Context: an optimization exercise on an open-source flow, tuned for small area. The choices shown serve that exercise and are no tape-out recipe. Some runs may be left out. An edit can pass the tests and still lose a function that they never use. Function was not checked in any run shown here: the RTL went through the layout flow alone.

--- flow/design.v: outline only ---
// module dct_1d: 2521 lines
// module fa_cell: 4 lines
// module maj_cell: 3 lines
// module xor_cell: 3 lines
// module and_cell: 3 lines
// module or_cell: 3 lines
// module ao_cell: 3 lines
// module fa1_cell: 4 lines
// module ha_cell: 4 lines
module dct_1d(
    input clk,
    input rst_n,
    input enable,
    input signed [9:0] x0, input signed [9:0] x1, input signed [9:0] x2, input signed [9:0] x3,
    input signed [9:0] x4, input signed [9:0] x5, input signed [9:0] x6, input signed [9:0] x7,
    output reg signed [10:0] y0, output reg signed [10:0] y1, output reg signed [10:0] y2, output reg signed [10:0] y3,
    output reg signed [10:0] y4, output reg signed [10:0] y5, output reg signed [10:0] y6, output reg signed [10:0] y7,
    output valid
);
  // ...
==> flow/run.sh <==
#!/bin/bash
# synth_recipe.tcl (not shown) runs the flow's synth.tcl, then flattens the netlist and writes it again
# the make line also repeats each setting of config.mk as NAME=value (left out here)
make -C /OpenROAD-flow-scripts/flow DESIGN_CONFIG=/design/flow/config.mk WORK_HOME=/design/flow/orfs CLKGATE_MAP_FILE= SYNTH_SCRIPT=/design/flow/synth_recipe.tcl finish
==> flow/config.mk <==
export PLATFORM = sky130hd
export DESIGN_NAME = dct_1d
export DESIGN_NICKNAME = dct_1d
export VERILOG_FILES = /design/flow/design.v
export SDC_FILE = /design/flow/constraint.sdc
export NUM_CORES = 4
export LEC_CHECK = 0
export ABC_AREA = 1
export CAP_MARGIN = 20
export CORE_MARGIN = 2
export CORE_UTILIZATION = 40
export SLEW_MARGIN = 20
export SYNTH_HIERARCHICAL = 1
==> flow/constraint.sdc <==
create_clock -name core_clock -period 6.0 [get_ports {clk}]
set_input_delay 1.2000 -clock core_clock [delete_from_list [all_inputs] [get_ports {clk}]]
set_output_delay 1.2000 -clock core_clock [all_outputs]
set_load 0.01 [all_outputs]
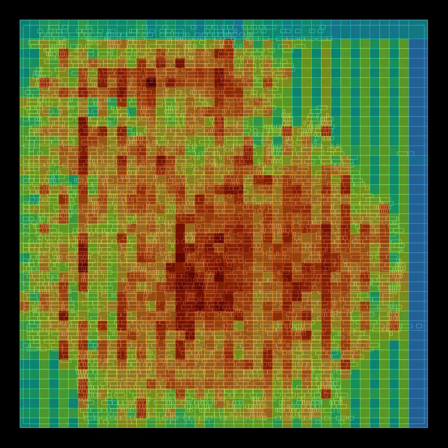
(run_1/congestion_map.png)
Finished Core Util: 48.1%
met2 usage: 43.0%

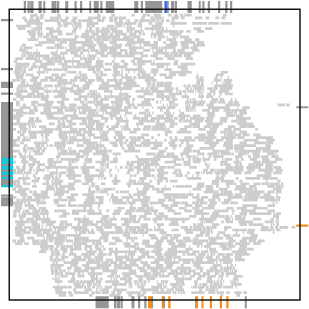
(run_1/pinout.png)
Drawn at 1 px/µm. Pins as bars across the die edge, other pins in gray.
[orange] y1 | pins: 11 | direction: output | edge: 10 south, 1 east
[blue] enable | pins: 1 | direction: input | edge: north
[cyan] x1 | pins: 10 | direction: input | edge: west
all pins by edge: 76 west, 62 north, 32 south, 2 east

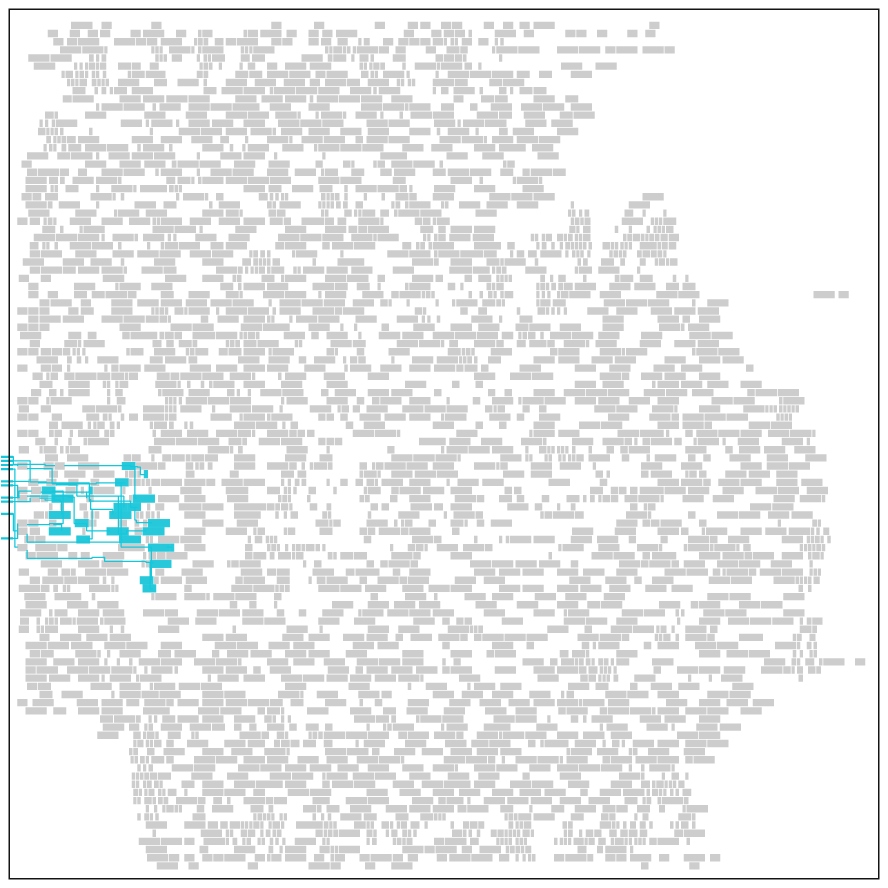
(run_1/port_trees.png)
Drawn at 3 px/µm.
[cyan] x1 | direction: input | end cells: 23 | buffers: 13 | wire: 558 µm

==> impl_metrics.toml, run 1 <==
[floorplanning]
core_area_mm2 = 0.0805
start_util_pct = 40.4
die-area_mm2 = 0.0837
row_count = 104
die_x_um = 289
io_pins = 172
die_height_um = 289

[finish]
nNetsFinal = 4440
multi_input_area_mm2 = 0.0276
seq_area_mm2 = 0.00369
fin_cells = 4189
num-fill-cells = 7153
syn2layout_area_growth_pct = 18.9
drive_above_1_share_pct = 12.6

[sta]
period_needed_ps = 5830
hold_viol = 0
finalSetupViolCount = 0
final.setup_skew_ps = 32.1
report.final.slew_viol_count = 0
post-route-period-util_pct = 97.2
relSlewSlack_pct = 50.4
max_freq_mhz = 171
rsz0062_at_grt = "no"

[logic_synthesis]
syn_inst = 2574
synth.ff_latch_count = 184
async_flop_share_pct = 0
synth_edf_count = 0
synth-seq-area-share_pct = 11.3
synthTopCellsByArea = "fa_1 (66%), dfxtp_1 (11%), ha_1 (6.7%)"
synth_top_area_share_pct = 65.7
synthFlopType = "dfxtp_1"
yosysTopAreaCell = "fa_1"
yosysUniqueCellTypes = 41
synth_area_mm2 = 0.0326
avgSynthCellArea_um2 = 12.7

[placement]
dp_hpwl_mm = 95.2
place_inst = 4143
gp_congestion = 1.03
port_buffers = 171

[worst_setup_path]
cp.arrival_ps = 6260
worst_setup_path_start_kind = "flop"
rr_worst_depth = 18
cp.depth = 18
worstPathRequired_ps = 6430
path_class = "flop to flop"
cpMaxStageDelayCell = "dfxtp_1"
crit_family = "adder cells"
critPathMaxStageDelay_ps = 700
crit_chain = "buf_4, fa_1, fa_1, fa_1, fa_1, fa_1, fa_1, fa_1, fa_1, nand2_1, inv_1, nand3_2, nor2_1, nand3_1, nand2_1, inv_1, fa_1, inv_1"
worst-path-buf-inv = 4
cp_max_fo = 3

[clock_tree]
clkTransAtPathRegs_ps = 90
cts_tree = "done"
cts_buffer_depth = 2
root_buffer = "clkbuf_16"
cts.sinks = 184
clk_latency_ps = 540
htree_num_levels = 4

[global_routing]
grt_pass1_wl_mm = 159
grtUsageTotal_pct = 27.3
grt_start_max_net_pins = 21
grt_pass1_vias = 24300
use_met1_pct = 36.7
grt_use_met3_pct = 6.76

[worst_hold_path]
min_path_cells = 2
hold_class = "flop to flop"

[job]
maxCapViolCount = 0

[drt]
vias = 21100
drtIter0Drc = 1481
vias_per_cell = 5.04
ant_nets = 0

[outcome]
outcome = "complete, no violations"
-- run 1: worst register-to-register path, delay by kind of cell (launching register included) --
kind	cells	cell delay (ps)
fa+ha+maj	9	4170
flops	1	700
buf+inv	4	460
simple gates	5	430
-- run 1: cells in the final DEF, fill, tap and decap left out, types with 7 or more instances in the layout --
cell,netlist,layout
ha_1,175,175
inv_1,422,415
xnor2_1,18,17
buf_4,0,276
nor2_1,73,72
xor2_1,61,61
conb_1,1,69
a21o_1,7,7
o21ai_1,11,10
nand2_1,298,298
o21bai_1,10,10
a21oi_1,62,61
clkdlybuf4s50_1,0,171
fa_1,1069,1063
nor3_1,12,12
o21ai_0,7,7
nand3_1,74,73
inv_2,6,9
clkbuf_16,0,17
nand2_2,26,26
dfxtp_1,184,178
-- run 1: area by class of cell --
type	count	share of cell area, %
clock inverter	14	0.501
sequential	184	9.53
clock buffer	18	1.11
timing repair buffer	453	10.1
multi-input combinational	2029	71.2
antenna	3	0.0194
tap	1060	3.42
inverter	428	4.19
-- run 1: through the flow --
step	cell area (µm²)	setup TNS [ps]	hold WS [ps]	worst slack [ps]
CTS	38600	0	435	114
global route	38700	0	449	6.56
detailed placement	38000	-5610	412	-407
floorplan	32800	0	390	114
global placement	37900	-4220	400	-352
finish	38700	0	430	166
-- run 1: synth_stat cells, types with 6 or more instances --
master and instances:
fa_1 1069, inv_1 422, nand2_1 298, dfxtp_1 184
ha_1 175, nand3_1 74, nor2_1 73, a21oi_1 62
xor2_1 61, nand2_2 26, xnor2_1 18, nor3_1 12
o21ai_1 11, o21bai_1 10, a21o_1 7, o21ai_0 7
inv_2 6, nand3b_1 6
-- run 1: logic make-up (layout without fill, tap and decap cells) --
family	Yosys count	count (layout)	synth area share [%]
fa+ha+maj	1244	1244	72.4
simple gates	518	518	6.96
buf+inv	429	913	4.97
flops	184	184	11.3
compound gates	119	119	2.21
xor+xnor	79	79	2.12
other cells	1	72	0.0115
-- run 1: routing by layer --
metal  part of all wire [%]  wire length, µm
met1                     41            43500
met2                     47            50200
met3                    8.0             8560
met4                    4.1             4360
met5                      0                0
-- run 1: repair_timing --
item / CTS / global route
endpoints found under the hold margin: 0 / 0
setup endpoints to repair: 0 / 32
resized for setup: 0 / 23
buffers inserted: 0 / 11
hold buffers: 0 / 0
==> run_1/closeup.png <==
Region (52, 197) to (92, 237) µm. Cells in gray, sequential cells in the stronger gray; small squares are vias.
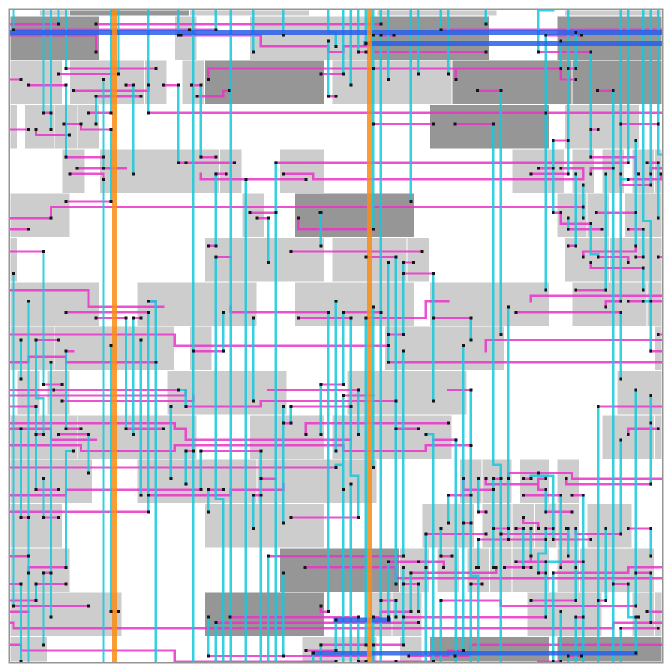

==> run 2: too many edits to list; what changed since run 1 <==
flow/design.v: 2548 -> 2483 lines; modules unchanged: 8
  dct_1d: edited, 2521 -> 2456 lines
--- a/flow/config.mk
+++ b/flow/config.mk
@@ -10,4 +10,5 @@
 export CORE_MARGIN = 2
 export CORE_UTILIZATION = 40
+export PLACE_DENSITY = 0.8
 export SLEW_MARGIN = 20
 export SYNTH_HIERARCHICAL = 1
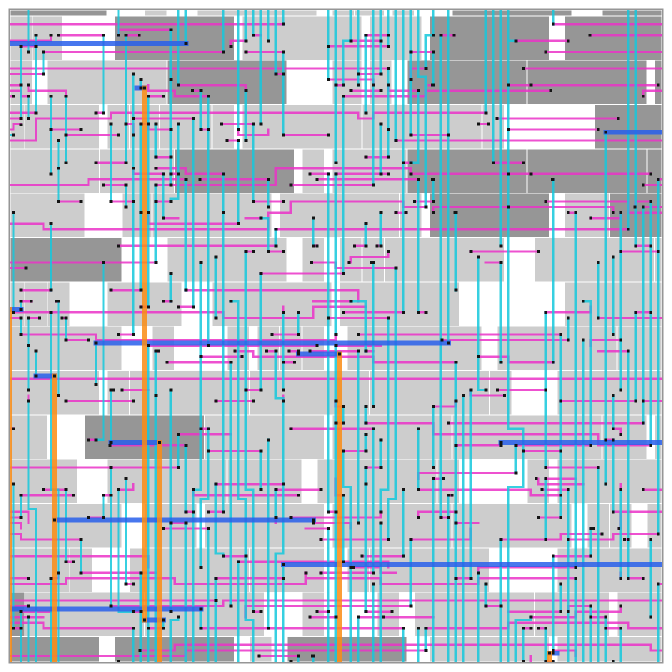
(run_2/closeup.png)
Region (52, 197) to (92, 237) µm. Cells in gray, sequential cells in the stronger gray; small squares are vias.
[magenta] M1
[orange] M4
[blue] M3
[cyan] M2
most frequent: fa_1 (39), inv_1 (24), dfxtp_1 (16)
cells with their middle in the window: 102
sequential cells in the window: 16

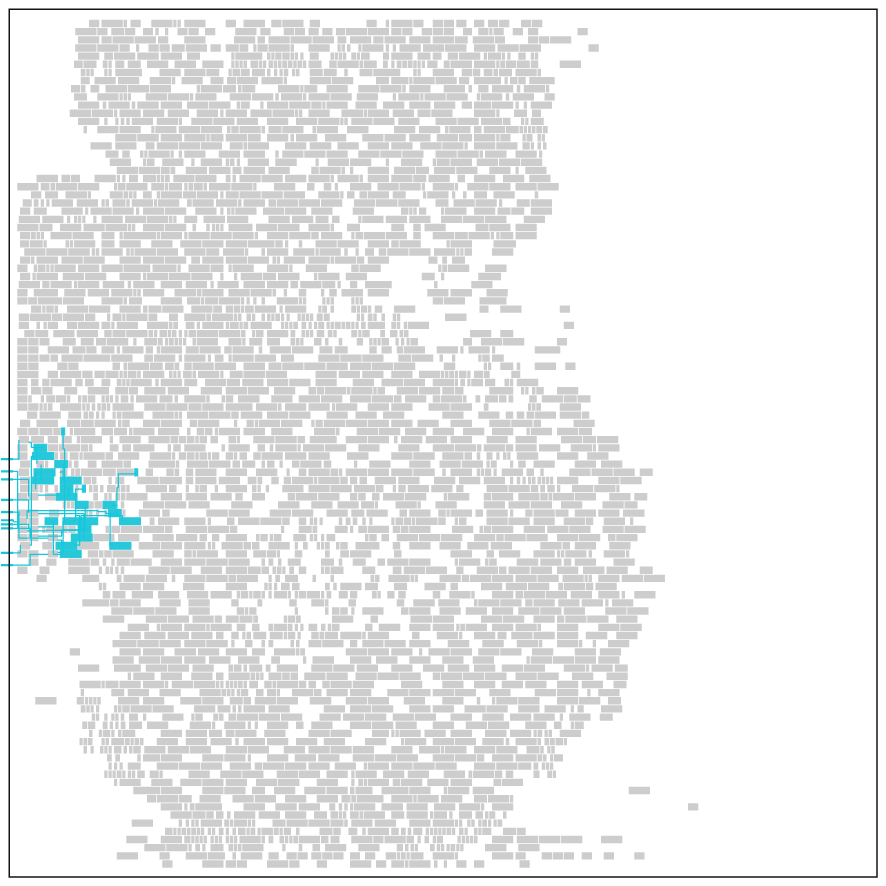
(run_2/port_trees.png)
Drawn at 3 px/µm.
[cyan] x1 | direction: input | end cells: 23 | buffers: 13 | wire: 435 µm

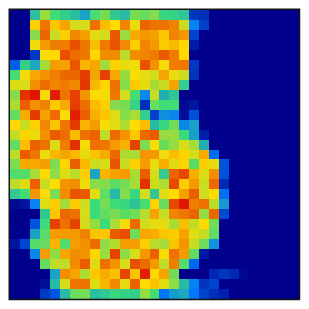
(run_2/util_map.png)
Drawn at 1 px/µm. The die is cut into 29 by 29 equal tiles; dark blue is low, red is high, 0 to 100% covered.
emptiest ninth of the die: north-east
tiles over 75% full: 31%
mean over tiles: 44%
fullest tile: 98%

==> impl_metrics.toml, run 2 <==
[logic_synthesis]
avgSynthCellArea_um2 = 12.9
synth_area_mm2 = 0.0324
yosysUniqueCellTypes = 41
synthFlopType = "dfxtp_1"
synthTopCellsByArea = "fa_1 (66%), dfxtp_1 (11%), ha_1 (7.3%)"
synth-seq-area-share_pct = 11.4
synth_commonest_cells = "fa_1 (1071), inv_1 (404), nand2_1 (276), ha_1 (190), dfxtp_1 (184)"
synth.ff_latch_count = 184
yosysTopAreaCell = "fa_1"
synth_edf_count = 0
async_flop_share_pct = 0
synthMostInstantiatedCell = "fa_1"
syn_inst = 2511
synth_top_area_share_pct = 66.1
yosys_warnings = 7

[drt]
vias = 20900
firstDrtPassIters = 5
post_drt_wl_per_cell_um = 23.2
drtIter0Drc = 1614
finalWirelength_mm = 94.5
ant_nets = 0
drc = 0
vias_per_cell = 5.14

[worst_setup_path]
worst_setup_path_start_kind = "flop"
cp_max_fo = 8
critPathCaptureType = "flop"
cp.arrival_ps = 6270
worstPathRequired_ps = 6420
path_class = "flop to flop"
path_common_cell = "fa_1"
rr_worst_depth = 16
crit_chain = "inv_1, fa_1, fa_1, fa_1, fa_1, fa_1, fa_1, fa_1, fa_1, nand2_1, inv_1, nand3_1, o21ai_2, buf_12, ha_1, xor2_1"
critPathMaxStageDelay_ps = 560
cpMaxStageDelayCell = "fa_1"
reg2reg_slack_ps = 140

[floorplanning]
start_util_pct = 40.3
io_pins = 172
core_area_mm2 = 0.0804
die-area_mm2 = 0.0834
die_height_um = 289
row_count = 104
die_x_um = 289

[global_routing]
grtUsageTotal_pct = 24.3
grt_overflow = 0
grt_start_max_net_pins = 22
grt_pass1_wl_mm = 146
grt_pass1_vias = 24500
antenna_found_initial = 0

[finish]
drive_above_1_share_pct = 10.6
final_cell_mix = "fa_1 (1064), inv_1 (396), nand2_1 (276)"
nNetsFinal = 4344
antenna_cells = 0
final_common_cell = "fa_1"
syn2layout_area_growth_pct = 17.8
num-fill-cells = 6917

[clock_tree]
numCtsBuffers = 17
cts_hold_buf = 0
cts_tree = "done"
htree_num_levels = 4
cts_buffer_depth = 2
clkTransAtPathRegs_ps = 80
cts.sinks = 184
clk_latency_ps = 510
root_buffer = "clkbuf_16"

[placement]
port_buffers = 171
dp_hpwl_mm = 84.0
gp_congestion = 1.03

[sta]
relSlewSlack_pct = 39.2
final.setup_skew_ps = 17.5
report.final.slew_viol_count = 0
max_freq_mhz = 171
hold_viol = 0
finalSetupViolCount = 0
worst_pin_slew_ps = 909
fin_tns_setup_ps = 0
post-route-period-util_pct = 97.6
period_needed_ps = 5860
rsz0062_at_grt = "no"

[worst_hold_path]
min_path_cells = 2
hold_class = "flop to flop"

[job]
maxCapViolCount = 0

[outcome]
outcome = "complete, no violations"
run 2: final cells by class:
cell class | instances | area (µm²) | share of cell area, %
multi-input combinational | 1988 | 27500 | 72.0
timing repair buffer | 403 | 3490 | 9.15
clock inverter | 15 | 215 | 0.564
clock buffer | 17 | 425 | 1.11
inverter | 406 | 1540 | 4.02
sequential | 184 | 3690 | 9.67
tap | 1060 | 1330 | 3.47
run 2: logic make-up after synthesis:
group,count (synthesis),synth area share (%)
adders and majority gates,1261,73.4
AOI/OAI and AO/OA,125,2.31
DFF,184,11.4
and+or+nand+nor,453,5.96
buffers and inverters,407,4.73
other,1,0.0116
xor gates and xnor gates,80,2.18
run 2: stage by stage:
stage / worst slack, ps / instance area [µm²] / instances / util, % / hold slack, ps
floorplan: 139 / 32700 / 2579 / - / 390
global placement: -311 / 37500 / 4038 / 46.6 / 395
detailed placement: -498 / 37500 / 4038 / 46.6 / 396
CTS: 62.6 / 38100 / 4070 / 47.4 / 413
global route: 7.61 / 38200 / 4073 / 47.5 / 473
finish: 145 / 38200 / 4073 / 47.5 / 410
run 2: worst max-delay path, delay by kind of cell (launching register included):
kind,cells,cell delay (ps)
compound gates,1,230
xor+xnor,1,180
fa+ha+maj,9,4050
buf+inv,3,730
flops,1,340
simple gates,2,230
run 2: metal layers:
| layer | track usage (%) | part of all wire [%] | vias up |
|---|---|---|---|
| met5 | 0 | 0 | - |
| met4 | 13.6 | 6.9 | 0 |
| met3 | 6.94 | 11 | 360 |
| met2 | 38.3 | 46 | 1079 |
| met1 | 30.2 | 36 | 11000 |
| li1 | - | - | 8442 |
run 2: timing repair:
| item | 4_1_cts | 5_1_grt |
|---|---|---|
| buffers inserted | 0 | 3 |
| resized for setup | 0 | 24 |
| endpoints found under the setup margin | 0 | 34 |
==> run_2/congestion_map.png <==
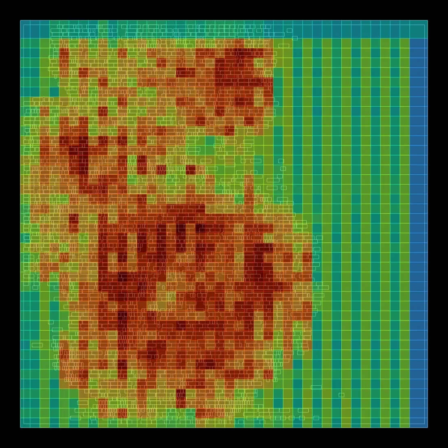

## Run 3: large edit since run 2, in outline
flow/design.v: 2483 -> 2419 lines; modules unchanged: 8
  dct_1d: edited, 2456 -> 2392 lines
--- a/flow/config.mk
+++ b/flow/config.mk
@@ -10,5 +10,4 @@
 export CORE_MARGIN = 2
 export CORE_UTILIZATION = 40
-export PLACE_DENSITY = 0.8
 export SLEW_MARGIN = 20
 export SYNTH_HIERARCHICAL = 1
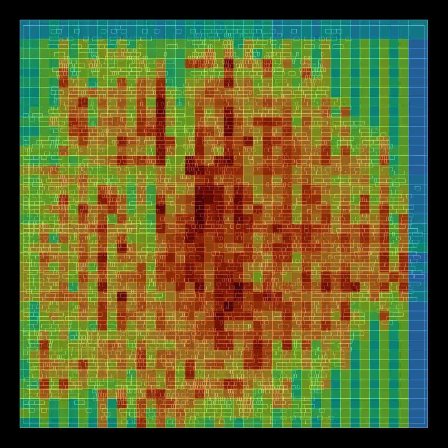
(run_3/congestion_map.png)
gr busiest metal: met2
wire length per cell: 25.0 µm

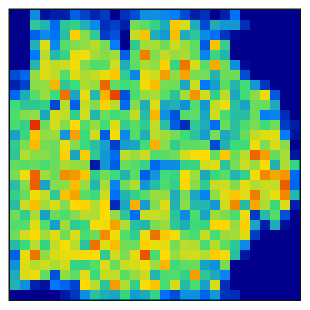
(run_3/util_map.png)
Drawn at 1 px/µm. The die is cut into 29 by 29 equal tiles; dark blue is low, red is high, 0 to 100% covered.
tiles over 75% full: 8.9%
mean over tiles: 45%
emptiest ninth of the die: north-east
nearly empty tiles: 14%
fullest tile: 95%

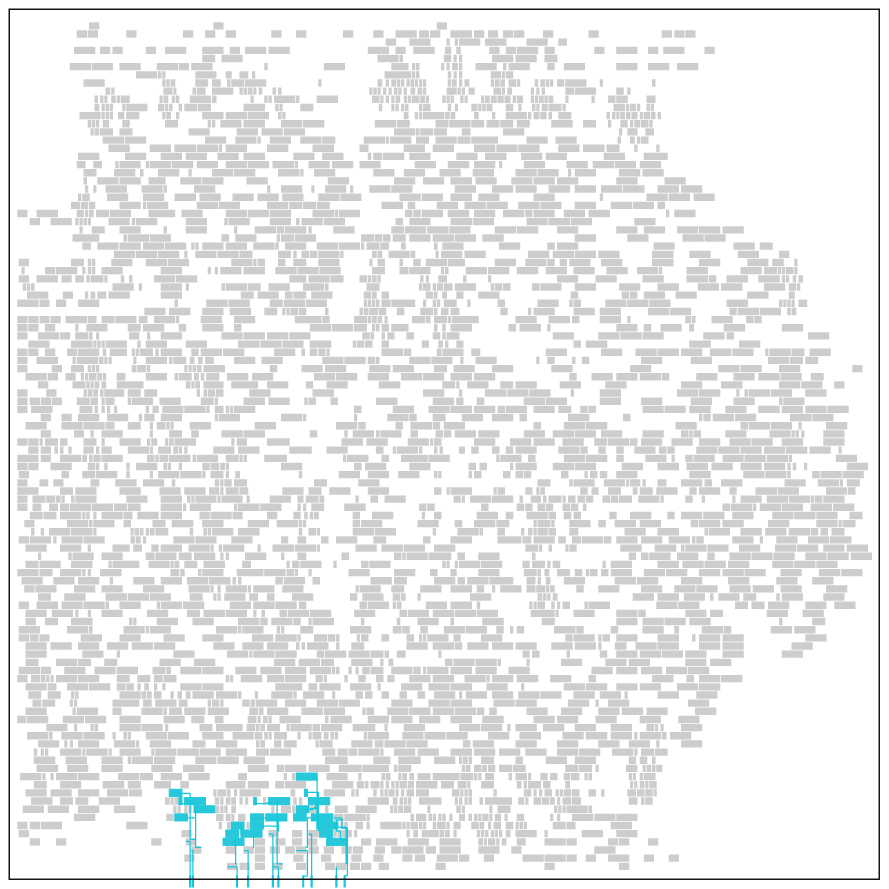
(run_3/port_trees.png)
Drawn at 3 px/µm.
[cyan] x1 | direction: input | end cells: 23 | buffers: 11 | wire: 321 µm

==> impl_metrics.toml, run 3 <==
[global_routing]
antenna_found_initial = 3
grt_start_max_net_pins = 22
grtUsageTotal_pct = 26.4
grt_overflow = 0
grt_pass1_wl_mm = 156
grt_pass1_vias = 24700

[clock_tree]
cts_hold_buf = 0
cts_buffer_depth = 2
cts.sinks = 184
htree_num_levels = 4
root_buffer = "clkbuf_16"
numCtsBuffers = 17
clkTransAtPathRegs_ps = 80
clk_latency_ps = 530
cts_tree = "done"

[finish]
syn2layout_area_growth_pct = 19.3
fin_cells = 4118
fin_area_mm2 = 0.0389
drive_above_1_share_pct = 13.7
final_cell_mix = "fa_1 (1075), inv_1 (395), buf_4 (288)"
num-fill-cells = 7186
nNetsFinal = 4401
final_common_cell = "fa_1"
utilization_pct = 48.2

[worst_hold_path]
min_path_cells = 2
hold_class = "flop to flop"

[worst_setup_path]
critPathMaxStageDelay_ps = 560
cpMaxStageDelayCell = "fa_1"
worst_setup_path_start_kind = "flop"
cp_max_fo = 3
rr_worst_depth = 18
reg2reg_slack_ps = 130
cp.arrival_ps = 6270
critPathCaptureType = "flop"
worstPathRequired_ps = 6400
crit_chain = "clkinvlp_4, buf_4, fa_1, fa_1, fa_1, fa_1, fa_1, fa_1, fa_1, fa_2, ha_1, nand2_1, nor2_1, nand3_1, nand2_2, inv_1, fa_1, xnor2_1"
path_class = "flop to flop"
path_common_cell = "fa_1"

[logic_synthesis]
yosysTopAreaCell = "fa_1"
avgSynthCellArea_um2 = 13.1
synthMostInstantiatedCell = "fa_1"
synthTopCellsByArea = "fa_1 (66%), dfxtp_1 (11%), ha_1 (7.4%)"
yosysUniqueCellTypes = 41
yosys_warnings = 7
synth_area_mm2 = 0.0326
synth.ff_latch_count = 184
synth_commonest_cells = "fa_1 (1080), inv_1 (404), nand2_1 (248), ha_1 (194), dfxtp_1 (184)"
async_flop_share_pct = 0
synth_edf_count = 0
synth_top_area_share_pct = 66.3
synthFlopType = "dfxtp_1"
synth-seq-area-share_pct = 11.3
syn_inst = 2489

[job]
maxCapViolCount = 0

[outcome]
outcome = "complete, no violations"

[sta]
max_freq_mhz = 170
rsz0062_at_grt = "no"
period_needed_ps = 5870
hold_viol = 0
fin_hold_ws_ps = 429
report.final.slew_viol_count = 0
post-route-period-util_pct = 97.8
worst_pin_slew_ps = 881
finalSetupViolCount = 0
relSlewSlack_pct = 40.6
final.setup_skew_ps = 32.4

[drt]
ant_nets = 0
drtIter0Drc = 1255
vias = 20400
finalWirelength_mm = 103
vias_per_cell = 4.96
firstDrtPassIters = 5
drc = 0

[placement]
gp_congestion = 0.991
place_inst = 4076
port_buffers = 171
dp_hpwl_mm = 92.0
post_dp_cell_area_mm2 = 0.0382

[floorplanning]
die-area_mm2 = 0.0838
core_area_mm2 = 0.0807
start_util_pct = 40.4
die_x_um = 290
row_count = 104
io_pins = 172
die_height_um = 290

[power]
run 3: cell types whose count changed after synthesis, sizes merged, moves of 4 or more:
cell	previous run	this run
xnor2	14	24
xor2	66	57
o21ai	28	17
a21o	11	7
nand2	290	269
ha	190	194
fa	1071	1080
a21oi	59	64
nor3	12	5
o21bai	10	6
run 3: per-stage QoR:
step | setup TNS (ps) | setup WS, ps
floorplan | 0 | 89.7
global placement | -3740 | -385
detailed placement | -5530 | -411
CTS | 0 | 23.2
global route | 0 | 0.524
finish | 0 | 129
run 3: routing by layer:
layer / wire length, µm / GRT usage (%)
met1: 39600 / 32.4
met2: 53100 / 46.0
met3: 6110 / 5.16
met4: 4360 / 10.2
met5: 35 / 0
run 3: cell families after synthesis:
group	share of synthesized area, %
buf+inv	4.70
xor+xnor	2.22
other cells	0.0115
fa+ha+maj	73.7
simple gates	5.85
flops	11.3
compound gates	2.18
run 3: final cells by class:
class | count | area (µm²) | share of cell area [%]
flip-flops and latches | 184 | 3690 | 9.50
multi-input cells | 1965 | 27700 | 71.1
well taps | 1060 | 1330 | 3.41
repair buffers | 468 | 4050 | 10.4
inverters | 408 | 1550 | 3.97
clock inverters | 15 | 191 | 0.492
clock buffers | 17 | 425 | 1.09
diodes | 1 | 2.50 | 0.00643
run 3: worst max-delay path, delay by kind of cell (launching register included):
kind / cells / cell delay (ps)
buffers and inverters: 3 / 520
adder cells (fa/ha/maj): 10 / 4400
AND/OR/NAND/NOR: 4 / 340
flip-flops: 1 / 390
XOR/XNOR: 1 / 130
run 3: what timing repair did:
action / CTS / global route
setup endpoints to repair: 1 / 27
pin swaps: 0 / 0
buffers inserted: 2 / 7
hold endpoints to repair: 0 / 0
resized for setup: 1 / 27
==> run_3/pinout.png <==
Drawn at 1 px/µm. Pins as bars across the die edge, other pins in gray.
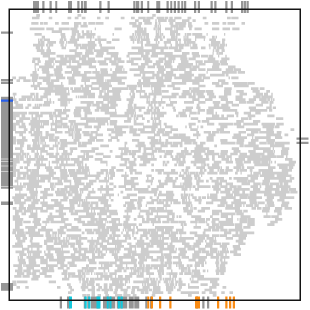

--- run 4: outline of the changes from run 3 ---
flow/design.v: 2419 -> 2608 lines; modules unchanged: 8
  dct_1d: edited, 2392 -> 2581 lines
--- a/flow/config.mk
+++ b/flow/config.mk
@@ -10,4 +10,5 @@
 export CORE_MARGIN = 2
 export CORE_UTILIZATION = 40
+export PLACE_DENSITY = 0.8
 export SLEW_MARGIN = 20
 export SYNTH_HIERARCHICAL = 1
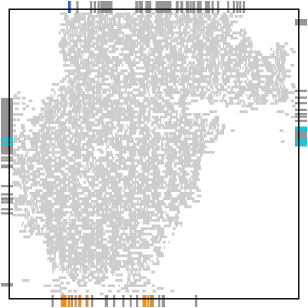
(run_4/pinout.png)
Drawn at 1 px/µm. Pins as bars across the die edge, other pins in gray.
[orange] y1 | pins: 11 | direction: output | edge: south
[blue] enable | pins: 1 | direction: input | edge: north
[cyan] x1 | pins: 10 | direction: input | edge: 7 east, 3 west
all pins by edge: 66 north, 54 west, 27 south, 25 east

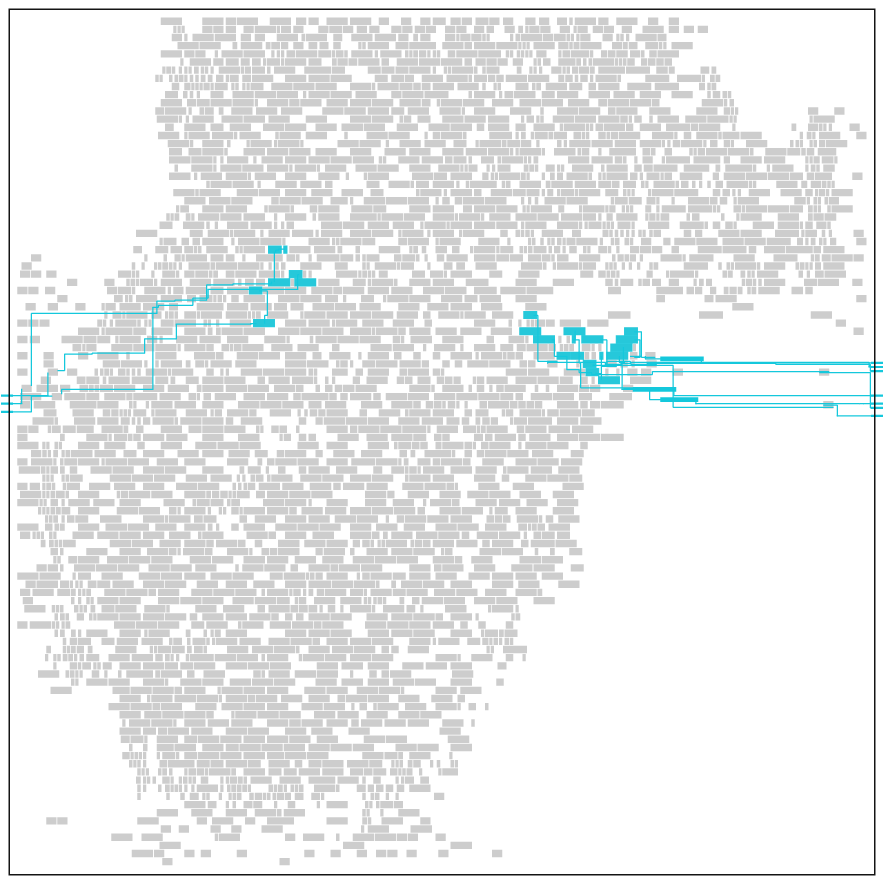
(run_4/port_trees.png)
Drawn at 3 px/µm.
[cyan] x1 | direction: input | end cells: 23 | buffers: 12 | wire: 1230 µm

==> impl_metrics.toml, run 4 <==
[logic_synthesis]
synth.ff_latch_count = 182
yosys_warnings = 7
synth-compound-area-share_pct = 2.31
synth_commonest_cells = "fa_1 (1034), inv_1 (429), nand2_1 (300), ha_1 (194), dfxtp_1 (182)"
avgSynthCellArea_um2 = 12.5
yosysTopAreaCell = "fa_1"
synth_area_mm2 = 0.0323
synth_top_family_by_area = "adder cells"
synthTopCellsByArea = "fa_1 (64%), dfxtp_1 (11%), ha_1 (7.5%)"
synthMostInstantiatedCell = "fa_1"
synth_fa_ha_area_share_pct = 71.7
yosysUniqueCellTypes = 46
synthFlopType = "dfxtp_1"
synth_mux_area_share_pct = 0.0698
yosys.area_share.xor_xnor_pct = 2.17
synth_edf_count = 0
synth_top_area_share_pct = 64.2
syn_inst = 2578
async_flop_share_pct = 0
synth-seq-area-share_pct = 11.3
yosys.area_share.simple_pct = 7.33

[floorplanning]
row_count = 104
io_pins = 172
die-area_mm2 = 0.0829
die_x_um = 288
start_util_pct = 40.2
core_area_mm2 = 0.0802
die_height_um = 288

[global_routing]
antenna_found_initial = 8
grt_pass1_wl_mm = 145
grt_pass1_vias = 24000
grtUsageTotal_pct = 24.2
grt_overflow = 0
grt_start_max_net_pins = 21

[worst_setup_path]
worst-path-buf-inv = 1
reg2reg_slack_ps = -50
path_common_cell = "fa_2"
worstPathRequired_ps = 6410
path_class = "flop to flop"
crit_family = "adder cells"
cp.arrival_ps = 6460
worst_setup_path_start_kind = "flop"
critPathMaxStageDelay_ps = 510
crit_chain = "ha_4, fa_2, inv_2, fa_2, fa_2, fa_1, fa_1, fa_1, fa_2, fa_2, fa_2, fa_2, fa_2, ha_4, nand2_1, o21bai_1, a31oi_1, nor2_1, a21oi_1, nand2_1, nand2_1, nand2_1"
critPathCaptureType = "flop"
cp_max_fo = 3
cp.depth = 22
rr_worst_depth = 22
cpMaxStageDelayCell = "fa_1"

[drt]
drc = 0
drtIter0Drc = 1634
vias = 21300
firstDrtPassIters = 5
vias_per_cell = 5.09
post_drt_wl_per_cell_um = 22.5
finalWirelength_mm = 94.2
ant_nets = 0

[worst_hold_path]
hold_class = "flop to flop"
min_path_cells = 2

[outcome]
failed_checks = "setup timing"
outcome = "complete, but fails checks"

[sta]
period_needed_ps = 6050
max_freq_mhz = 165
finalSetupViolCount = 2
worst_pin_slew_ps = 724
relSlewSlack_pct = 51.4
fin_hold_ws_ps = 422
final.setup_skew_ps = 12.6
hold_viol = 0
report.final.slew_viol_count = 0
rsz0062_at_grt = "yes"
worst_slack_ps = -50.7
post-route-period-util_pct = 101

[clock_tree]
numCtsBuffers = 17
htree_num_levels = 4
cts.sinks = 182
clk_latency_ps = 520
clkTransAtPathRegs_ps = 90
cts_buffer_depth = 2
root_buffer = "clkbuf_16"
cts_tree = "done"

[finish]
final_cell_mix = "fa_1 (1005), inv_1 (405), nand2_1 (292)"
fin_area_mm2 = 0.0386
utilization_pct = 48.2
drive_above_1_share_pct = 15.1
syn2layout_area_growth_pct = 19.7
nNetsFinal = 4427
final_common_cell = "fa_1"

[placement]
port_buffers = 171
gp_congestion = 1.04
dp_hpwl_mm = 84.0
pre_cts_ws_ps = -525
post_dp_cell_area_mm2 = 0.0375

[job]
maxCapViolCount = 0
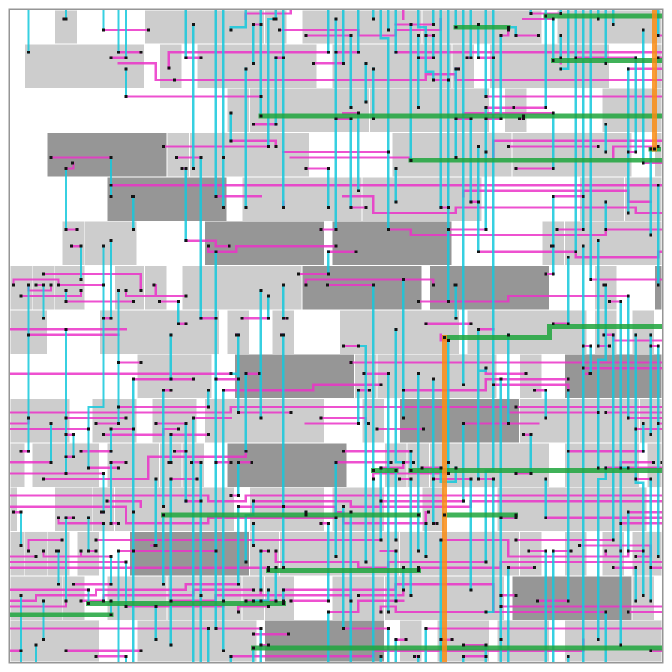
(run_4/closeup.png)
Region (52, 196) to (92, 236) µm. Cells in gray, sequential cells in the stronger gray; small squares are vias.
[green] M3
[orange] M4
[cyan] M2
[magenta] M1
sequential cells in the window: 13
cells with their middle in the window: 106
most frequent: fa_1 (31), inv_1 (27), dfxtp_1 (13)

[run 4: changes by cell type after synthesis, moves of 5 or more]
cell | before | now
a21oi_1 | 62 | 57
a31oi_1 | 1 | 6
fa_1 | 1080 | 1034
inv_1 | 404 | 429
nand2_1 | 248 | 300
nand3_1 | 59 | 95
nand3_2 | 8 | 16
nand3b_1 | 9 | 4
nor2_2 | 7 | 1
nor3_1 | 2 | 11
o21ai_1 | 0 | 5
o21ai_2 | 6 | 0
[run 4: routing by layer]
metal  routed length (µm)  GRT usage, %  part of all wire [%]
met1                35100          30.4                    37
met5                   66             0                 0.070
met2                44200          37.9                    47
met3                 9660          7.77                    10
met4                 5300          12.1                   5.6
[run 4: worst register-to-register path, stage by stage (launching register included)]
cell and delay (ps):
dfxtp_4 370, ha_4 160, fa_2 340, inv_2 70
fa_2 450, fa_2 350, fa_1 480, fa_1 510
fa_1 430, fa_2 350, fa_2 340, fa_2 340
fa_2 350, fa_2 360, ha_4 170, nand2_1 80
o21bai_1 80, a31oi_1 250, nor2_1 100, a21oi_1 190
nand2_1 70, nand2_1 60, nand2_1 40
[run 4: area by class of cell]
cell class,instances,area (µm²)
clock buffer,18,429
timing repair buffer,453,3880
clock inverter,14,180
inverter,434,1650
antenna,3,7.51
multi-input combinational,2028,27500
fill,7017,41500
sequential,182,3660
tap,1060,1330
[run 4: kinds of logic after synthesis]
family	Yosys count
other	1
xor gates and xnor gates	80
and+or+nand+nor	526
DFF	182
muxes	2
buffers and inverters	436
AOI/OAI and AO/OA	122
adders and majority gates	1229
[run 4: timing repair]
action	CTS	global route
gates cloned	0	0
hold buffers	0	0
hold endpoints to repair	0	0
resized for setup	27	77
buffers inserted	7	13
pin swaps	12	14
endpoints found under the setup margin	17	49
[run 4: through the flow]
| stage | setup TNS (ps) | cells |
|---|---|---|
| after CTS | -263 | 4177 |
| after global placement | -5250 | 4138 |
| after floorplan | 0 | 2646 |
| after global routing | -1510 | 4189 |
| final | -79.8 | 4192 |
| after detailed placement | -8020 | 4138 |
==> run_4/congestion_map.png <==
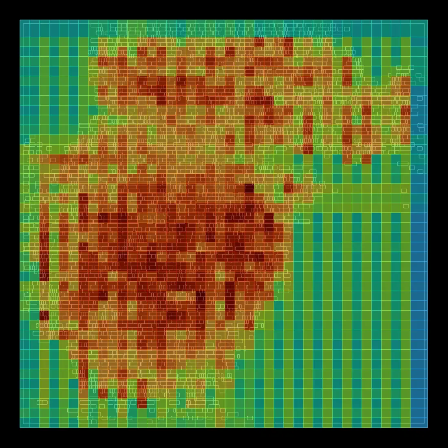

--- run 5: outline of the changes from run 4 ---
flow/design.v: 2608 -> 2979 lines; modules unchanged: 3
  dct_1d: edited, 2581 -> 2968 lines
  removed: xor_cell, and_cell, or_cell, ao_cell, fa1_cell
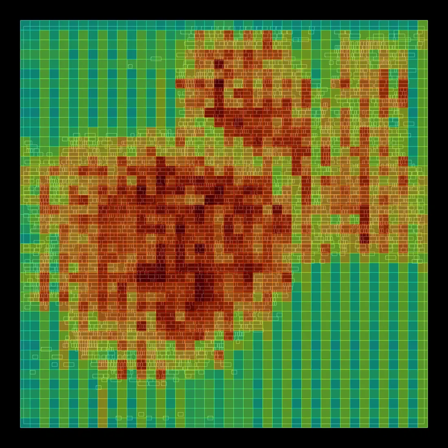
(run_5/congestion_map.png)
Finished Core Util: 47.4%
wire length per cell: 20.8 µm
met1 Resource Use GR: 28.5%
met2 usage: 36.6%
GR Util All Layers: 23.3%

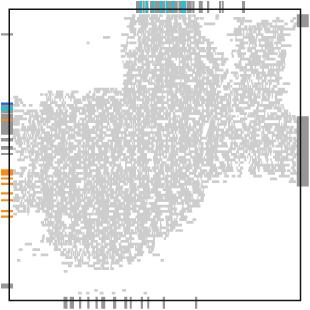
(run_5/pinout.png)
Drawn at 1 px/µm. Pins as bars across the die edge, other pins in gray.
[blue] enable | pins: 1 | direction: input | edge: west
[cyan] x1 | pins: 10 | direction: input | edge: 8 north, 2 west
[orange] y1 | pins: 11 | direction: output | edge: west
all pins by edge: 60 east, 52 north, 41 west, 19 south

==> impl_metrics.toml, run 5 <==
[outcome]
outcome = "complete, no violations"

[sta]
finalSetupViolCount = 0
post-route-period-util_pct = 97.8
relSlewSlack_pct = 32.6
rsz0062_at_grt = "yes"
worst_pin_slew_ps = 1010
fin_tns_setup_ps = 0
report.final.slew_viol_count = 0
hold_viol = 0
max_freq_mhz = 170
final.setup_skew_ps = 20.8
period_needed_ps = 5870

[drt]
ant_nets = 0
vias = 22500
vias_per_cell = 5.07
finalWirelength_mm = 92.5
drc = 0
drtIter0Drc = 1646
firstDrtPassIters = 6

[logic_synthesis]
yosysTopAreaCell = "fa_1"
synthFlopType = "dfxtp_1"
synth_edf_count = 0
synthMostInstantiatedCell = "fa_1"
synth_commonest_cells = "fa_1 (949), inv_1 (750), nand2_1 (351), ha_1 (228), dfxtp_1 (182)"
syn_inst = 2973
yosys_warnings = 7
synth-seq-area-share_pct = 11.1
avgSynthCellArea_um2 = 11.0
synth.ff_latch_count = 182
synth_area_mm2 = 0.0327
yosysUniqueCellTypes = 45
async_flop_share_pct = 0
synth_top_area_share_pct = 58.1
synthTopCellsByArea = "fa_1 (58%), dfxtp_1 (11%), ha_1 (8.7%)"

[global_routing]
grt_overflow = 0
grt_start_max_net_pins = 19
antenna_found_initial = 5
grt_pass1_wl_mm = 145
grt_pass1_vias = 25600

[worst_setup_path]
worstPathRequired_ps = 6400
worst_setup_path_start_kind = "flop"
critPathCaptureType = "flop"
reg2reg_slack_ps = 130
cp_max_fo = 4
cp.arrival_ps = 6270
path_class = "flop to flop"
rr_worst_depth = 21

[floorplanning]
die_x_um = 290
core_area_mm2 = 0.0807
die_height_um = 290
row_count = 104
io_pins = 172
die-area_mm2 = 0.0840
start_util_pct = 40.5

[finish]
syn2layout_area_growth_pct = 17.0
nNetsFinal = 4624
final_cell_mix = "fa_1 (918), inv_1 (729), nand2_1 (338)"
drive_above_1_share_pct = 12.1
final_common_cell = "fa_1"
fin_area_mm2 = 0.0382
antenna_cells = 0
multi_input_area_mm2 = 0.0265
fin_cells = 4437
num-fill-cells = 7088
seq_area_mm2 = 0.00366

[clock_tree]
clk_latency_ps = 520
cts_hold_buf = 0
clkTransAtPathRegs_ps = 80
cts.sinks = 182
cts_buffer_depth = 2
numCtsBuffers = 17
htree_num_levels = 4
root_buffer = "clkbuf_16"
cts_tree = "done"

[placement]
post_dp_cell_area_mm2 = 0.0372
port_buffers = 171
dp_hpwl_mm = 79.5
gp_congestion = 0.988
place_inst = 4389

[worst_hold_path]
min_path_cells = 2
hold_class = "flop to flop"

[job]
maxCapViolCount = 0
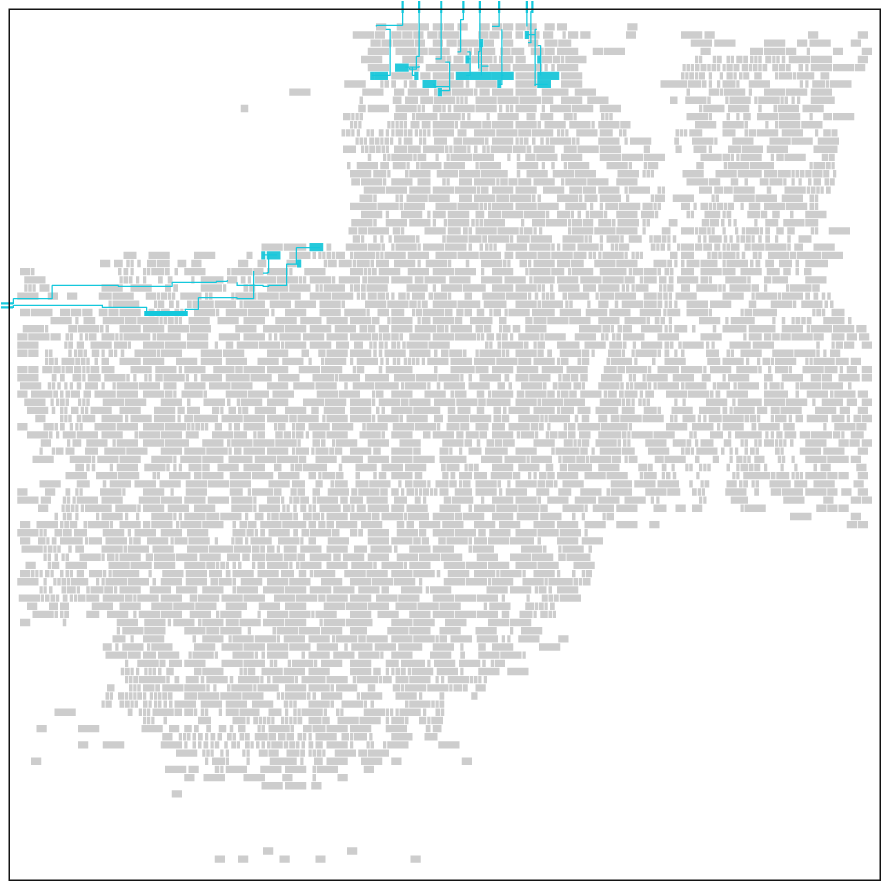
(run_5/port_trees.png)
Drawn at 3 px/µm.
[cyan] x1 | direction: input | end cells: 20 | buffers: 10 | wire: 484 µm

## run 5: cell count changes after synthesis, moves of 12 or more
cell	change
ha_1	+34
inv_1	+321
nor2_1	+33
a21oi_1	+12
fa_1	-85
o21ai_0	+13
nand2_1	+51
## run 5: timing repair
item | in CTS | in global routing
setup buffers | 1 | 15
pin swaps | 1 | 49
gates resized for setup | 9 | 113
endpoints found under the setup margin | 23 | 54
## run 5: final cells by class
class                   instances  area share [%]
clock buffers                  18            1.15
clock inverters                14           0.353
inverters                     753            7.44
multi-input cells            2035            69.4
flip-flops and latches        182            9.58
well taps                    1060            3.47
repair buffers                375            8.66
## run 5: cell families after synthesis
family / count (synthesis) / share of synthesized area [%]
flip-flops: 182 / 11.1
XOR/XNOR: 75 / 2.01
adder cells (fa/ha/maj): 1178 / 66.9
buffers and inverters: 756 / 8.69
AO/OA/AOI/OAI: 149 / 2.74
AND/OR/NAND/NOR: 633 / 8.53
## run 5: worst max-delay path, cell delays in order, from the launching register on
cell        delay, ps
dfxtp_1           330
inv_1              90
ha_1              140
inv_1              50
fa_2              350
buf_4             150
fa_2              570
clkinvlp_4        210
fa_1              500
fa_2              360
fa_1              490
inv_1              50
fa_1              460
fa_2              360
fa_1              580
inv_1              70
nand2_1           100
o22ai_1            90
a21oi_2           130
nand2_2           120
fa_1              390
xor2_1            170
## run 5: metal layers
layer / track usage [%] / vias to the layer above / wire length, µm
met1: 28.5 / 11500 / 33700
met2: 36.6 / 1163 / 43100
met3: 7.94 / 331 / 10500
met5: 0 / - / 26
li1: - / 9512 / -
met4: 11.9 / 4 / 5160
## run 5: stage by stage
stage	hold WS (ps)	util (%)	setup WS, ps
after detailed placement	402	46.1	-249
after global placement	398	46.1	-156
after global routing	457	47.4	-43.0
after CTS	422	46.8	0.831
final	419	47.4	131
after floorplan	390	-	-7.37
==> run_5/closeup.png <==
Region (52, 197) to (92, 237) µm. Cells in gray, sequential cells in the stronger gray; small squares are vias.
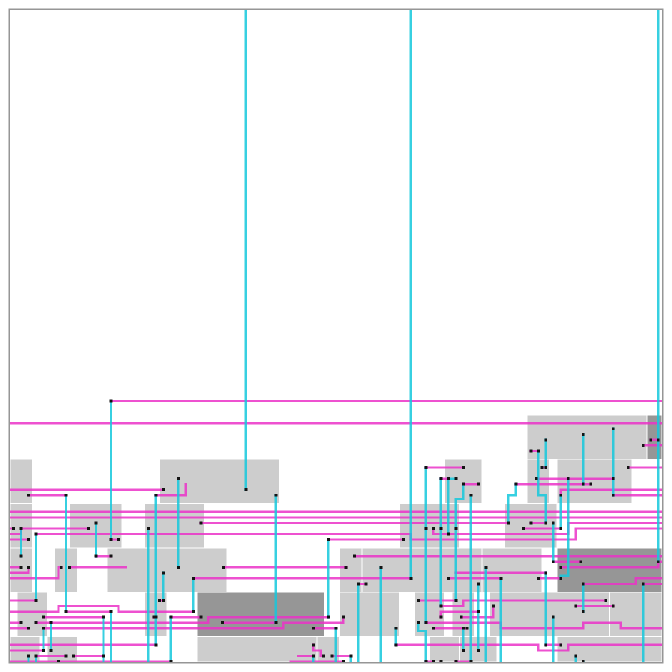

--- run 6: outline of the changes from run 5 ---
flow/design.v: 2979 -> 2743 lines; modules unchanged: 2
  dct_1d: edited, 2968 -> 2732 lines
  maj_cell: edited, 3 -> 3 lines
==> module maj_cell as of run 6 <==
module maj_cell(input a, input b, input c, output co);
assign co = (a & b) | (c & (a | b));
endmodule
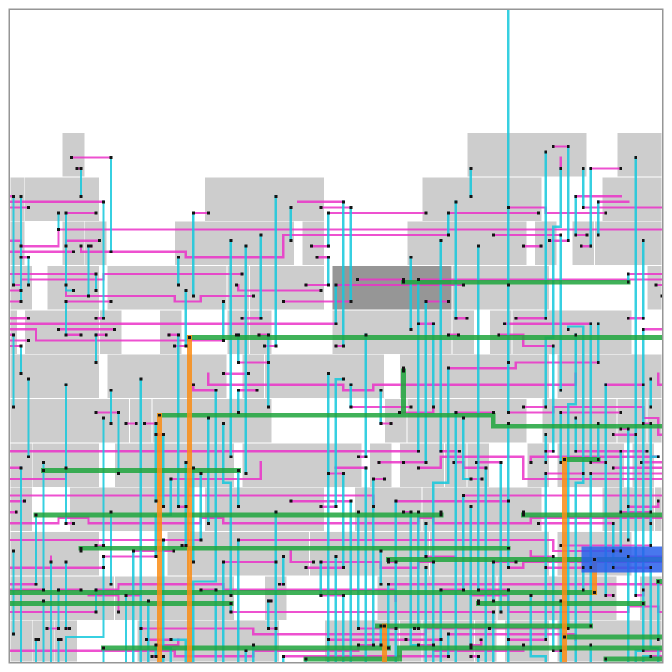
(run_6/closeup.png)
Region (52, 196) to (92, 236) µm. Cells in gray, sequential cells in the stronger gray; small squares are vias.
[green] M3
[blue] M5
[orange] M4
[magenta] M1
[cyan] M2
sequential cells in the window: 1
cells with their middle in the window: 81
most frequent: fa_1 (31), inv_1 (28), ha_1 (6)

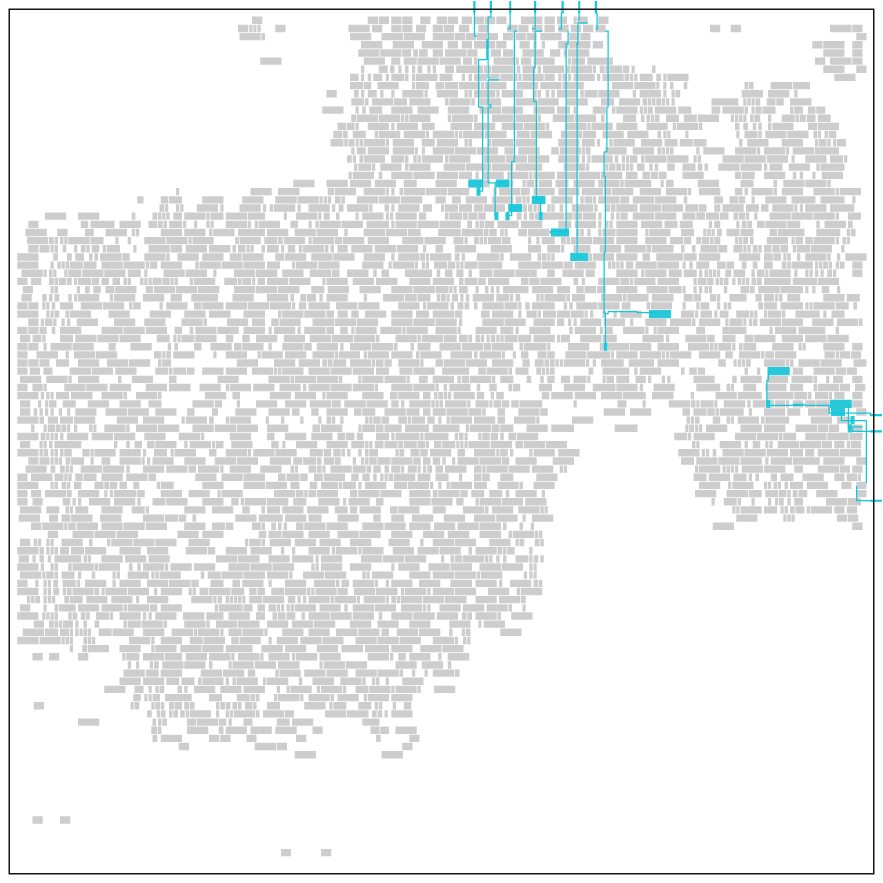
(run_6/port_trees.png)
Drawn at 3 px/µm.
[cyan] x1 | direction: input | end cells: 20 | buffers: 10 | wire: 716 µm

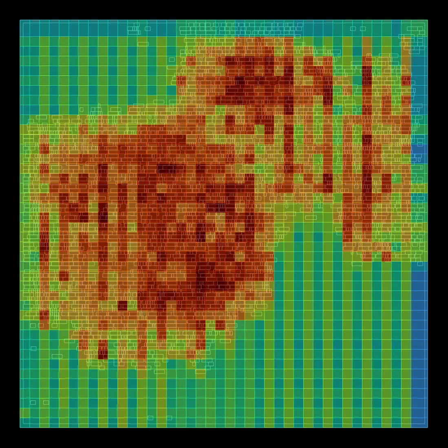
(run_6/congestion_map.png)
wire length per cell: 21.9 µm
met1 Resource Use GR: 29.6%
Finished Core Util: 46.8%

==> impl_metrics.toml, run 6 <==
[sta]
final.setup_skew_ps = 18.6
worst_pin_slew_ps = 882
max_freq_mhz = 170
report.final.slew_viol_count = 0
hold_viol = 0
worst_slack_ps = 106
finalSetupViolCount = 0
post-route-period-util_pct = 98.2
rsz0062_at_grt = "yes"
relSlewSlack_pct = 41.0
fin_hold_ws_ps = 415
period_needed_ps = 5890

[logic_synthesis]
yosys_warnings = 7
synth.ff_latch_count = 182
synthTopCellsByArea = "fa_1 (59%), dfxtp_1 (11%), ha_1 (9.6%)"
syn_inst = 2817
synth_top_area_share_pct = 59.1
synth_area_mm2 = 0.0322
yosysUniqueCellTypes = 38
async_flop_share_pct = 0
avgSynthCellArea_um2 = 11.4
yosysTopAreaCell = "fa_1"
synth-seq-area-share_pct = 11.3
synth_edf_count = 0
synthFlopType = "dfxtp_1"
synthMostInstantiatedCell = "fa_1"
synth_commonest_cells = "fa_1 (951), inv_1 (742), ha_1 (247), nand2_1 (246), dfxtp_1 (182)"

[drt]
ant_nets = 0
drc = 0
firstDrtPassIters = 8
drtIter0Drc = 1795
vias_per_cell = 5.04
vias = 21500
finalWirelength_mm = 93.7

[global_routing]
grt_pass1_wl_mm = 145
grt_overflow = 0
grtUsageTotal_pct = 24.1
grt_pass1_vias = 24300
antenna_found_initial = 7
grt_start_max_net_pins = 20

[floorplanning]
die_x_um = 288
core_area_mm2 = 0.0802
row_count = 104
start_util_pct = 40.2
die_height_um = 288
io_pins = 172
die-area_mm2 = 0.0828

[placement]
post_dp_cell_area_mm2 = 0.0366
gp_congestion = 1.03
port_buffers = 171
pre_cts_ws_ps = -303
dp_hpwl_mm = 80.8

[clock_tree]
numCtsBuffers = 17
cts_tree = "done"
htree_num_levels = 4
clkTransAtPathRegs_ps = 90
cts_buffer_depth = 2
cts.sinks = 182
clk_latency_ps = 520
root_buffer = "clkbuf_16"

[outcome]
outcome = "complete, no violations"

[worst_setup_path]
worst_setup_path_start_kind = "flop"
reg2reg_slack_ps = 110
cp.arrival_ps = 6330
rr_worst_depth = 20
path_class = "flop to flop"
worstPathRequired_ps = 6440
critPathCaptureType = "flop"
cp_max_fo = 8

[finish]
syn2layout_area_growth_pct = 16.6
final_common_cell = "fa_1"
num-fill-cells = 7108
final_cell_mix = "fa_1 (930), inv_1 (732), ha_1 (244)"
drive_above_1_share_pct = 10.2
fin_area_mm2 = 0.0375
nNetsFinal = 4473

[worst_hold_path]
hold_class = "flop to flop"
min_path_cells = 2

[job]
maxCapViolCount = 0
[run 6: layout make-up]
type | instances | area (µm²) | area share, %
inverters | 746 | 2800 | 7.47
repair buffers | 359 | 3180 | 8.48
flip-flops and latches | 182 | 3670 | 9.78
multi-input cells | 1886 | 25900 | 69.1
clock inverters | 14 | 155 | 0.413
clock buffers | 18 | 439 | 1.17
diodes | 4 | 10.0 | 0.0267
well taps | 1060 | 1330 | 3.53
[run 6: logic make-up after synthesis]
kind of cell | after synthesis | share of synthesized area [%]
AOI/OAI and AO/OA | 150 | 2.79
DFF | 182 | 11.3
adders and majority gates | 1198 | 68.7
muxes | 1 | 0.0350
buffers and inverters | 749 | 8.74
and+or+nand+nor | 442 | 5.76
xor gates and xnor gates | 95 | 2.61
[run 6: repair_timing]
action	4_1_cts	5_1_grt
endpoints found under the setup margin	6	46
hold buffers	0	0
buffers inserted	0	10
resized for setup	4	75
pin swaps	0	33
[run 6: stage by stage]
| step | setup TNS (ps) | cells |
|---|---|---|
| 5_1_grt | -148 | 4268 |
| 6_report | 0 | 4269 |
| 3_3_place_gp | -848 | 4223 |
| 3_5_place_dp | -1670 | 4223 |
| 4_1_cts | 0 | 4255 |
| 2_1_floorplan | 0 | 2817 |
[run 6: per-layer routing]
metal,up-vias,share of wire [%],wire [µm],track usage (%)
li1,8980,-,-,-
met1,11100,36,33700,29.6
met2,1128,46,43500,37.7
met3,322,11,10600,7.82
met4,4,6.3,5860,13.2
met5,-,0.025,23,0
[run 6: worst max-delay path, stage by stage, from the launching register on]
cell	delay, ps
dfxtp_1	360
inv_1	110
ha_1	160
inv_1	60
fa_2	360
fa_2	600
inv_1	150
fa_1	520
fa_1	490
inv_1	50
fa_1	380
fa_1	410
fa_1	390
fa_1	480
nand2_1	60
a21oi_1	210
nand2_2	200
o31ai_4	340
buf_12	160
ha_1	150
xor2_1	150
==> run_6/pinout.png <==
Drawn at 1 px/µm. Pins as bars across the die edge, other pins in gray.
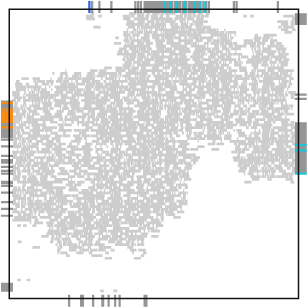

## Run 7: large edit since run 6, in outline
flow/design.v: 2743 -> 2909 lines; modules unchanged: 3
  dct_1d: edited, 2732 -> 2898 lines
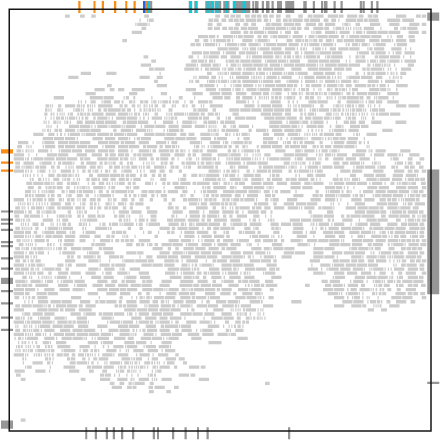
(run_7/pinout.png)
Drawn at 1.5 px/µm. Pins as bars across the die edge, other pins in gray.
[orange] y1 | pins: 11 | direction: output | edge: 7 north, 4 west
[cyan] x1 | pins: 10 | direction: input | edge: north
[blue] enable | pins: 1 | direction: input | edge: north
all pins by edge: 70 north, 66 east, 23 west, 13 south

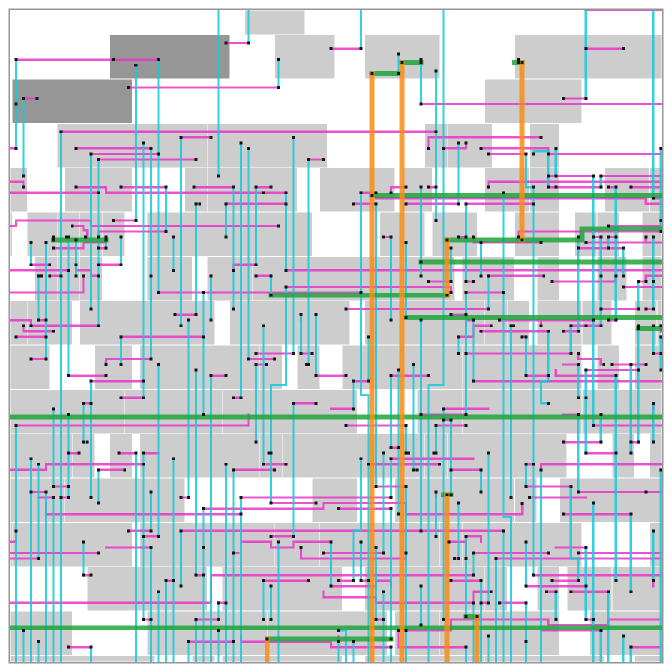
(run_7/closeup.png)
Region (50, 190) to (90, 230) µm. Cells in gray, sequential cells in the stronger gray; small squares are vias.
[magenta] M1
[orange] M4
[cyan] M2
[green] M3
cells with their middle in the window: 101
most frequent: fa_1 (27), inv_1 (18), buf_4 (14)
sequential cells in the window: 2

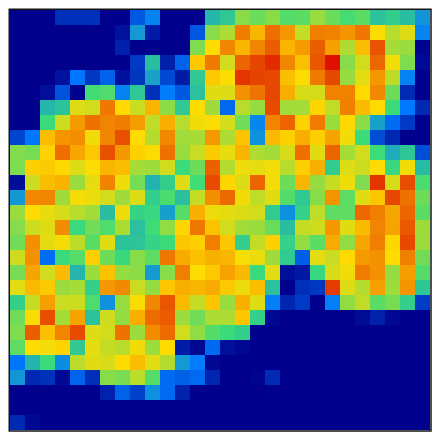
(run_7/util_map.png)
Drawn at 1.5 px/µm. The die is cut into 28 by 28 equal tiles; dark blue is low, red is high, 0 to 100% covered.
tiles over 75% full: 25%
nearly empty tiles: 25%
emptiest ninth of the die: south-east
mean over tiles: 46%

==> impl_metrics.toml, run 7 <==
[outcome]
outcome = "complete, no violations"

[sta]
fin_tns_setup_ps = 0
finalSetupViolCount = 0
relSlewSlack_pct = 53.7
worst_pin_slew_ps = 692
fin_hold_ws_ps = 429
report.final.slew_viol_count = 0
rsz0062_at_grt = "yes"
final.setup_skew_ps = 15.7
post-route-period-util_pct = 98.1
worst_slack_ps = 112
hold_viol = 0
period_needed_ps = 5890
max_freq_mhz = 170

[finish]
syn2layout_area_growth_pct = 23.4
nNetsFinal = 4670
fin_cells = 4507
drive_above_1_share_pct = 17.0
final_cell_mix = "inv_1 (751), fa_1 (719), buf_4 (358)"
final_common_cell = "inv_1"

[worst_hold_path]
hold_class = "flop to flop"
min_path_cells = 2

[logic_synthesis]
synthMostInstantiatedCell = "fa_1"
synth_commonest_cells = "fa_1 (781), inv_1 (769), nand2_1 (353), ha_1 (292), dfxtp_1 (182)"
synth-seq-area-share_pct = 11.9
yosysUniqueCellTypes = 42
yosysTopAreaCell = "fa_1"
synthTopCellsByArea = "fa_1 (51%), ha_1 (12%), dfxtp_1 (12%)"
async_flop_share_pct = 0
avgSynthCellArea_um2 = 10.3
synth_area_mm2 = 0.0305
synthFlopType = "dfxtp_1"
synth_top_area_share_pct = 51.2
yosys_warnings = 7
syn_inst = 2955
synth_edf_count = 0

[floorplanning]
core_area_mm2 = 0.0757
die-area_mm2 = 0.0785
row_count = 101
die_height_um = 280
start_util_pct = 40.3
io_pins = 172

[drt]
post_drt_wl_per_cell_um = 21.2
vias = 22200
drc = 0
finalWirelength_mm = 95.6
ant_nets = 0
firstDrtPassIters = 5

[global_routing]
grt_start_max_net_pins = 21
grtUsageTotal_pct = 25.3
antenna_found_initial = 3
grt_pass1_wl_mm = 144
grt_pass1_vias = 24300
grt_overflow = 0

[job]
maxCapViolCount = 0

[worst_setup_path]
cp_max_fo = 5
cpMaxStageDelayCell = "fa_1"
worst-path-buf-inv = 5
rr_worst_depth = 27
cp.depth = 27
worstPathRequired_ps = 6400
worst_setup_path_start_kind = "flop"
reg2reg_slack_ps = 110
cp.arrival_ps = 6280
critPathCaptureType = "flop"
path_common_cell = "fa_1"

[placement]
dp_hpwl_mm = 83.7
place_inst = 4444
pre_cts_ws_ps = -242
port_buffers = 171

[clock_tree]
root_buffer = "clkbuf_16"
cts_tree = "done"
cts.sinks = 182
clkTransAtPathRegs_ps = 80
htree_num_levels = 4
clk_latency_ps = 510
numCtsBuffers = 17
cts_buffer_depth = 2
==> run 7: metal layers <==
layer | share of wire [%] | track usage (%) | wire, µm | vias up
li1 | - | - | - | 9807
met1 | 37 | 30.3 | 35600 | 11200
met2 | 48 | 41.7 | 45700 | 859
met3 | 8.1 | 5.79 | 7780 | 312
met4 | 6.8 | 14.6 | 6520 | 2
met5 | 0.014 | 0 | 13 | -
==> run 7: worst reg2reg max path: stages, from the launching register on <==
cell and delay, ps:
dfxtp_1 320, buf_4 150, ha_1 200, fa_1 390, nand2_1 70, nand2_1 80
o21ai_4 120, buf_4 160, o21ai_2 60, nand3_1 70, nand2_1 110, fa_1 420
xor2_1 190, buf_4 170, fa_1 460, fa_1 400, fa_1 470, fa_1 390
fa_1 360, inv_1 60, ha_1 230, inv_1 60, nor2_1 40, a21oi_1 150
o21a_2 210, nand2_4 90, ha_1 190, xor2_1 150
==> run 7: timing repair <==
action / in CTS / in global routing
gates resized for setup: 35 / 153
pin swaps: 8 / 70
gates cloned: 1 / 1
buffers inserted: 6 / 21
endpoints found under the setup margin: 28 / 47
hold buffers: 0 / 0
==> run 7: cells by family after synthesis <==
family | count (synthesis) | synth area share [%]
buffers and inverters | 781 | 9.65
DFF | 182 | 11.9
AOI/OAI and AO/OA | 167 | 3.17
adders and majority gates | 1073 | 63.2
and+or+nand+nor | 637 | 8.71
xor gates and xnor gates | 114 | 3.27
muxes | 1 | 0.0369
==> run 7: cell type report <==
cell class / instances / area (µm²)
Fill cell: 6640 / 38000
Multi-Input combinational cell: 1994 / 24500
Timing Repair Buffer: 549 / 4700
Sequential cell: 182 / 3650
Inverter: 770 / 2900
Tap cell: 978 / 1220
Clock buffer: 17 / 425
Clock inverter: 15 / 200
Antenna cell: 2 / 5.00
==> run 7: per-stage QoR <==
stage	area [µm²]	util [%]
CTS	36900	48.8
global route	37600	49.7
finish	37700	49.7
floorplan	30500	-
global placement	36100	47.7
detailed placement	36100	47.7
==> run_7/congestion_map.png <==
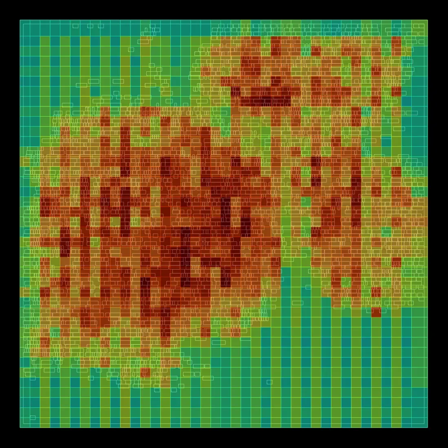

## Run 8: large edit since run 7, in outline
flow/design.v: 2909 -> 2918 lines; modules unchanged: 3
  dct_1d: edited, 2898 -> 2907 lines
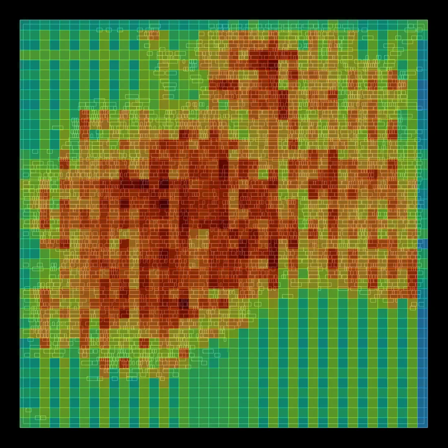
(run_8/congestion_map.png)
Finished Core Util: 47.4%
met1 Resource Use GR: 28.9%
met2 usage: 39.2%

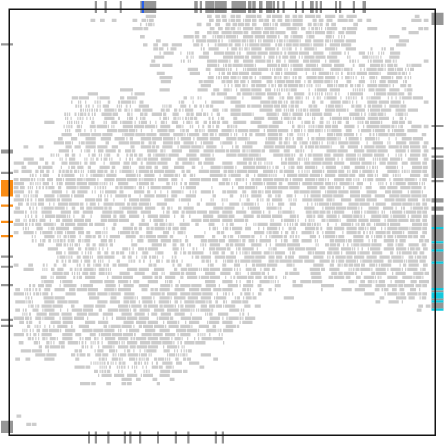
(run_8/pinout.png)
Drawn at 1.5 px/µm. Pins as bars across the die edge, other pins in gray.
[cyan] x1 | pins: 10 | direction: input | edge: east
[blue] enable | pins: 1 | direction: input | edge: north
[orange] y1 | pins: 11 | direction: output | edge: west
all pins by edge: 70 east, 65 north, 26 west, 11 south

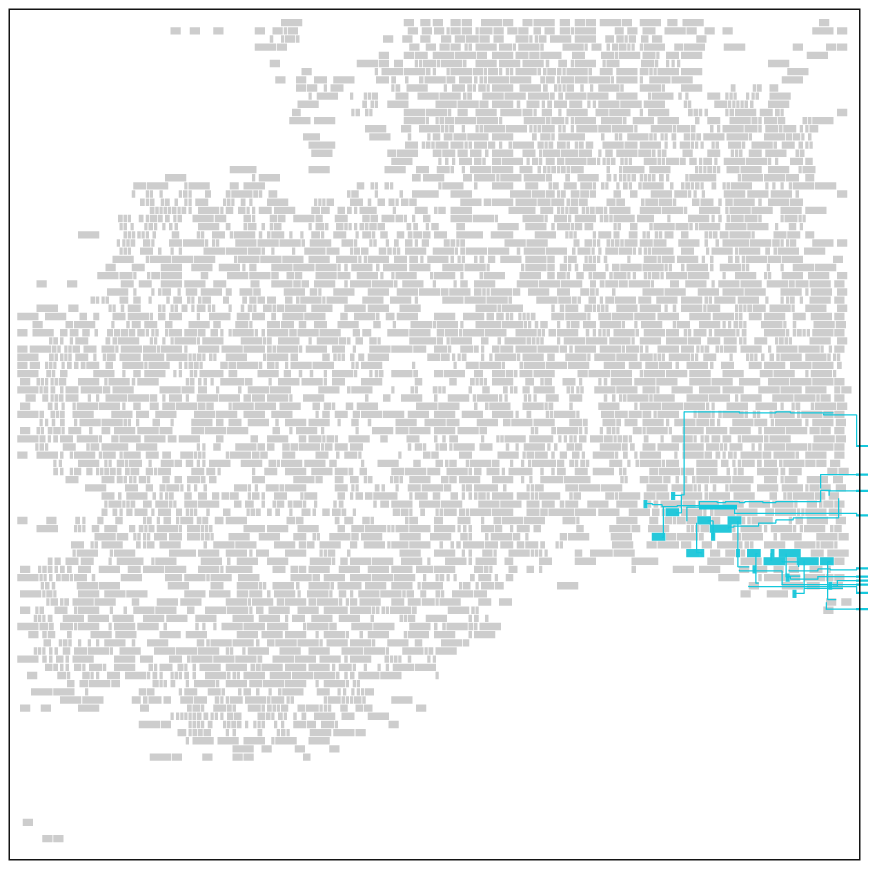
(run_8/port_trees.png)
Drawn at 3 px/µm.
[cyan] x1 | direction: input | end cells: 21 | buffers: 10 | wire: 604 µm

==> impl_metrics.toml, run 8 <==
[logic_synthesis]
synthFlopType = "dfxtp_1"
synth-seq-area-share_pct = 11.7
synth_top_area_share_pct = 48.1
synth_edf_count = 0
yosysUniqueCellTypes = 48
yosysTopAreaCell = "fa_1"
async_flop_share_pct = 0
synthMostInstantiatedCell = "inv_1"
syn_inst = 3089
synth_area_mm2 = 0.0311
avgSynthCellArea_um2 = 10.1
synthTopCellsByArea = "fa_1 (48%), ha_1 (14%), dfxtp_1 (12%)"
synth.ff_latch_count = 182
synth_commonest_cells = "inv_1 (811), fa_1 (749), nand2_1 (355), ha_1 (344), dfxtp_1 (182)"
yosys_warnings = 7

[worst_setup_path]
cpMaxStageDelayCell = "fa_1"
worstPathRequired_ps = 6390
critPathCaptureType = "flop"
worst_setup_path_start_kind = "flop"
cp.arrival_ps = 6230
cp_max_fo = 5
critPathMaxStageDelay_ps = 560
rr_worst_depth = 23
path_class = "flop to flop"
crit_chain = "buf_4, inv_1, ha_1, inv_1, fa_1, inv_2, fa_2, fa_1, inv_1, fa_1, fa_1, fa_2, fa_1, fa_1, ha_1, nand2_2, inv_1, nand2_1, nand2_1, a21oi_4, nand2_4, ha_1, xor2_1"
path_common_cell = "fa_1"
reg2reg_slack_ps = 160

[global_routing]
grt_pass1_vias = 24200
grt_overflow = 0
antenna_found_initial = 5
grt_pass1_wl_mm = 141
grtUsageTotal_pct = 23.7
grt_start_max_net_pins = 19

[sta]
fin_tns_setup_ps = 0
period_needed_ps = 5840
post-route-period-util_pct = 97.3
final.setup_skew_ps = 14.6
relSlewSlack_pct = 50.1
worst_pin_slew_ps = 742
report.final.slew_viol_count = 0
hold_viol = 0
max_freq_mhz = 171
finalSetupViolCount = 0

[clock_tree]
clkTransAtPathRegs_ps = 70
cts_buffer_depth = 2
clk_latency_ps = 500
cts_tree = "done"
root_buffer = "clkbuf_16"
numCtsBuffers = 17
htree_num_levels = 4
cts.sinks = 182

[placement]
dp_hpwl_mm = 81.5
post_dp_cell_area_mm2 = 0.0359
port_buffers = 171
gp_congestion = 1.02

[outcome]
outcome = "complete, no violations"

[drt]
drtIter0Drc = 1487
vias = 22100
post_drt_wl_per_cell_um = 19.9
ant_nets = 0
firstDrtPassIters = 5
finalWirelength_mm = 91.0
drc = 0
vias_per_cell = 4.84

[floorplanning]
core_area_mm2 = 0.0772
die_height_um = 283
io_pins = 172
die-area_mm2 = 0.0801
die_x_um = 283
start_util_pct = 40.3
row_count = 102

[finish]
num-fill-cells = 7039
nNetsFinal = 4687
drive_above_1_share_pct = 10.5
final_common_cell = "inv_1"
fin_area_mm2 = 0.0366
multi_input_area_mm2 = 0.0245
seq_area_mm2 = 0.00365
final_cell_mix = "inv_1 (809), fa_1 (739), nand2_1 (354)"
syn2layout_area_growth_pct = 17.5

[worst_hold_path]
min_path_cells = 2
hold_class = "flop to flop"

[job]
maxCapViolCount = 0
-- run 8: changes by cell type in the layout (fill, tap and decap cells not counted), sizes merged, moves of 4 or more --
cell,previous run,this run
inv,774,823
fa,781,749
a21o,13,20
buf,378,245
xor2,91,85
nand2,364,384
o21bai,11,15
ha,292,344
xnor2,23,28
a21oi,94,132
nand4,3,7
nor3,15,11
-- run 8: worst max-delay path: cells and delay by family (launching register included) --
family	cells	cell delay [ps]
compound gates	1	220
xor+xnor	1	150
fa+ha+maj	11	4230
buf+inv	6	460
flops	1	310
simple gates	4	340
-- run 8: final cells by class --
type | instances | area share, %
Clock buffer | 18 | 1.17
Multi-Input combinational cell | 2077 | 66.8
Antenna cell | 1 | 0.00684
Sequential cell | 182 | 9.99
Timing Repair Buffer | 416 | 9.70
Tap cell | 1040 | 3.56
Inverter | 817 | 8.38
Clock inverter | 14 | 0.376
-- run 8: through the flow --
| stage | util, % | std cells | setup slack, ps | hold slack, ps |
|---|---|---|---|---|
| final | 47.4 | 4565 | 160 | 427 |
| after global routing | 47.4 | 4564 | -23.6 | 451 |
| after CTS | 47.2 | 4562 | 63.7 | 432 |
| after detailed placement | 46.5 | 4530 | -206 | 418 |
| after global placement | 46.5 | 4530 | -75.3 | 407 |
| after floorplan | - | 3089 | 248 | 386 |
-- run 8: what timing repair did --
action	4_1_cts	5_1_grt
setup endpoints to repair	0	31
setup buffers	0	1
gates resized for setup	0	35
hold buffers	0	0
-- run 8: logic make-up after synthesis --
| group | synth area share [%] |
|---|---|
| AO/OA/AOI/OAI | 4.07 |
| XOR/XNOR | 3.20 |
| adder cells (fa/ha/maj) | 62.0 |
| buffers and inverters | 10.1 |
| flip-flops | 11.7 |
| multiplexers | 0.0723 |
| AND/OR/NAND/NOR | 8.88 |
-- run 8: per-layer routing --
layer	track usage [%]	part of all wire [%]
met5	0	0.042
met4	11.4	5.6
met3	6.19	8.3
met2	39.2	48
met1	28.9	38
==> run_8/closeup.png <==
Region (51, 192) to (91, 232) µm. Cells in gray, sequential cells in the stronger gray; small squares are vias.
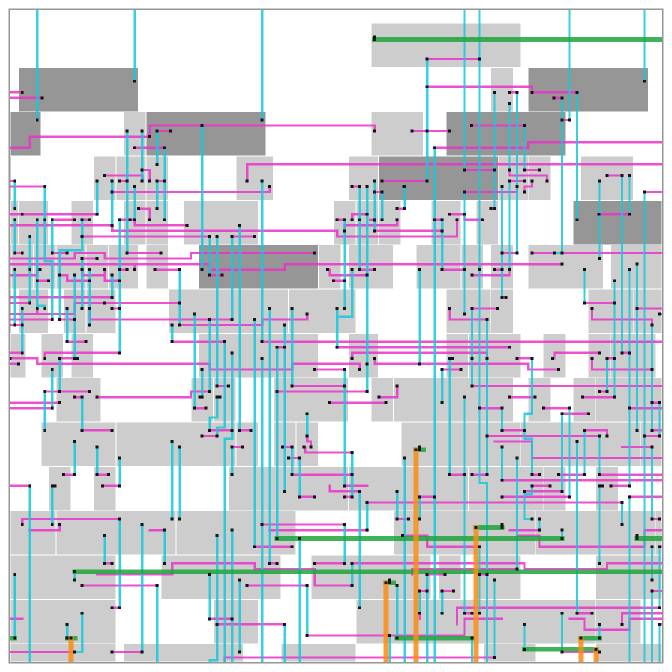

## Run 9: large edit since run 8, in outline
flow/design.v: 2918 -> 3066 lines; modules unchanged: 3
  dct_1d: edited, 2907 -> 3055 lines
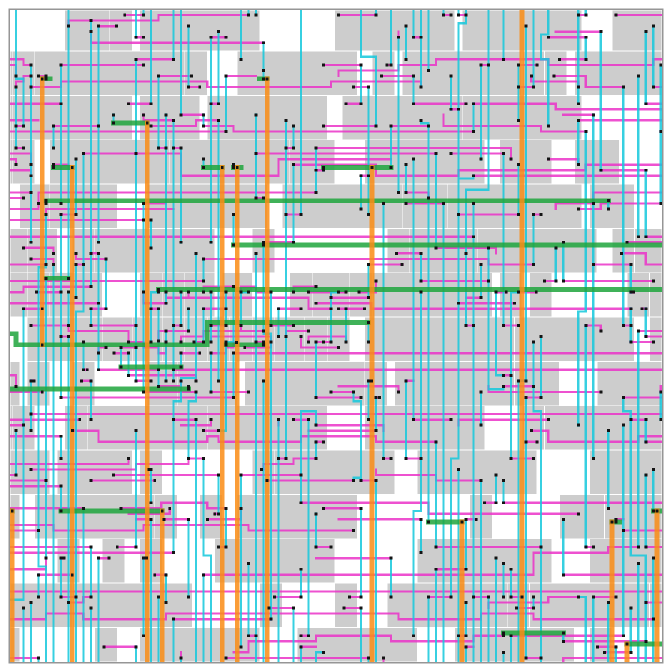
(run_9/closeup.png)
Region (50, 191) to (90, 231) µm. Cells in gray, sequential cells in the stronger gray; small squares are vias.
[green] M3
[magenta] M1
[orange] M4
[cyan] M2
sequential cells in the window: 0
most frequent: fa_1 (40), inv_1 (32), nand2_1 (9)
cells with their middle in the window: 114

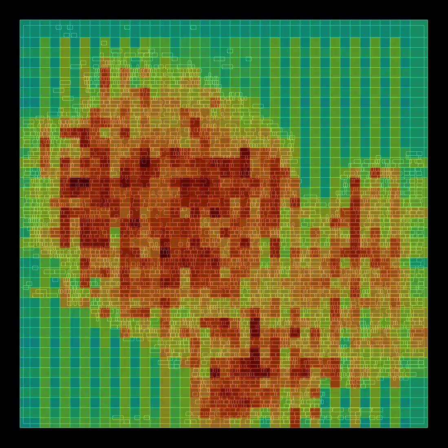
(run_9/congestion_map.png)
met3 usage: 5.63%
GR Util All Layers: 24.4%
met1 Resource Use GR: 30.4%

==> impl_metrics.toml, run 9 <==
[outcome]
outcome = "complete, no violations"

[logic_synthesis]
synth_area_mm2 = 0.0307
synth-seq-area-share_pct = 11.9
syn_inst = 3009
yosysUniqueCellTypes = 43
synthFlopType = "dfxtp_1"
yosysTopAreaCell = "fa_1"
synth_edf_count = 0
synthMostInstantiatedCell = "inv_1"
async_flop_share_pct = 0
synth.ff_latch_count = 182
synthTopCellsByArea = "fa_1 (48%), ha_1 (15%), dfxtp_1 (12%)"
avgSynthCellArea_um2 = 10.2
yosys_warnings = 7
synth_commonest_cells = "inv_1 (796), fa_1 (736), ha_1 (357), nand2_1 (304), dfxtp_1 (182)"
synth_top_area_share_pct = 48.0

[worst_setup_path]
path_common_cell = "fa_1"
cpMaxStageDelayCell = "fa_1"
worstPathRequired_ps = 6400
cp.arrival_ps = 6180
cp.depth = 27
critPathCaptureType = "flop"
cp_max_fo = 4
critPathMaxStageDelay_ps = 570
worst_setup_path_start_kind = "flop"
reg2reg_slack_ps = 220
rr_worst_depth = 27
worst-path-buf-inv = 7
path_class = "flop to flop"
crit_family = "adder cells"

[clock_tree]
numCtsBuffers = 17
cts.sinks = 182
clk_latency_ps = 520
clkTransAtPathRegs_ps = 80
cts_buffer_depth = 2
htree_num_levels = 4
root_buffer = "clkbuf_16"
cts_tree = "done"
cts_hold_buf = 0

[sta]
fin_hold_ws_ps = 423
finalSetupViolCount = 0
worst_slack_ps = 218
report.final.slew_viol_count = 0
rsz0062_at_grt = "yes"
worst_pin_slew_ps = 670
hold_viol = 0
max_freq_mhz = 173
post-route-period-util_pct = 96.4
final.setup_skew_ps = 21.3
period_needed_ps = 5780
relSlewSlack_pct = 55.3

[placement]
place_inst = 4471
gp_congestion = 1.01
dp_hpwl_mm = 80.4
pre_cts_ws_ps = -219
port_buffers = 171

[global_routing]
grt_overflow = 0
grt_start_max_net_pins = 20
antenna_found_initial = 4
grt_pass1_vias = 24000
grt_pass1_wl_mm = 140

[worst_hold_path]
hold_class = "flop to flop"
min_path_cells = 2

[finish]
final_cell_mix = "inv_1 (783), fa_1 (706), ha_1 (352)"
utilization_pct = 48.5
num-fill-cells = 6818
fin_cells = 4518
nNetsFinal = 4649
drive_above_1_share_pct = 12.6
syn2layout_area_growth_pct = 19.8
final_common_cell = "inv_1"

[drt]
post_drt_wl_per_cell_um = 20.1
firstDrtPassIters = 5
vias_per_cell = 4.87
drc = 0
drtIter0Drc = 1563
finalWirelength_mm = 90.9
vias = 22000
ant_nets = 0

[floorplanning]
die_x_um = 281
die_height_um = 281
row_count = 101
io_pins = 172
die-area_mm2 = 0.0790
start_util_pct = 40.5
core_area_mm2 = 0.0759

[job]
maxCapViolCount = 0
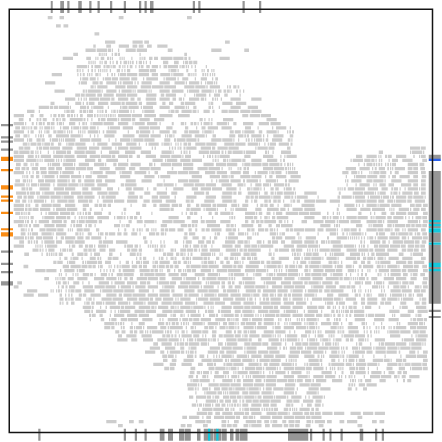
(run_9/pinout.png)
Drawn at 1.5 px/µm. Pins as bars across the die edge, other pins in gray.
[cyan] x1 | pins: 10 | direction: input | edge: 8 east, 2 south
[blue] enable | pins: 1 | direction: input | edge: east
[orange] y1 | pins: 11 | direction: output | edge: west
all pins by edge: 70 east, 64 south, 20 west, 18 north

## run 9: cell types whose count changed in the layout (fill, tap and decap cells not counted), moves of 9 or more
| cell | delta |
|---|---|
| inv_1 | -26 |
| fa_2 | +20 |
| nor2_1 | -12 |
| nand2_2 | -15 |
| buf_4 | +34 |
| nand2_1 | -61 |
| fa_1 | -33 |
| xor2_1 | +9 |
## run 9: cells by family after synthesis
family	synth area share, %
XOR/XNOR	3.65
flip-flops	11.9
multiplexers	0.106
buffers and inverters	9.89
AO/OA/AOI/OAI	4.56
adder cells (fa/ha/maj)	62.5
AND/OR/NAND/NOR	7.45
## run 9: repair_timing
action,in CTS,in global routing
buffers inserted,1,12
setup endpoints to repair,5,40
gates resized for setup,4,118
pin swaps,2,29
## run 9: worst register-to-register path, delay by kind of cell, from the launching register on
kind            cells  cell delay (ps)
simple gates       10              930
buf+inv             7              600
compound gates      1              150
fa+ha+maj           9             3620
flops               1              370
## run 9: final cells by class
cell class / count / area, µm² / share of cell area [%]
antenna: 2 / 5.00 / 0.0136
sequential: 182 / 3660 / 9.94
inverter: 796 / 3000 / 8.14
clock inverter: 14 / 158 / 0.428
tap: 1030 / 1290 / 3.50
timing repair buffer: 455 / 3880 / 10.6
clock buffer: 18 / 439 / 1.19
multi-input combinational: 2021 / 24400 / 66.2
## run 9: layer usage
metal | vias to the layer above | routed length [µm] | GRT usage [%]
li1 | 9913 | - | -
met1 | 11000 | 35300 | 30.4
met2 | 814 | 42400 | 39.6
met3 | 247 | 7780 | 5.63
met4 | 2 | 5400 | 12.4
met5 | - | 13 | 0
## run 9: stage by stage
step	TNS, ps	cell area [µm²]
detailed placement	-786	35700
floorplan	0	30700
CTS	0	36300
finish	0	36800
global placement	-320	35700
global route	-454	36800
==> run_9/port_trees.png <==
Drawn at 3 px/µm.
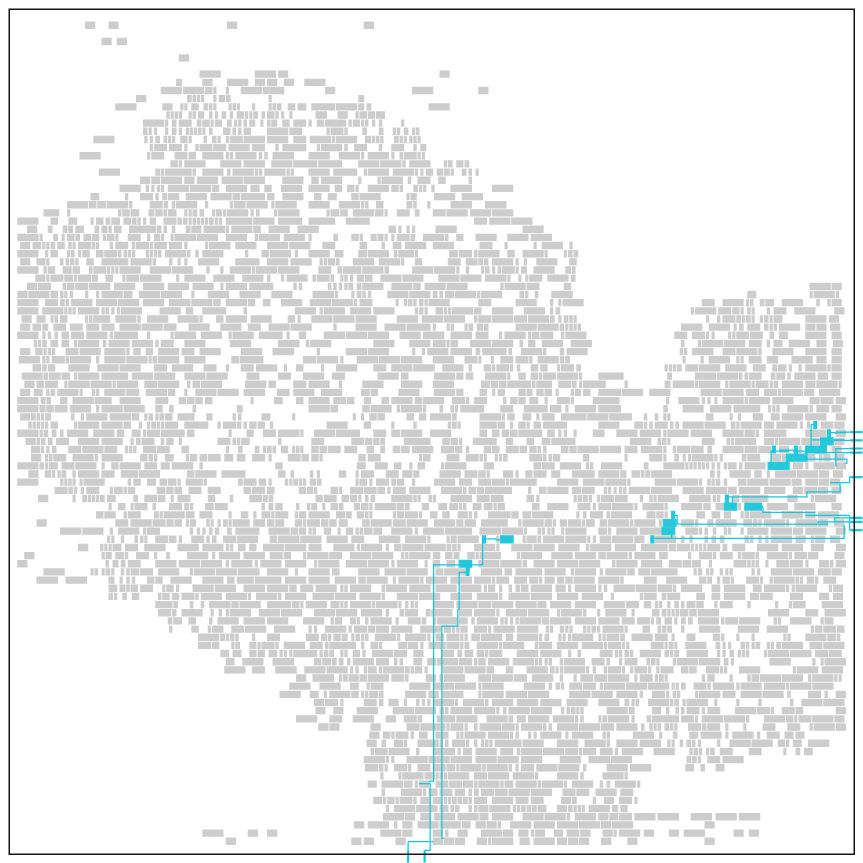

==> run 10: too many edits to list; what changed since run 9 <==
flow/design.v: 3066 -> 2953 lines; modules unchanged: 3
  dct_1d: edited, 3055 -> 2942 lines
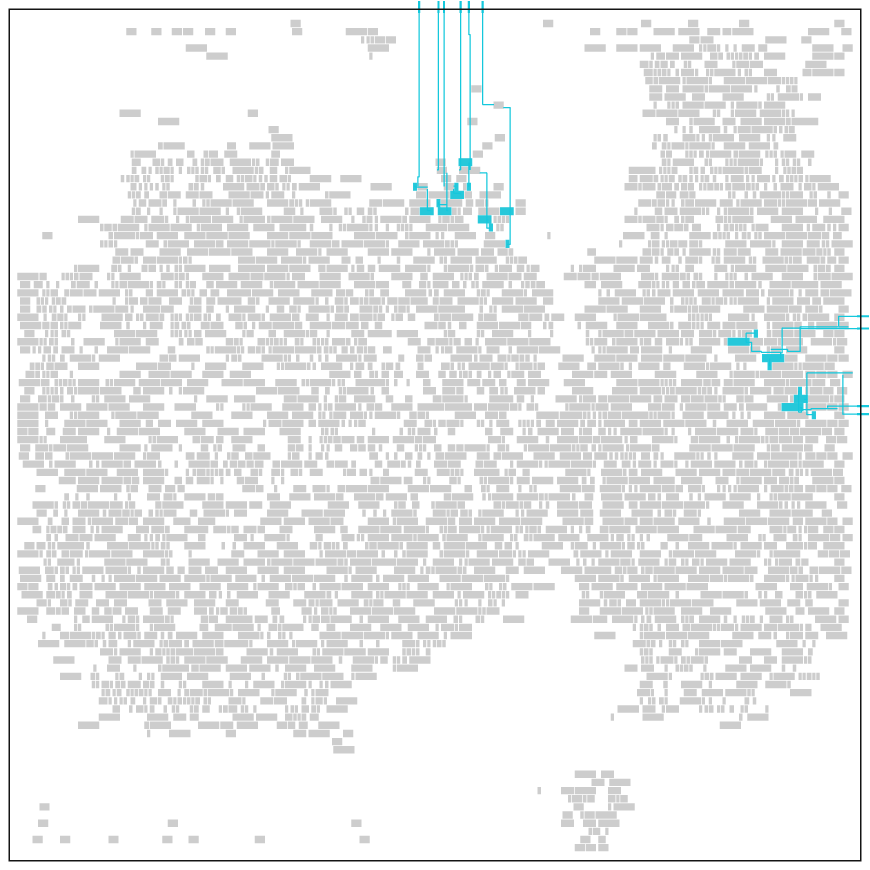
(run_10/port_trees.png)
Drawn at 3 px/µm.
[cyan] x1 | direction: input | end cells: 20 | buffers: 10 | wire: 614 µm

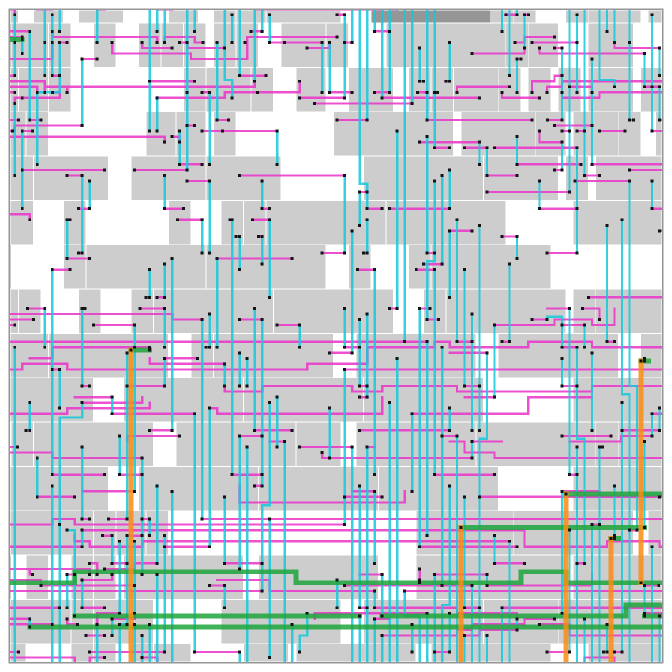
(run_10/closeup.png)
Region (51, 192) to (91, 232) µm. Cells in gray, sequential cells in the stronger gray; small squares are vias.
[magenta] M1
[cyan] M2
[green] M3
[orange] M4
cells with their middle in the window: 112
most frequent: fa_1 (39), inv_1 (28), nand2_1 (12)
sequential cells in the window: 0

==> impl_metrics.toml, run 10 <==
[worst_setup_path]
path_class = "flop to flop"
rr_worst_depth = 20
cp.arrival_ps = 6260
critPathCaptureType = "flop"
worstPathRequired_ps = 6420
cp_max_fo = 6
worst_setup_path_start_kind = "flop"
reg2reg_slack_ps = 160

[placement]
post_dp_cell_area_mm2 = 0.0358
port_buffers = 171
gp_congestion = 1.06
place_inst = 4536
dp_hpwl_mm = 81.1

[logic_synthesis]
async_flop_share_pct = 0
yosysUniqueCellTypes = 46
synth_commonest_cells = "inv_1 (853), fa_1 (739), ha_1 (353), nand2_1 (341), dfxtp_1 (182)"
synthTopCellsByArea = "fa_1 (47%), ha_1 (14%), dfxtp_1 (12%)"
synth_edf_count = 0
synthFlopType = "dfxtp_1"
synth-seq-area-share_pct = 11.7
synth_area_mm2 = 0.0312
synthMostInstantiatedCell = "inv_1"
synth_top_area_share_pct = 47.4
yosysTopAreaCell = "fa_1"
avgSynthCellArea_um2 = 10.0
synth.ff_latch_count = 182
yosys_warnings = 7
syn_inst = 3119

[global_routing]
use_met1_pct = 28.8
grt_overflow = 0
antenna_found_initial = 3
gr-usage-met2_pct = 39.5
grt_pass1_wl_mm = 142
grt_pass1_vias = 24400
top_usage_layer = "met2"
grt_use_met3_pct = 6.29
grtUsageTotal_pct = 23.9
grt_start_max_net_pins = 21

[finish]
syn2layout_area_growth_pct = 17.1
fin_cells = 4574
nNetsFinal = 4691
fin_area_mm2 = 0.0365
final_common_cell = "inv_1"
drive_above_1_share_pct = 9.21
final_cell_mix = "inv_1 (844), fa_1 (732), ha_1 (352)"

[drt]
finalWirelength_mm = 91.1
vias = 22100
post_drt_wl_per_cell_um = 19.9
vias_per_cell = 4.84
drc = 0
firstDrtPassIters = 5
drtIter0Drc = 1456
ant_nets = 0

[worst_hold_path]
hold_class = "flop to flop"
min_path_cells = 2

[clock_tree]
cts_hold_buf = 0
cts_buffer_depth = 2
htree_num_levels = 4
cts.sinks = 182
root_buffer = "clkbuf_16"
cts_tree = "done"
numCtsBuffers = 17
clk_latency_ps = 530
clkTransAtPathRegs_ps = 90

[sta]
hold_viol = 0
report.final.slew_viol_count = 0
final.setup_skew_ps = 18.2
post-route-period-util_pct = 97.3
max_freq_mhz = 171
worst_pin_slew_ps = 1050
finalSetupViolCount = 0
fin_hold_ws_ps = 421
period_needed_ps = 5840
relSlewSlack_pct = 29.7

[floorplanning]
core_area_mm2 = 0.0773
row_count = 102
die_height_um = 283
die_x_um = 283
start_util_pct = 40.3
die-area_mm2 = 0.0803
io_pins = 172

[outcome]
outcome = "complete, no violations"

[job]
maxCapViolCount = 0
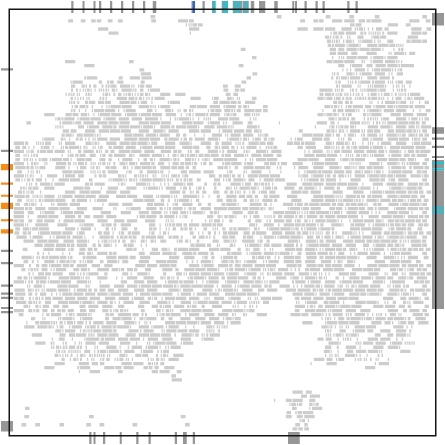
(run_10/pinout.png)
Drawn at 1.5 px/µm. Pins as bars across the die edge, other pins in gray.
[blue] enable | pins: 1 | direction: input | edge: north
[orange] y1 | pins: 11 | direction: output | edge: west
[cyan] x1 | pins: 10 | direction: input | edge: 6 north, 4 east
all pins by edge: 85 east, 44 north, 25 west, 18 south

[run 10: layer usage]
layer	share of wire, %	vias to the layer above
li1	-	9985
met1	38	11100
met2	48	799
met3	8.5	251
met4	5.8	2
met5	0.0088	-
[run 10: final cells by class]
| class | instances | area (µm²) |
|---|---|---|
| multi-input combinational | 2068 | 24400 |
| clock inverter | 14 | 174 |
| sequential | 182 | 3650 |
| clock buffer | 18 | 439 |
| antenna | 5 | 12.5 |
| inverter | 859 | 3220 |
| tap | 1040 | 1300 |
| timing repair buffer | 388 | 3360 |
| fill | 7157 | 40800 |
[run 10: per-stage QoR]
stage	utilization (%)	setup TNS, ps	worst slack (ps)
2_1_floorplan	-	0	140
3_3_place_gp	46.3	-810	-208
3_5_place_dp	46.3	-1610	-254
4_1_cts	47.1	0	16.0
5_1_grt	47.2	-6.11	-3.36
6_report	47.3	0	162
[run 10: kinds of logic (layout without fill, tap and decap cells)]
family	count (synthesis)	count (layout)	share of synthesized area [%]
buffers and inverters	869	1279	10.5
flip-flops	182	182	11.7
AND/OR/NAND/NOR	611	611	8.18
AO/OA/AOI/OAI	235	235	4.38
multiplexers	1	1	0.0361
other	0	5	0
adder cells (fa/ha/maj)	1092	1092	61.6
XOR/XNOR	129	129	3.64
[run 10: repair_timing]
action | 4_1_cts | 5_1_grt
setup buffers | 0 | 1
setup endpoints to repair | 2 | 31
gates resized for setup | 2 | 44
pin swaps | 0 | 5
[run 10: critical path, stage by stage, from the launching register on]
cell      delay, ps
dfxtp_4         400
inv_1            90
ha_1            140
inv_1            40
fa_1            390
fa_1            480
inv_1           230
fa_1            470
fa_1            410
fa_1            490
inv_1            60
fa_1            450
fa_1            450
ha_1            310
ha_1            320
nand2_1          70
nand3b_1        170
nand2_2         150
inv_1            70
fa_1            490
inv_1            40
==> run_10/util_map.png <==
Drawn at 1.5 px/µm. The die is cut into 28 by 28 equal tiles; dark blue is low, red is high, 0 to 100% covered.
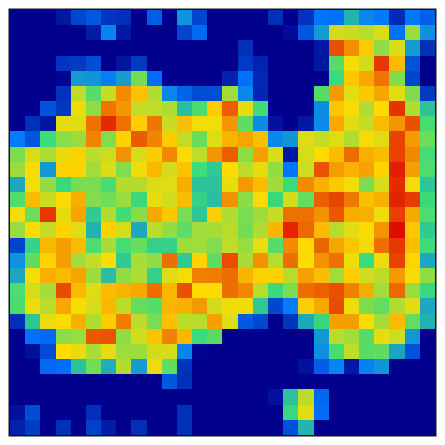

## Run 11: large edit since run 10, in outline
flow/design.v: 2953 -> 3019 lines; modules unchanged: 3
  dct_1d: edited, 2942 -> 3008 lines
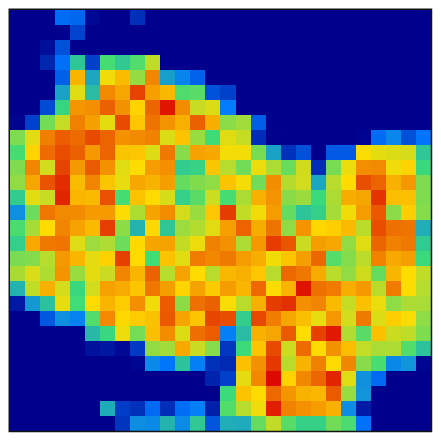
(run_11/util_map.png)
Drawn at 1.5 px/µm. The die is cut into 28 by 28 equal tiles; dark blue is low, red is high, 0 to 100% covered.
mean over tiles: 46%
fullest tile: 99%
tiles over 75% full: 32%

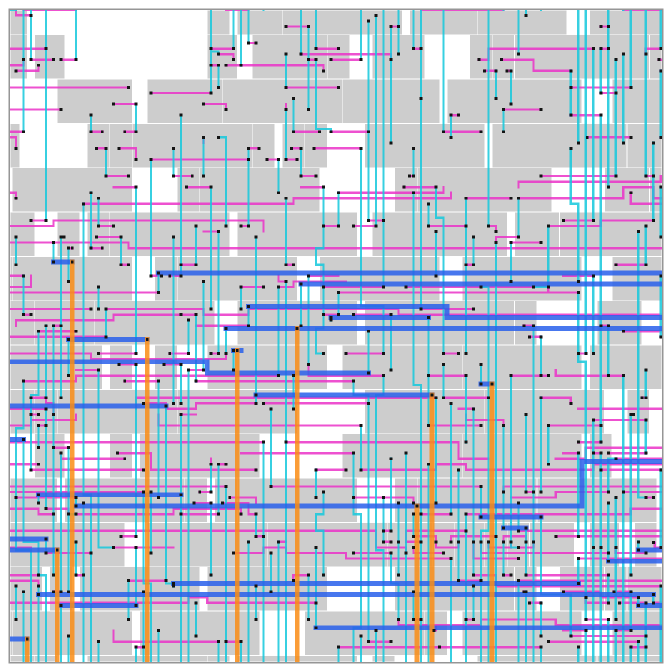
(run_11/closeup.png)
Region (50, 190) to (90, 230) µm. Cells in gray, sequential cells in the stronger gray; small squares are vias.
[orange] M4
[cyan] M2
[blue] M3
[magenta] M1
most frequent: fa_1 (41), inv_1 (23)
cells with their middle in the window: 104
sequential cells in the window: 0

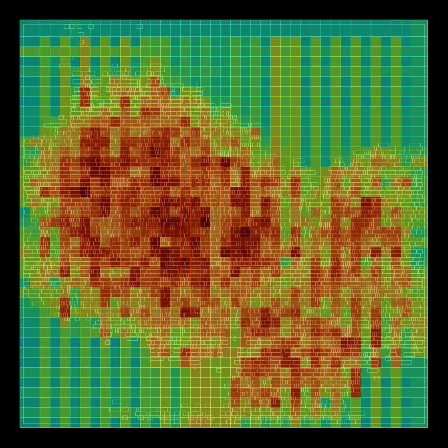
(run_11/congestion_map.png)
GR Util All Layers: 24.0%
Finished Core Util: 48.8%
met2 usage: 39.3%

==> impl_metrics.toml, run 11 <==
[finish]
multi_input_area_mm2 = 0.0243
fin_area_mm2 = 0.0370
drive_above_1_share_pct = 15.0
final_common_cell = "inv_1"
num-fill-cells = 6738
syn2layout_area_growth_pct = 21.0
nNetsFinal = 4689
final_cell_mix = "inv_1 (832), fa_1 (668), ha_1 (344)"
seq_area_mm2 = 0.00366

[sta]
post-route-period-util_pct = 100
relSlewSlack_pct = 35.1
rsz0062_at_grt = "yes"
report.final.slew_viol_count = 0
worst_pin_slew_ps = 964
period_needed_ps = 6010
final.setup_skew_ps = 24.9
fin_tns_setup_ps = -6.88
max_freq_mhz = 166
fin_hold_ws_ps = 430
finalSetupViolCount = 1
worst_slack_ps = -6.88
hold_viol = 0

[logic_synthesis]
synth_commonest_cells = "inv_1 (851), fa_1 (716), ha_1 (356), nand2_1 (297), dfxtp_1 (182)"
async_flop_share_pct = 0
synth_fa_ha_area_share_pct = 61.5
yosys.area_share.simple_pct = 7.68
yosys_warnings = 7
synthTopCellsByArea = "fa_1 (47%), ha_1 (15%), dfxtp_1 (12%)"
synth_top_family_by_area = "adder cells"
synth_top_area_share_pct = 46.9
yosysTopAreaCell = "fa_1"
yosysUniqueCellTypes = 44
avgSynthCellArea_um2 = 10.0
synthMostInstantiatedCell = "inv_1"
syn_inst = 3049
synth-seq-area-share_pct = 11.9
synth_mux_area_share_pct = 0.0696
synth_edf_count = 0
synth.ff_latch_count = 182
yosys.area_share.xor_xnor_pct = 4.01
synth-compound-area-share_pct = 4.24
synth_area_mm2 = 0.0306
synthFlopType = "dfxtp_1"

[worst_setup_path]
rr_worst_depth = 20
critPathCaptureType = "flop"
worstPathRequired_ps = 6400
cp_max_fo = 3
reg2reg_slack_ps = -7
crit_chain = "buf_4, ha_2, fa_2, inv_2, fa_2, inv_2, buf_6, fa_1, fa_2, fa_1, fa_2, fa_1, fa_1, ha_4, a21o_1, a221oi_2, inv_1, a21oi_2, nand2_1, xor2_1"
cpMaxStageDelayCell = "fa_1"
cp.arrival_ps = 6400
path_class = "flop to flop"
critPathMaxStageDelay_ps = 620
worst_setup_path_start_kind = "flop"

[clock_tree]
cts_buffer_depth = 2
cts.sinks = 182
numCtsBuffers = 17
cts_tree = "done"
clkTransAtPathRegs_ps = 90
root_buffer = "clkbuf_16"
htree_num_levels = 4
clk_latency_ps = 520

[global_routing]
antenna_found_initial = 3
grt_overflow = 0
grt_pass1_wl_mm = 138
grt_pass1_vias = 24200
grt_start_max_net_pins = 19

[drt]
drc = 0
ant_nets = 0
vias_per_cell = 4.95
finalWirelength_mm = 90.4
vias = 22400
post_drt_wl_per_cell_um = 20.0
drtIter0Drc = 1663
firstDrtPassIters = 5

[placement]
post_dp_cell_area_mm2 = 0.0355
dp_hpwl_mm = 79.3
port_buffers = 171
pre_cts_ws_ps = -299
gp_congestion = 1.05

[floorplanning]
die-area_mm2 = 0.0787
die_x_um = 280
row_count = 101
die_height_um = 280
io_pins = 172
core_area_mm2 = 0.0758
start_util_pct = 40.3

[job]
maxCapViolCount = 0

[outcome]
outcome = "complete, but fails checks"
failed_checks = "setup timing"

[worst_hold_path]
hold_class = "flop to flop"
min_path_cells = 2
==> run 11: changes by cell type in the layout (fill, tap and decap cells not counted), sizes merged, moves of 6 or more <==
cell and delta:
nand3 +14, xnor2 +6, nand3b -7, inv -11, fa -23, a21o -13, buf +89, nand2 -42
o21bai -10
==> run 11: through the flow <==
step	std cells
floorplan	3049
global placement	4461
detailed placement	4461
CTS	4493
global route	4525
finish	4526
==> run 11: layout make-up <==
class | count | share of cell area [%]
Antenna cell | 1 | 0.00676
Multi-Input combinational cell | 2004 | 65.6
Timing Repair Buffer | 477 | 11.0
Inverter | 852 | 8.66
Tap cell | 978 | 3.31
Sequential cell | 182 | 9.88
Clock buffer | 19 | 1.17
Clock inverter | 13 | 0.368
==> run 11: worst max-delay path: cells and delay by family, from the launching register on <==
kind / cells / cell delay (ps)
AND/OR/NAND/NOR: 1 / 70
adder cells (fa/ha/maj): 10 / 4160
XOR/XNOR: 1 / 140
buffers and inverters: 5 / 520
flip-flops: 1 / 340
AO/OA/AOI/OAI: 3 / 620
==> run 11: cells by family after synthesis <==
family / Yosys count
flops: 182
simple gates: 563
mux: 2
compound gates: 226
fa+ha+maj: 1073
buf+inv: 863
xor+xnor: 140
==> run 11: timing repair <==
item | in CTS | in global routing
endpoints found under the hold margin | 0 | 0
pin swaps | 4 | 93
gates resized for setup | 23 | 167
endpoints found under the setup margin | 29 | 42
setup buffers | 0 | 33
hold buffers | 0 | 0
==> run 11: layer usage <==
metal / GRT usage, % / part of all wire (%) / vias up
li1: - / - / 9989
met4: 11.7 / 5.4 / 0
met3: 5.65 / 9.5 / 251
met2: 39.3 / 48 / 954
met1: 29.8 / 38 / 11200
met5: 0 / 0 / -
==> run_11/pinout.png <==
Drawn at 1.5 px/µm. Pins as bars across the die edge, other pins in gray.
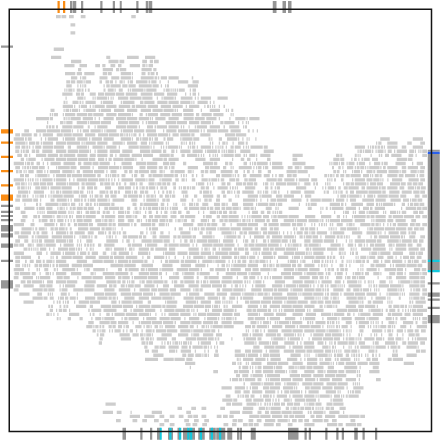

## Run 12: large edit since run 11, in outline
flow/design.v: 3019 -> 3009 lines; modules unchanged: 3
  dct_1d: edited, 3008 -> 2998 lines
--- a/flow/config.mk
+++ b/flow/config.mk
@@ -10,4 +10,5 @@
 export CORE_MARGIN = 2
 export CORE_UTILIZATION = 40
+export GPL_ROUTABILITY_DRIVEN = 0
 export PLACE_DENSITY = 0.8
 export SLEW_MARGIN = 20
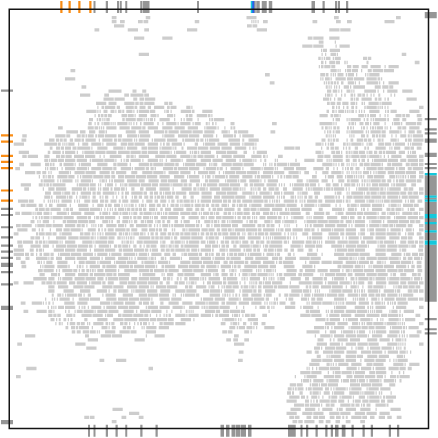
(run_12/pinout.png)
Drawn at 1.5 px/µm. Pins as bars across the die edge, other pins in gray.
[blue] enable | pins: 1 | direction: input | edge: north
[orange] y1 | pins: 11 | direction: output | edge: 7 west, 4 north
[cyan] x1 | pins: 10 | direction: input | edge: 9 east, 1 north

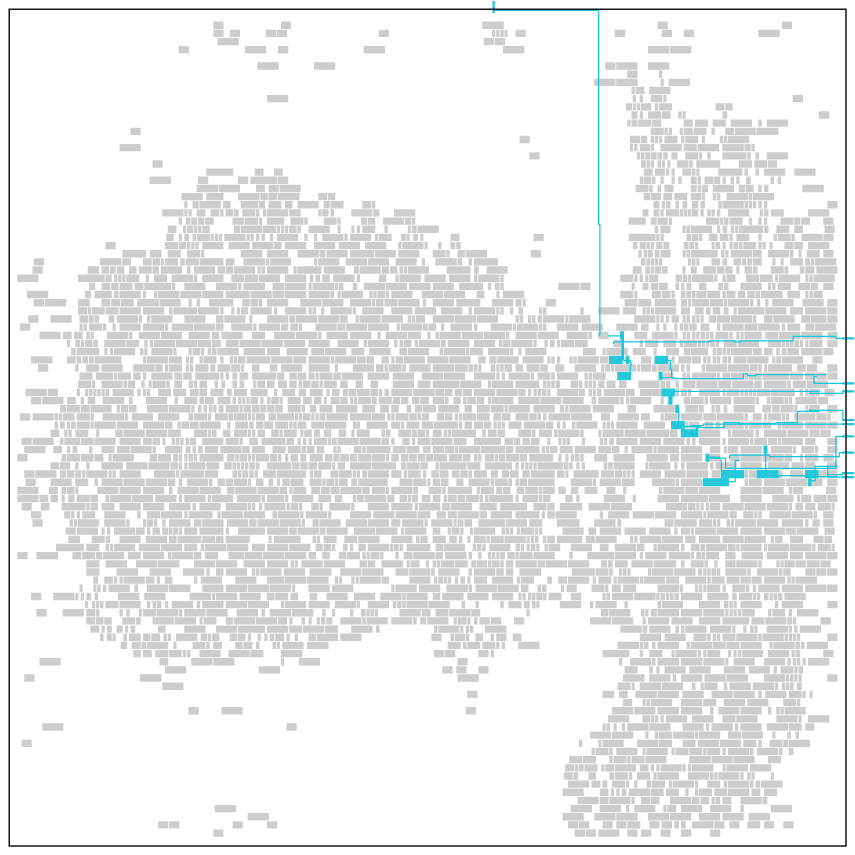
(run_12/port_trees.png)
Drawn at 3 px/µm.
[cyan] x1 | direction: input | end cells: 20 | buffers: 10 | wire: 718 µm

==> impl_metrics.toml, run 12 <==
[outcome]
outcome = "complete, but fails checks"
failed_checks = "setup timing"

[sta]
post-route-period-util_pct = 101
worst_slack_ps = -33.7
rsz0062_at_grt = "yes"
period_needed_ps = 6030
report.final.slew_viol_count = 0
finalSetupViolCount = 1
relSlewSlack_pct = 43.4
max_freq_mhz = 166
hold_viol = 0
final.setup_skew_ps = 25.5
worst_pin_slew_ps = 841

[finish]
final_cell_mix = "inv_1 (747), fa_1 (664), ha_1 (349)"
drive_above_1_share_pct = 15.4
num-fill-cells = 6353
fin_area_mm2 = 0.0363
seq_area_mm2 = 0.00366
syn2layout_area_growth_pct = 20.3
final_common_cell = "inv_1"
antenna_cells = 0
nNetsFinal = 4521
multi_input_area_mm2 = 0.0242

[worst_setup_path]
path_class = "flop to flop"
critPathCaptureType = "flop"
worst_setup_path_start_kind = "flop"
cp.arrival_ps = 6460
reg2reg_slack_ps = -30
cp_max_fo = 5
worstPathRequired_ps = 6430
rr_worst_depth = 23

[logic_synthesis]
synth-seq-area-share_pct = 12.1
yosys.area_share.simple_pct = 7.53
synth_top_family_by_area = "adder cells"
yosysTopAreaCell = "fa_1"
synth_fa_ha_area_share_pct = 62.0
synth.ff_latch_count = 182
syn_inst = 2935
avgSynthCellArea_um2 = 10.3
async_flop_share_pct = 0
synthMostInstantiatedCell = "inv_1"
yosysUniqueCellTypes = 38
yosys.area_share.xor_xnor_pct = 4.30
yosys_warnings = 7
synth_area_mm2 = 0.0301
synthFlopType = "dfxtp_1"
synthTopCellsByArea = "fa_1 (47%), ha_1 (15%), dfxtp_1 (12%)"
synth_edf_count = 0
synth_commonest_cells = "inv_1 (773), fa_1 (708), ha_1 (359), nand2_1 (280), dfxtp_1 (182)"
synth_mux_area_share_pct = 0.0332
synth_top_area_share_pct = 47.0
synth-compound-area-share_pct = 4.35

[placement]
pre_cts_ws_ps = -150
port_buffers = 171
dp_hpwl_mm = 75.0
post_dp_cell_area_mm2 = 0.0348

[global_routing]
antenna_found_initial = 4
grt_pass1_vias = 24300
grt_start_max_net_pins = 23
grt_overflow = 0
grt_pass1_wl_mm = 135
grtUsageTotal_pct = 23.4

[floorplanning]
row_count = 100
die_x_um = 278
core_area_mm2 = 0.0744
die_height_um = 278
io_pins = 172
die-area_mm2 = 0.0775
start_util_pct = 40.5

[clock_tree]
cts.sinks = 182
clkTransAtPathRegs_ps = 100
clk_latency_ps = 520
numCtsBuffers = 17
root_buffer = "clkbuf_16"
cts_tree = "done"
cts_buffer_depth = 2
cts_hold_buf = 0
htree_num_levels = 4

[drt]
drc = 0
post_drt_wl_per_cell_um = 20.3
firstDrtPassIters = 6
ant_nets = 0
vias = 22100
drtIter0Drc = 1774
finalWirelength_mm = 88.4
vias_per_cell = 5.07

[worst_hold_path]
min_path_cells = 2
hold_class = "flop to flop"

[job]
maxCapViolCount = 0
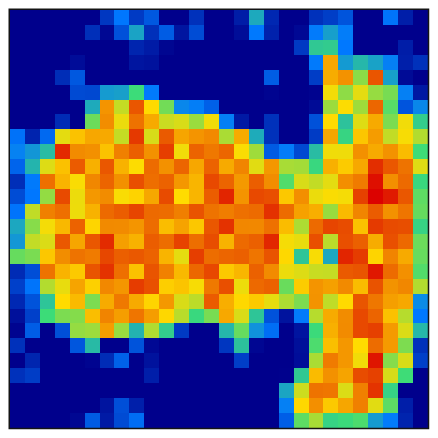
(run_12/util_map.png)
Drawn at 1.5 px/µm. The die is cut into 28 by 28 equal tiles; dark blue is low, red is high, 0 to 100% covered.
mean over tiles: 45%
tiles over 75% full: 36%
fullest tile: 100%

## run 12: changes by cell type after synthesis, sizes merged, moves of 4 or more
cell / delta
xnor2: -8
nor3: -5
clkbuf: -4
nand3: -20
a21o: +6
nand4: +6
nand2: -14
inv: -76
fa: -8
a21oi: -8
or2: +9
o21ai: -4
xor2: +16
nor2: -14
## run 12: final cells by class
class / instances / area share [%]
Sequential cell: 182 / 10.1
Multi-Input combinational cell: 1971 / 66.7
Tap cell: 969 / 3.34
Clock buffer: 17 / 1.17
Clock inverter: 15 / 0.576
Inverter: 776 / 8.06
Timing Repair Buffer: 423 / 10.0
## run 12: cells by family after synthesis
group | count (synthesis)
AOI/OAI and AO/OA | 227
and+or+nand+nor | 528
DFF | 182
xor gates and xnor gates | 148
muxes | 1
adders and majority gates | 1067
buffers and inverters | 782
## run 12: routing by layer
metal	part of all wire [%]	global-route usage, %	vias to the layer above	routed length [µm]
met4	5.9	11.0	4	5210
met1	35	27.8	11000	31300
met2	47	38.7	1136	41800
met5	0.034	0	-	30
met3	11	7.23	348	10100
li1	-	-	9585	-
## run 12: per-stage QoR
| step | TNS (ps) | instances | hold WS (ps) | utilization [%] |
|---|---|---|---|---|
| final | -33.7 | 4353 | 422 | 48.7 |
| after global routing | -3080 | 4353 | 452 | 48.7 |
| after CTS | -7.40 | 4334 | 425 | 47.6 |
| after detailed placement | -1200 | 4301 | 404 | 46.7 |
| after global placement | -241 | 4301 | 392 | 46.7 |
| after floorplan | 0 | 2935 | 390 | - |
## run 12: critical path, cell delays in order, from the launching register on
cell and delay, ps:
dfxtp_4 420, ha_4 160, inv_4 30, fa_2 400, o21bai_1 200, a21oi_2 110
fa_1 390, xor2_1 280, inv_1 170, fa_1 500, fa_2 390, fa_2 580
inv_2 40, fa_2 520, inv_2 40, fa_2 510, o21a_1 140, nand2_1 70
nor2_2 170, o21ai_2 90, nand2_2 120, inv_2 60, fa_2 520, inv_1 40
## run 12: repair_timing
action                     in CTS  in global routing
gates resized for setup        19                206
cloned                          0                  0
pin swaps                       3                104
setup endpoints to repair      29                 45
setup buffers                   1                 20

## Gallery

Placement density heat map.
picture 1
Drawn at 1 px/µm. The die is cut into 29 by 29 equal tiles; dark blue is low, red is high, 0 to 100% covered.
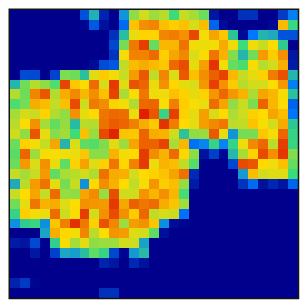
picture 2
Drawn at 1.5 px/µm. The die is cut into 28 by 28 equal tiles; dark blue is low, red is high, 0 to 100% covered.
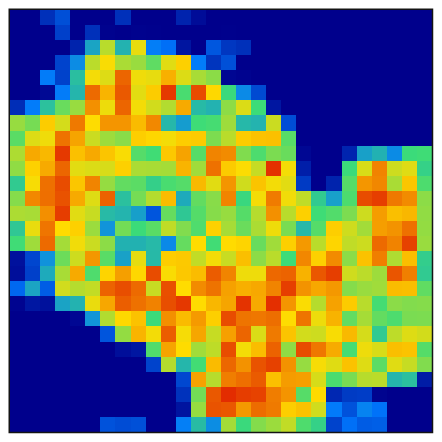
picture 3
Drawn at 1 px/µm. The die is cut into 29 by 29 equal tiles; dark blue is low, red is high, 0 to 100% covered.
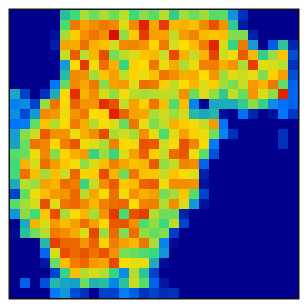
picture 4
Drawn at 1 px/µm. The die is cut into 29 by 29 equal tiles; dark blue is low, red is high, 0 to 100% covered.
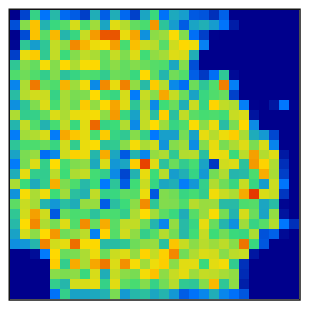
picture 5
Drawn at 1.5 px/µm. The die is cut into 28 by 28 equal tiles; dark blue is low, red is high, 0 to 100% covered.
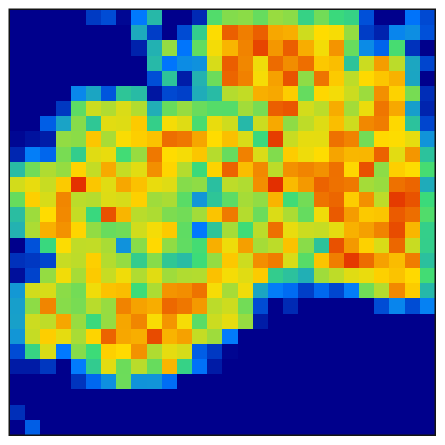
picture 1: run 6
picture 4: run 1
picture 2: run 9
picture 5: run 8
picture 3: run 4

Key to picture 5:
nearly empty tiles: 28%
fullest tile: 95%
mean over tiles: 44%
emptiest ninth of the die: south-east

## afterwards: timing with drivers on the ports
The flow's constraints put no driver on any port. The routed layouts listed below were extracted and timed again, unchanged, in two steps. Step 1, drivers: a clkbuf_16 drives clk and a buf_2 each remaining input, both assumed. Step 2 times the ports against the registers' clock, not the clock port: input delays grow and output delays shrink by t, the midpoint of the rising clock arrivals with the driver on. Three values: no drivers, after step 1, after step 2; two values: the first two.
| run | t, ns | setup WS [ns] | worst hold slack (ns) | clock arrival spread, ns | cell pins on the clock port's net |
|---|---|---|---|---|---|
| run 1 | 0.592 | 0.166 / 0.166 / -0.372 | 0.430 / 0.430 / 0.430 | 0.035 / 0.034 | 1 |
| run 2 | 0.562 | 0.145 / 0.145 / -0.356 | 0.410 / 0.410 / 0.410 | 0.024 / 0.024 | 1 |
| run 3 | 0.579 | 0.129 / 0.129 / -0.323 | 0.429 / 0.429 / 0.429 | 0.034 / 0.034 | 1 |
| run 4 | 0.568 | -0.051 / -0.051 / -0.341 | 0.422 / 0.422 / 0.422 | 0.014 / 0.013 | 1 |
| run 5 | 0.579 | 0.131 / 0.131 / -0.218 | 0.419 / 0.419 / 0.419 | 0.021 / 0.021 | 1 |
| run 6 | 0.585 | 0.106 / 0.106 / -0.284 | 0.415 / 0.415 / 0.415 | 0.019 / 0.019 | 1 |
| run 7 | 0.567 | 0.112 / 0.112 / -0.207 | 0.429 / 0.429 / 0.429 | 0.016 / 0.016 | 1 |
| run 8 | 0.554 | 0.160 / 0.160 / -0.170 | 0.427 / 0.427 / 0.427 | 0.018 / 0.017 | 1 |
| run 9 | 0.567 | 0.218 / 0.218 / -0.236 | 0.423 / 0.423 / 0.423 | 0.022 / 0.023 | 1 |
| run 10 | 0.577 | 0.162 / 0.162 / -0.235 | 0.421 / 0.421 / 0.421 | 0.020 / 0.019 | 1 |
| run 11 | 0.575 | -0.007 / -0.007 / -0.294 | 0.430 / 0.430 / 0.430 | 0.025 / 0.026 | 1 |
| run 12 | 0.565 | -0.034 / -0.034 / -0.127 | 0.422 / 0.422 / 0.422 | 0.028 / 0.028 | 1 |
Met with ideal ports but missed after step 2: setup timing in 9 of these runs. For run 1, which loses most, drivers alone change the setup slack by 0.000 ns; drivers and shift together by -0.538 ns.
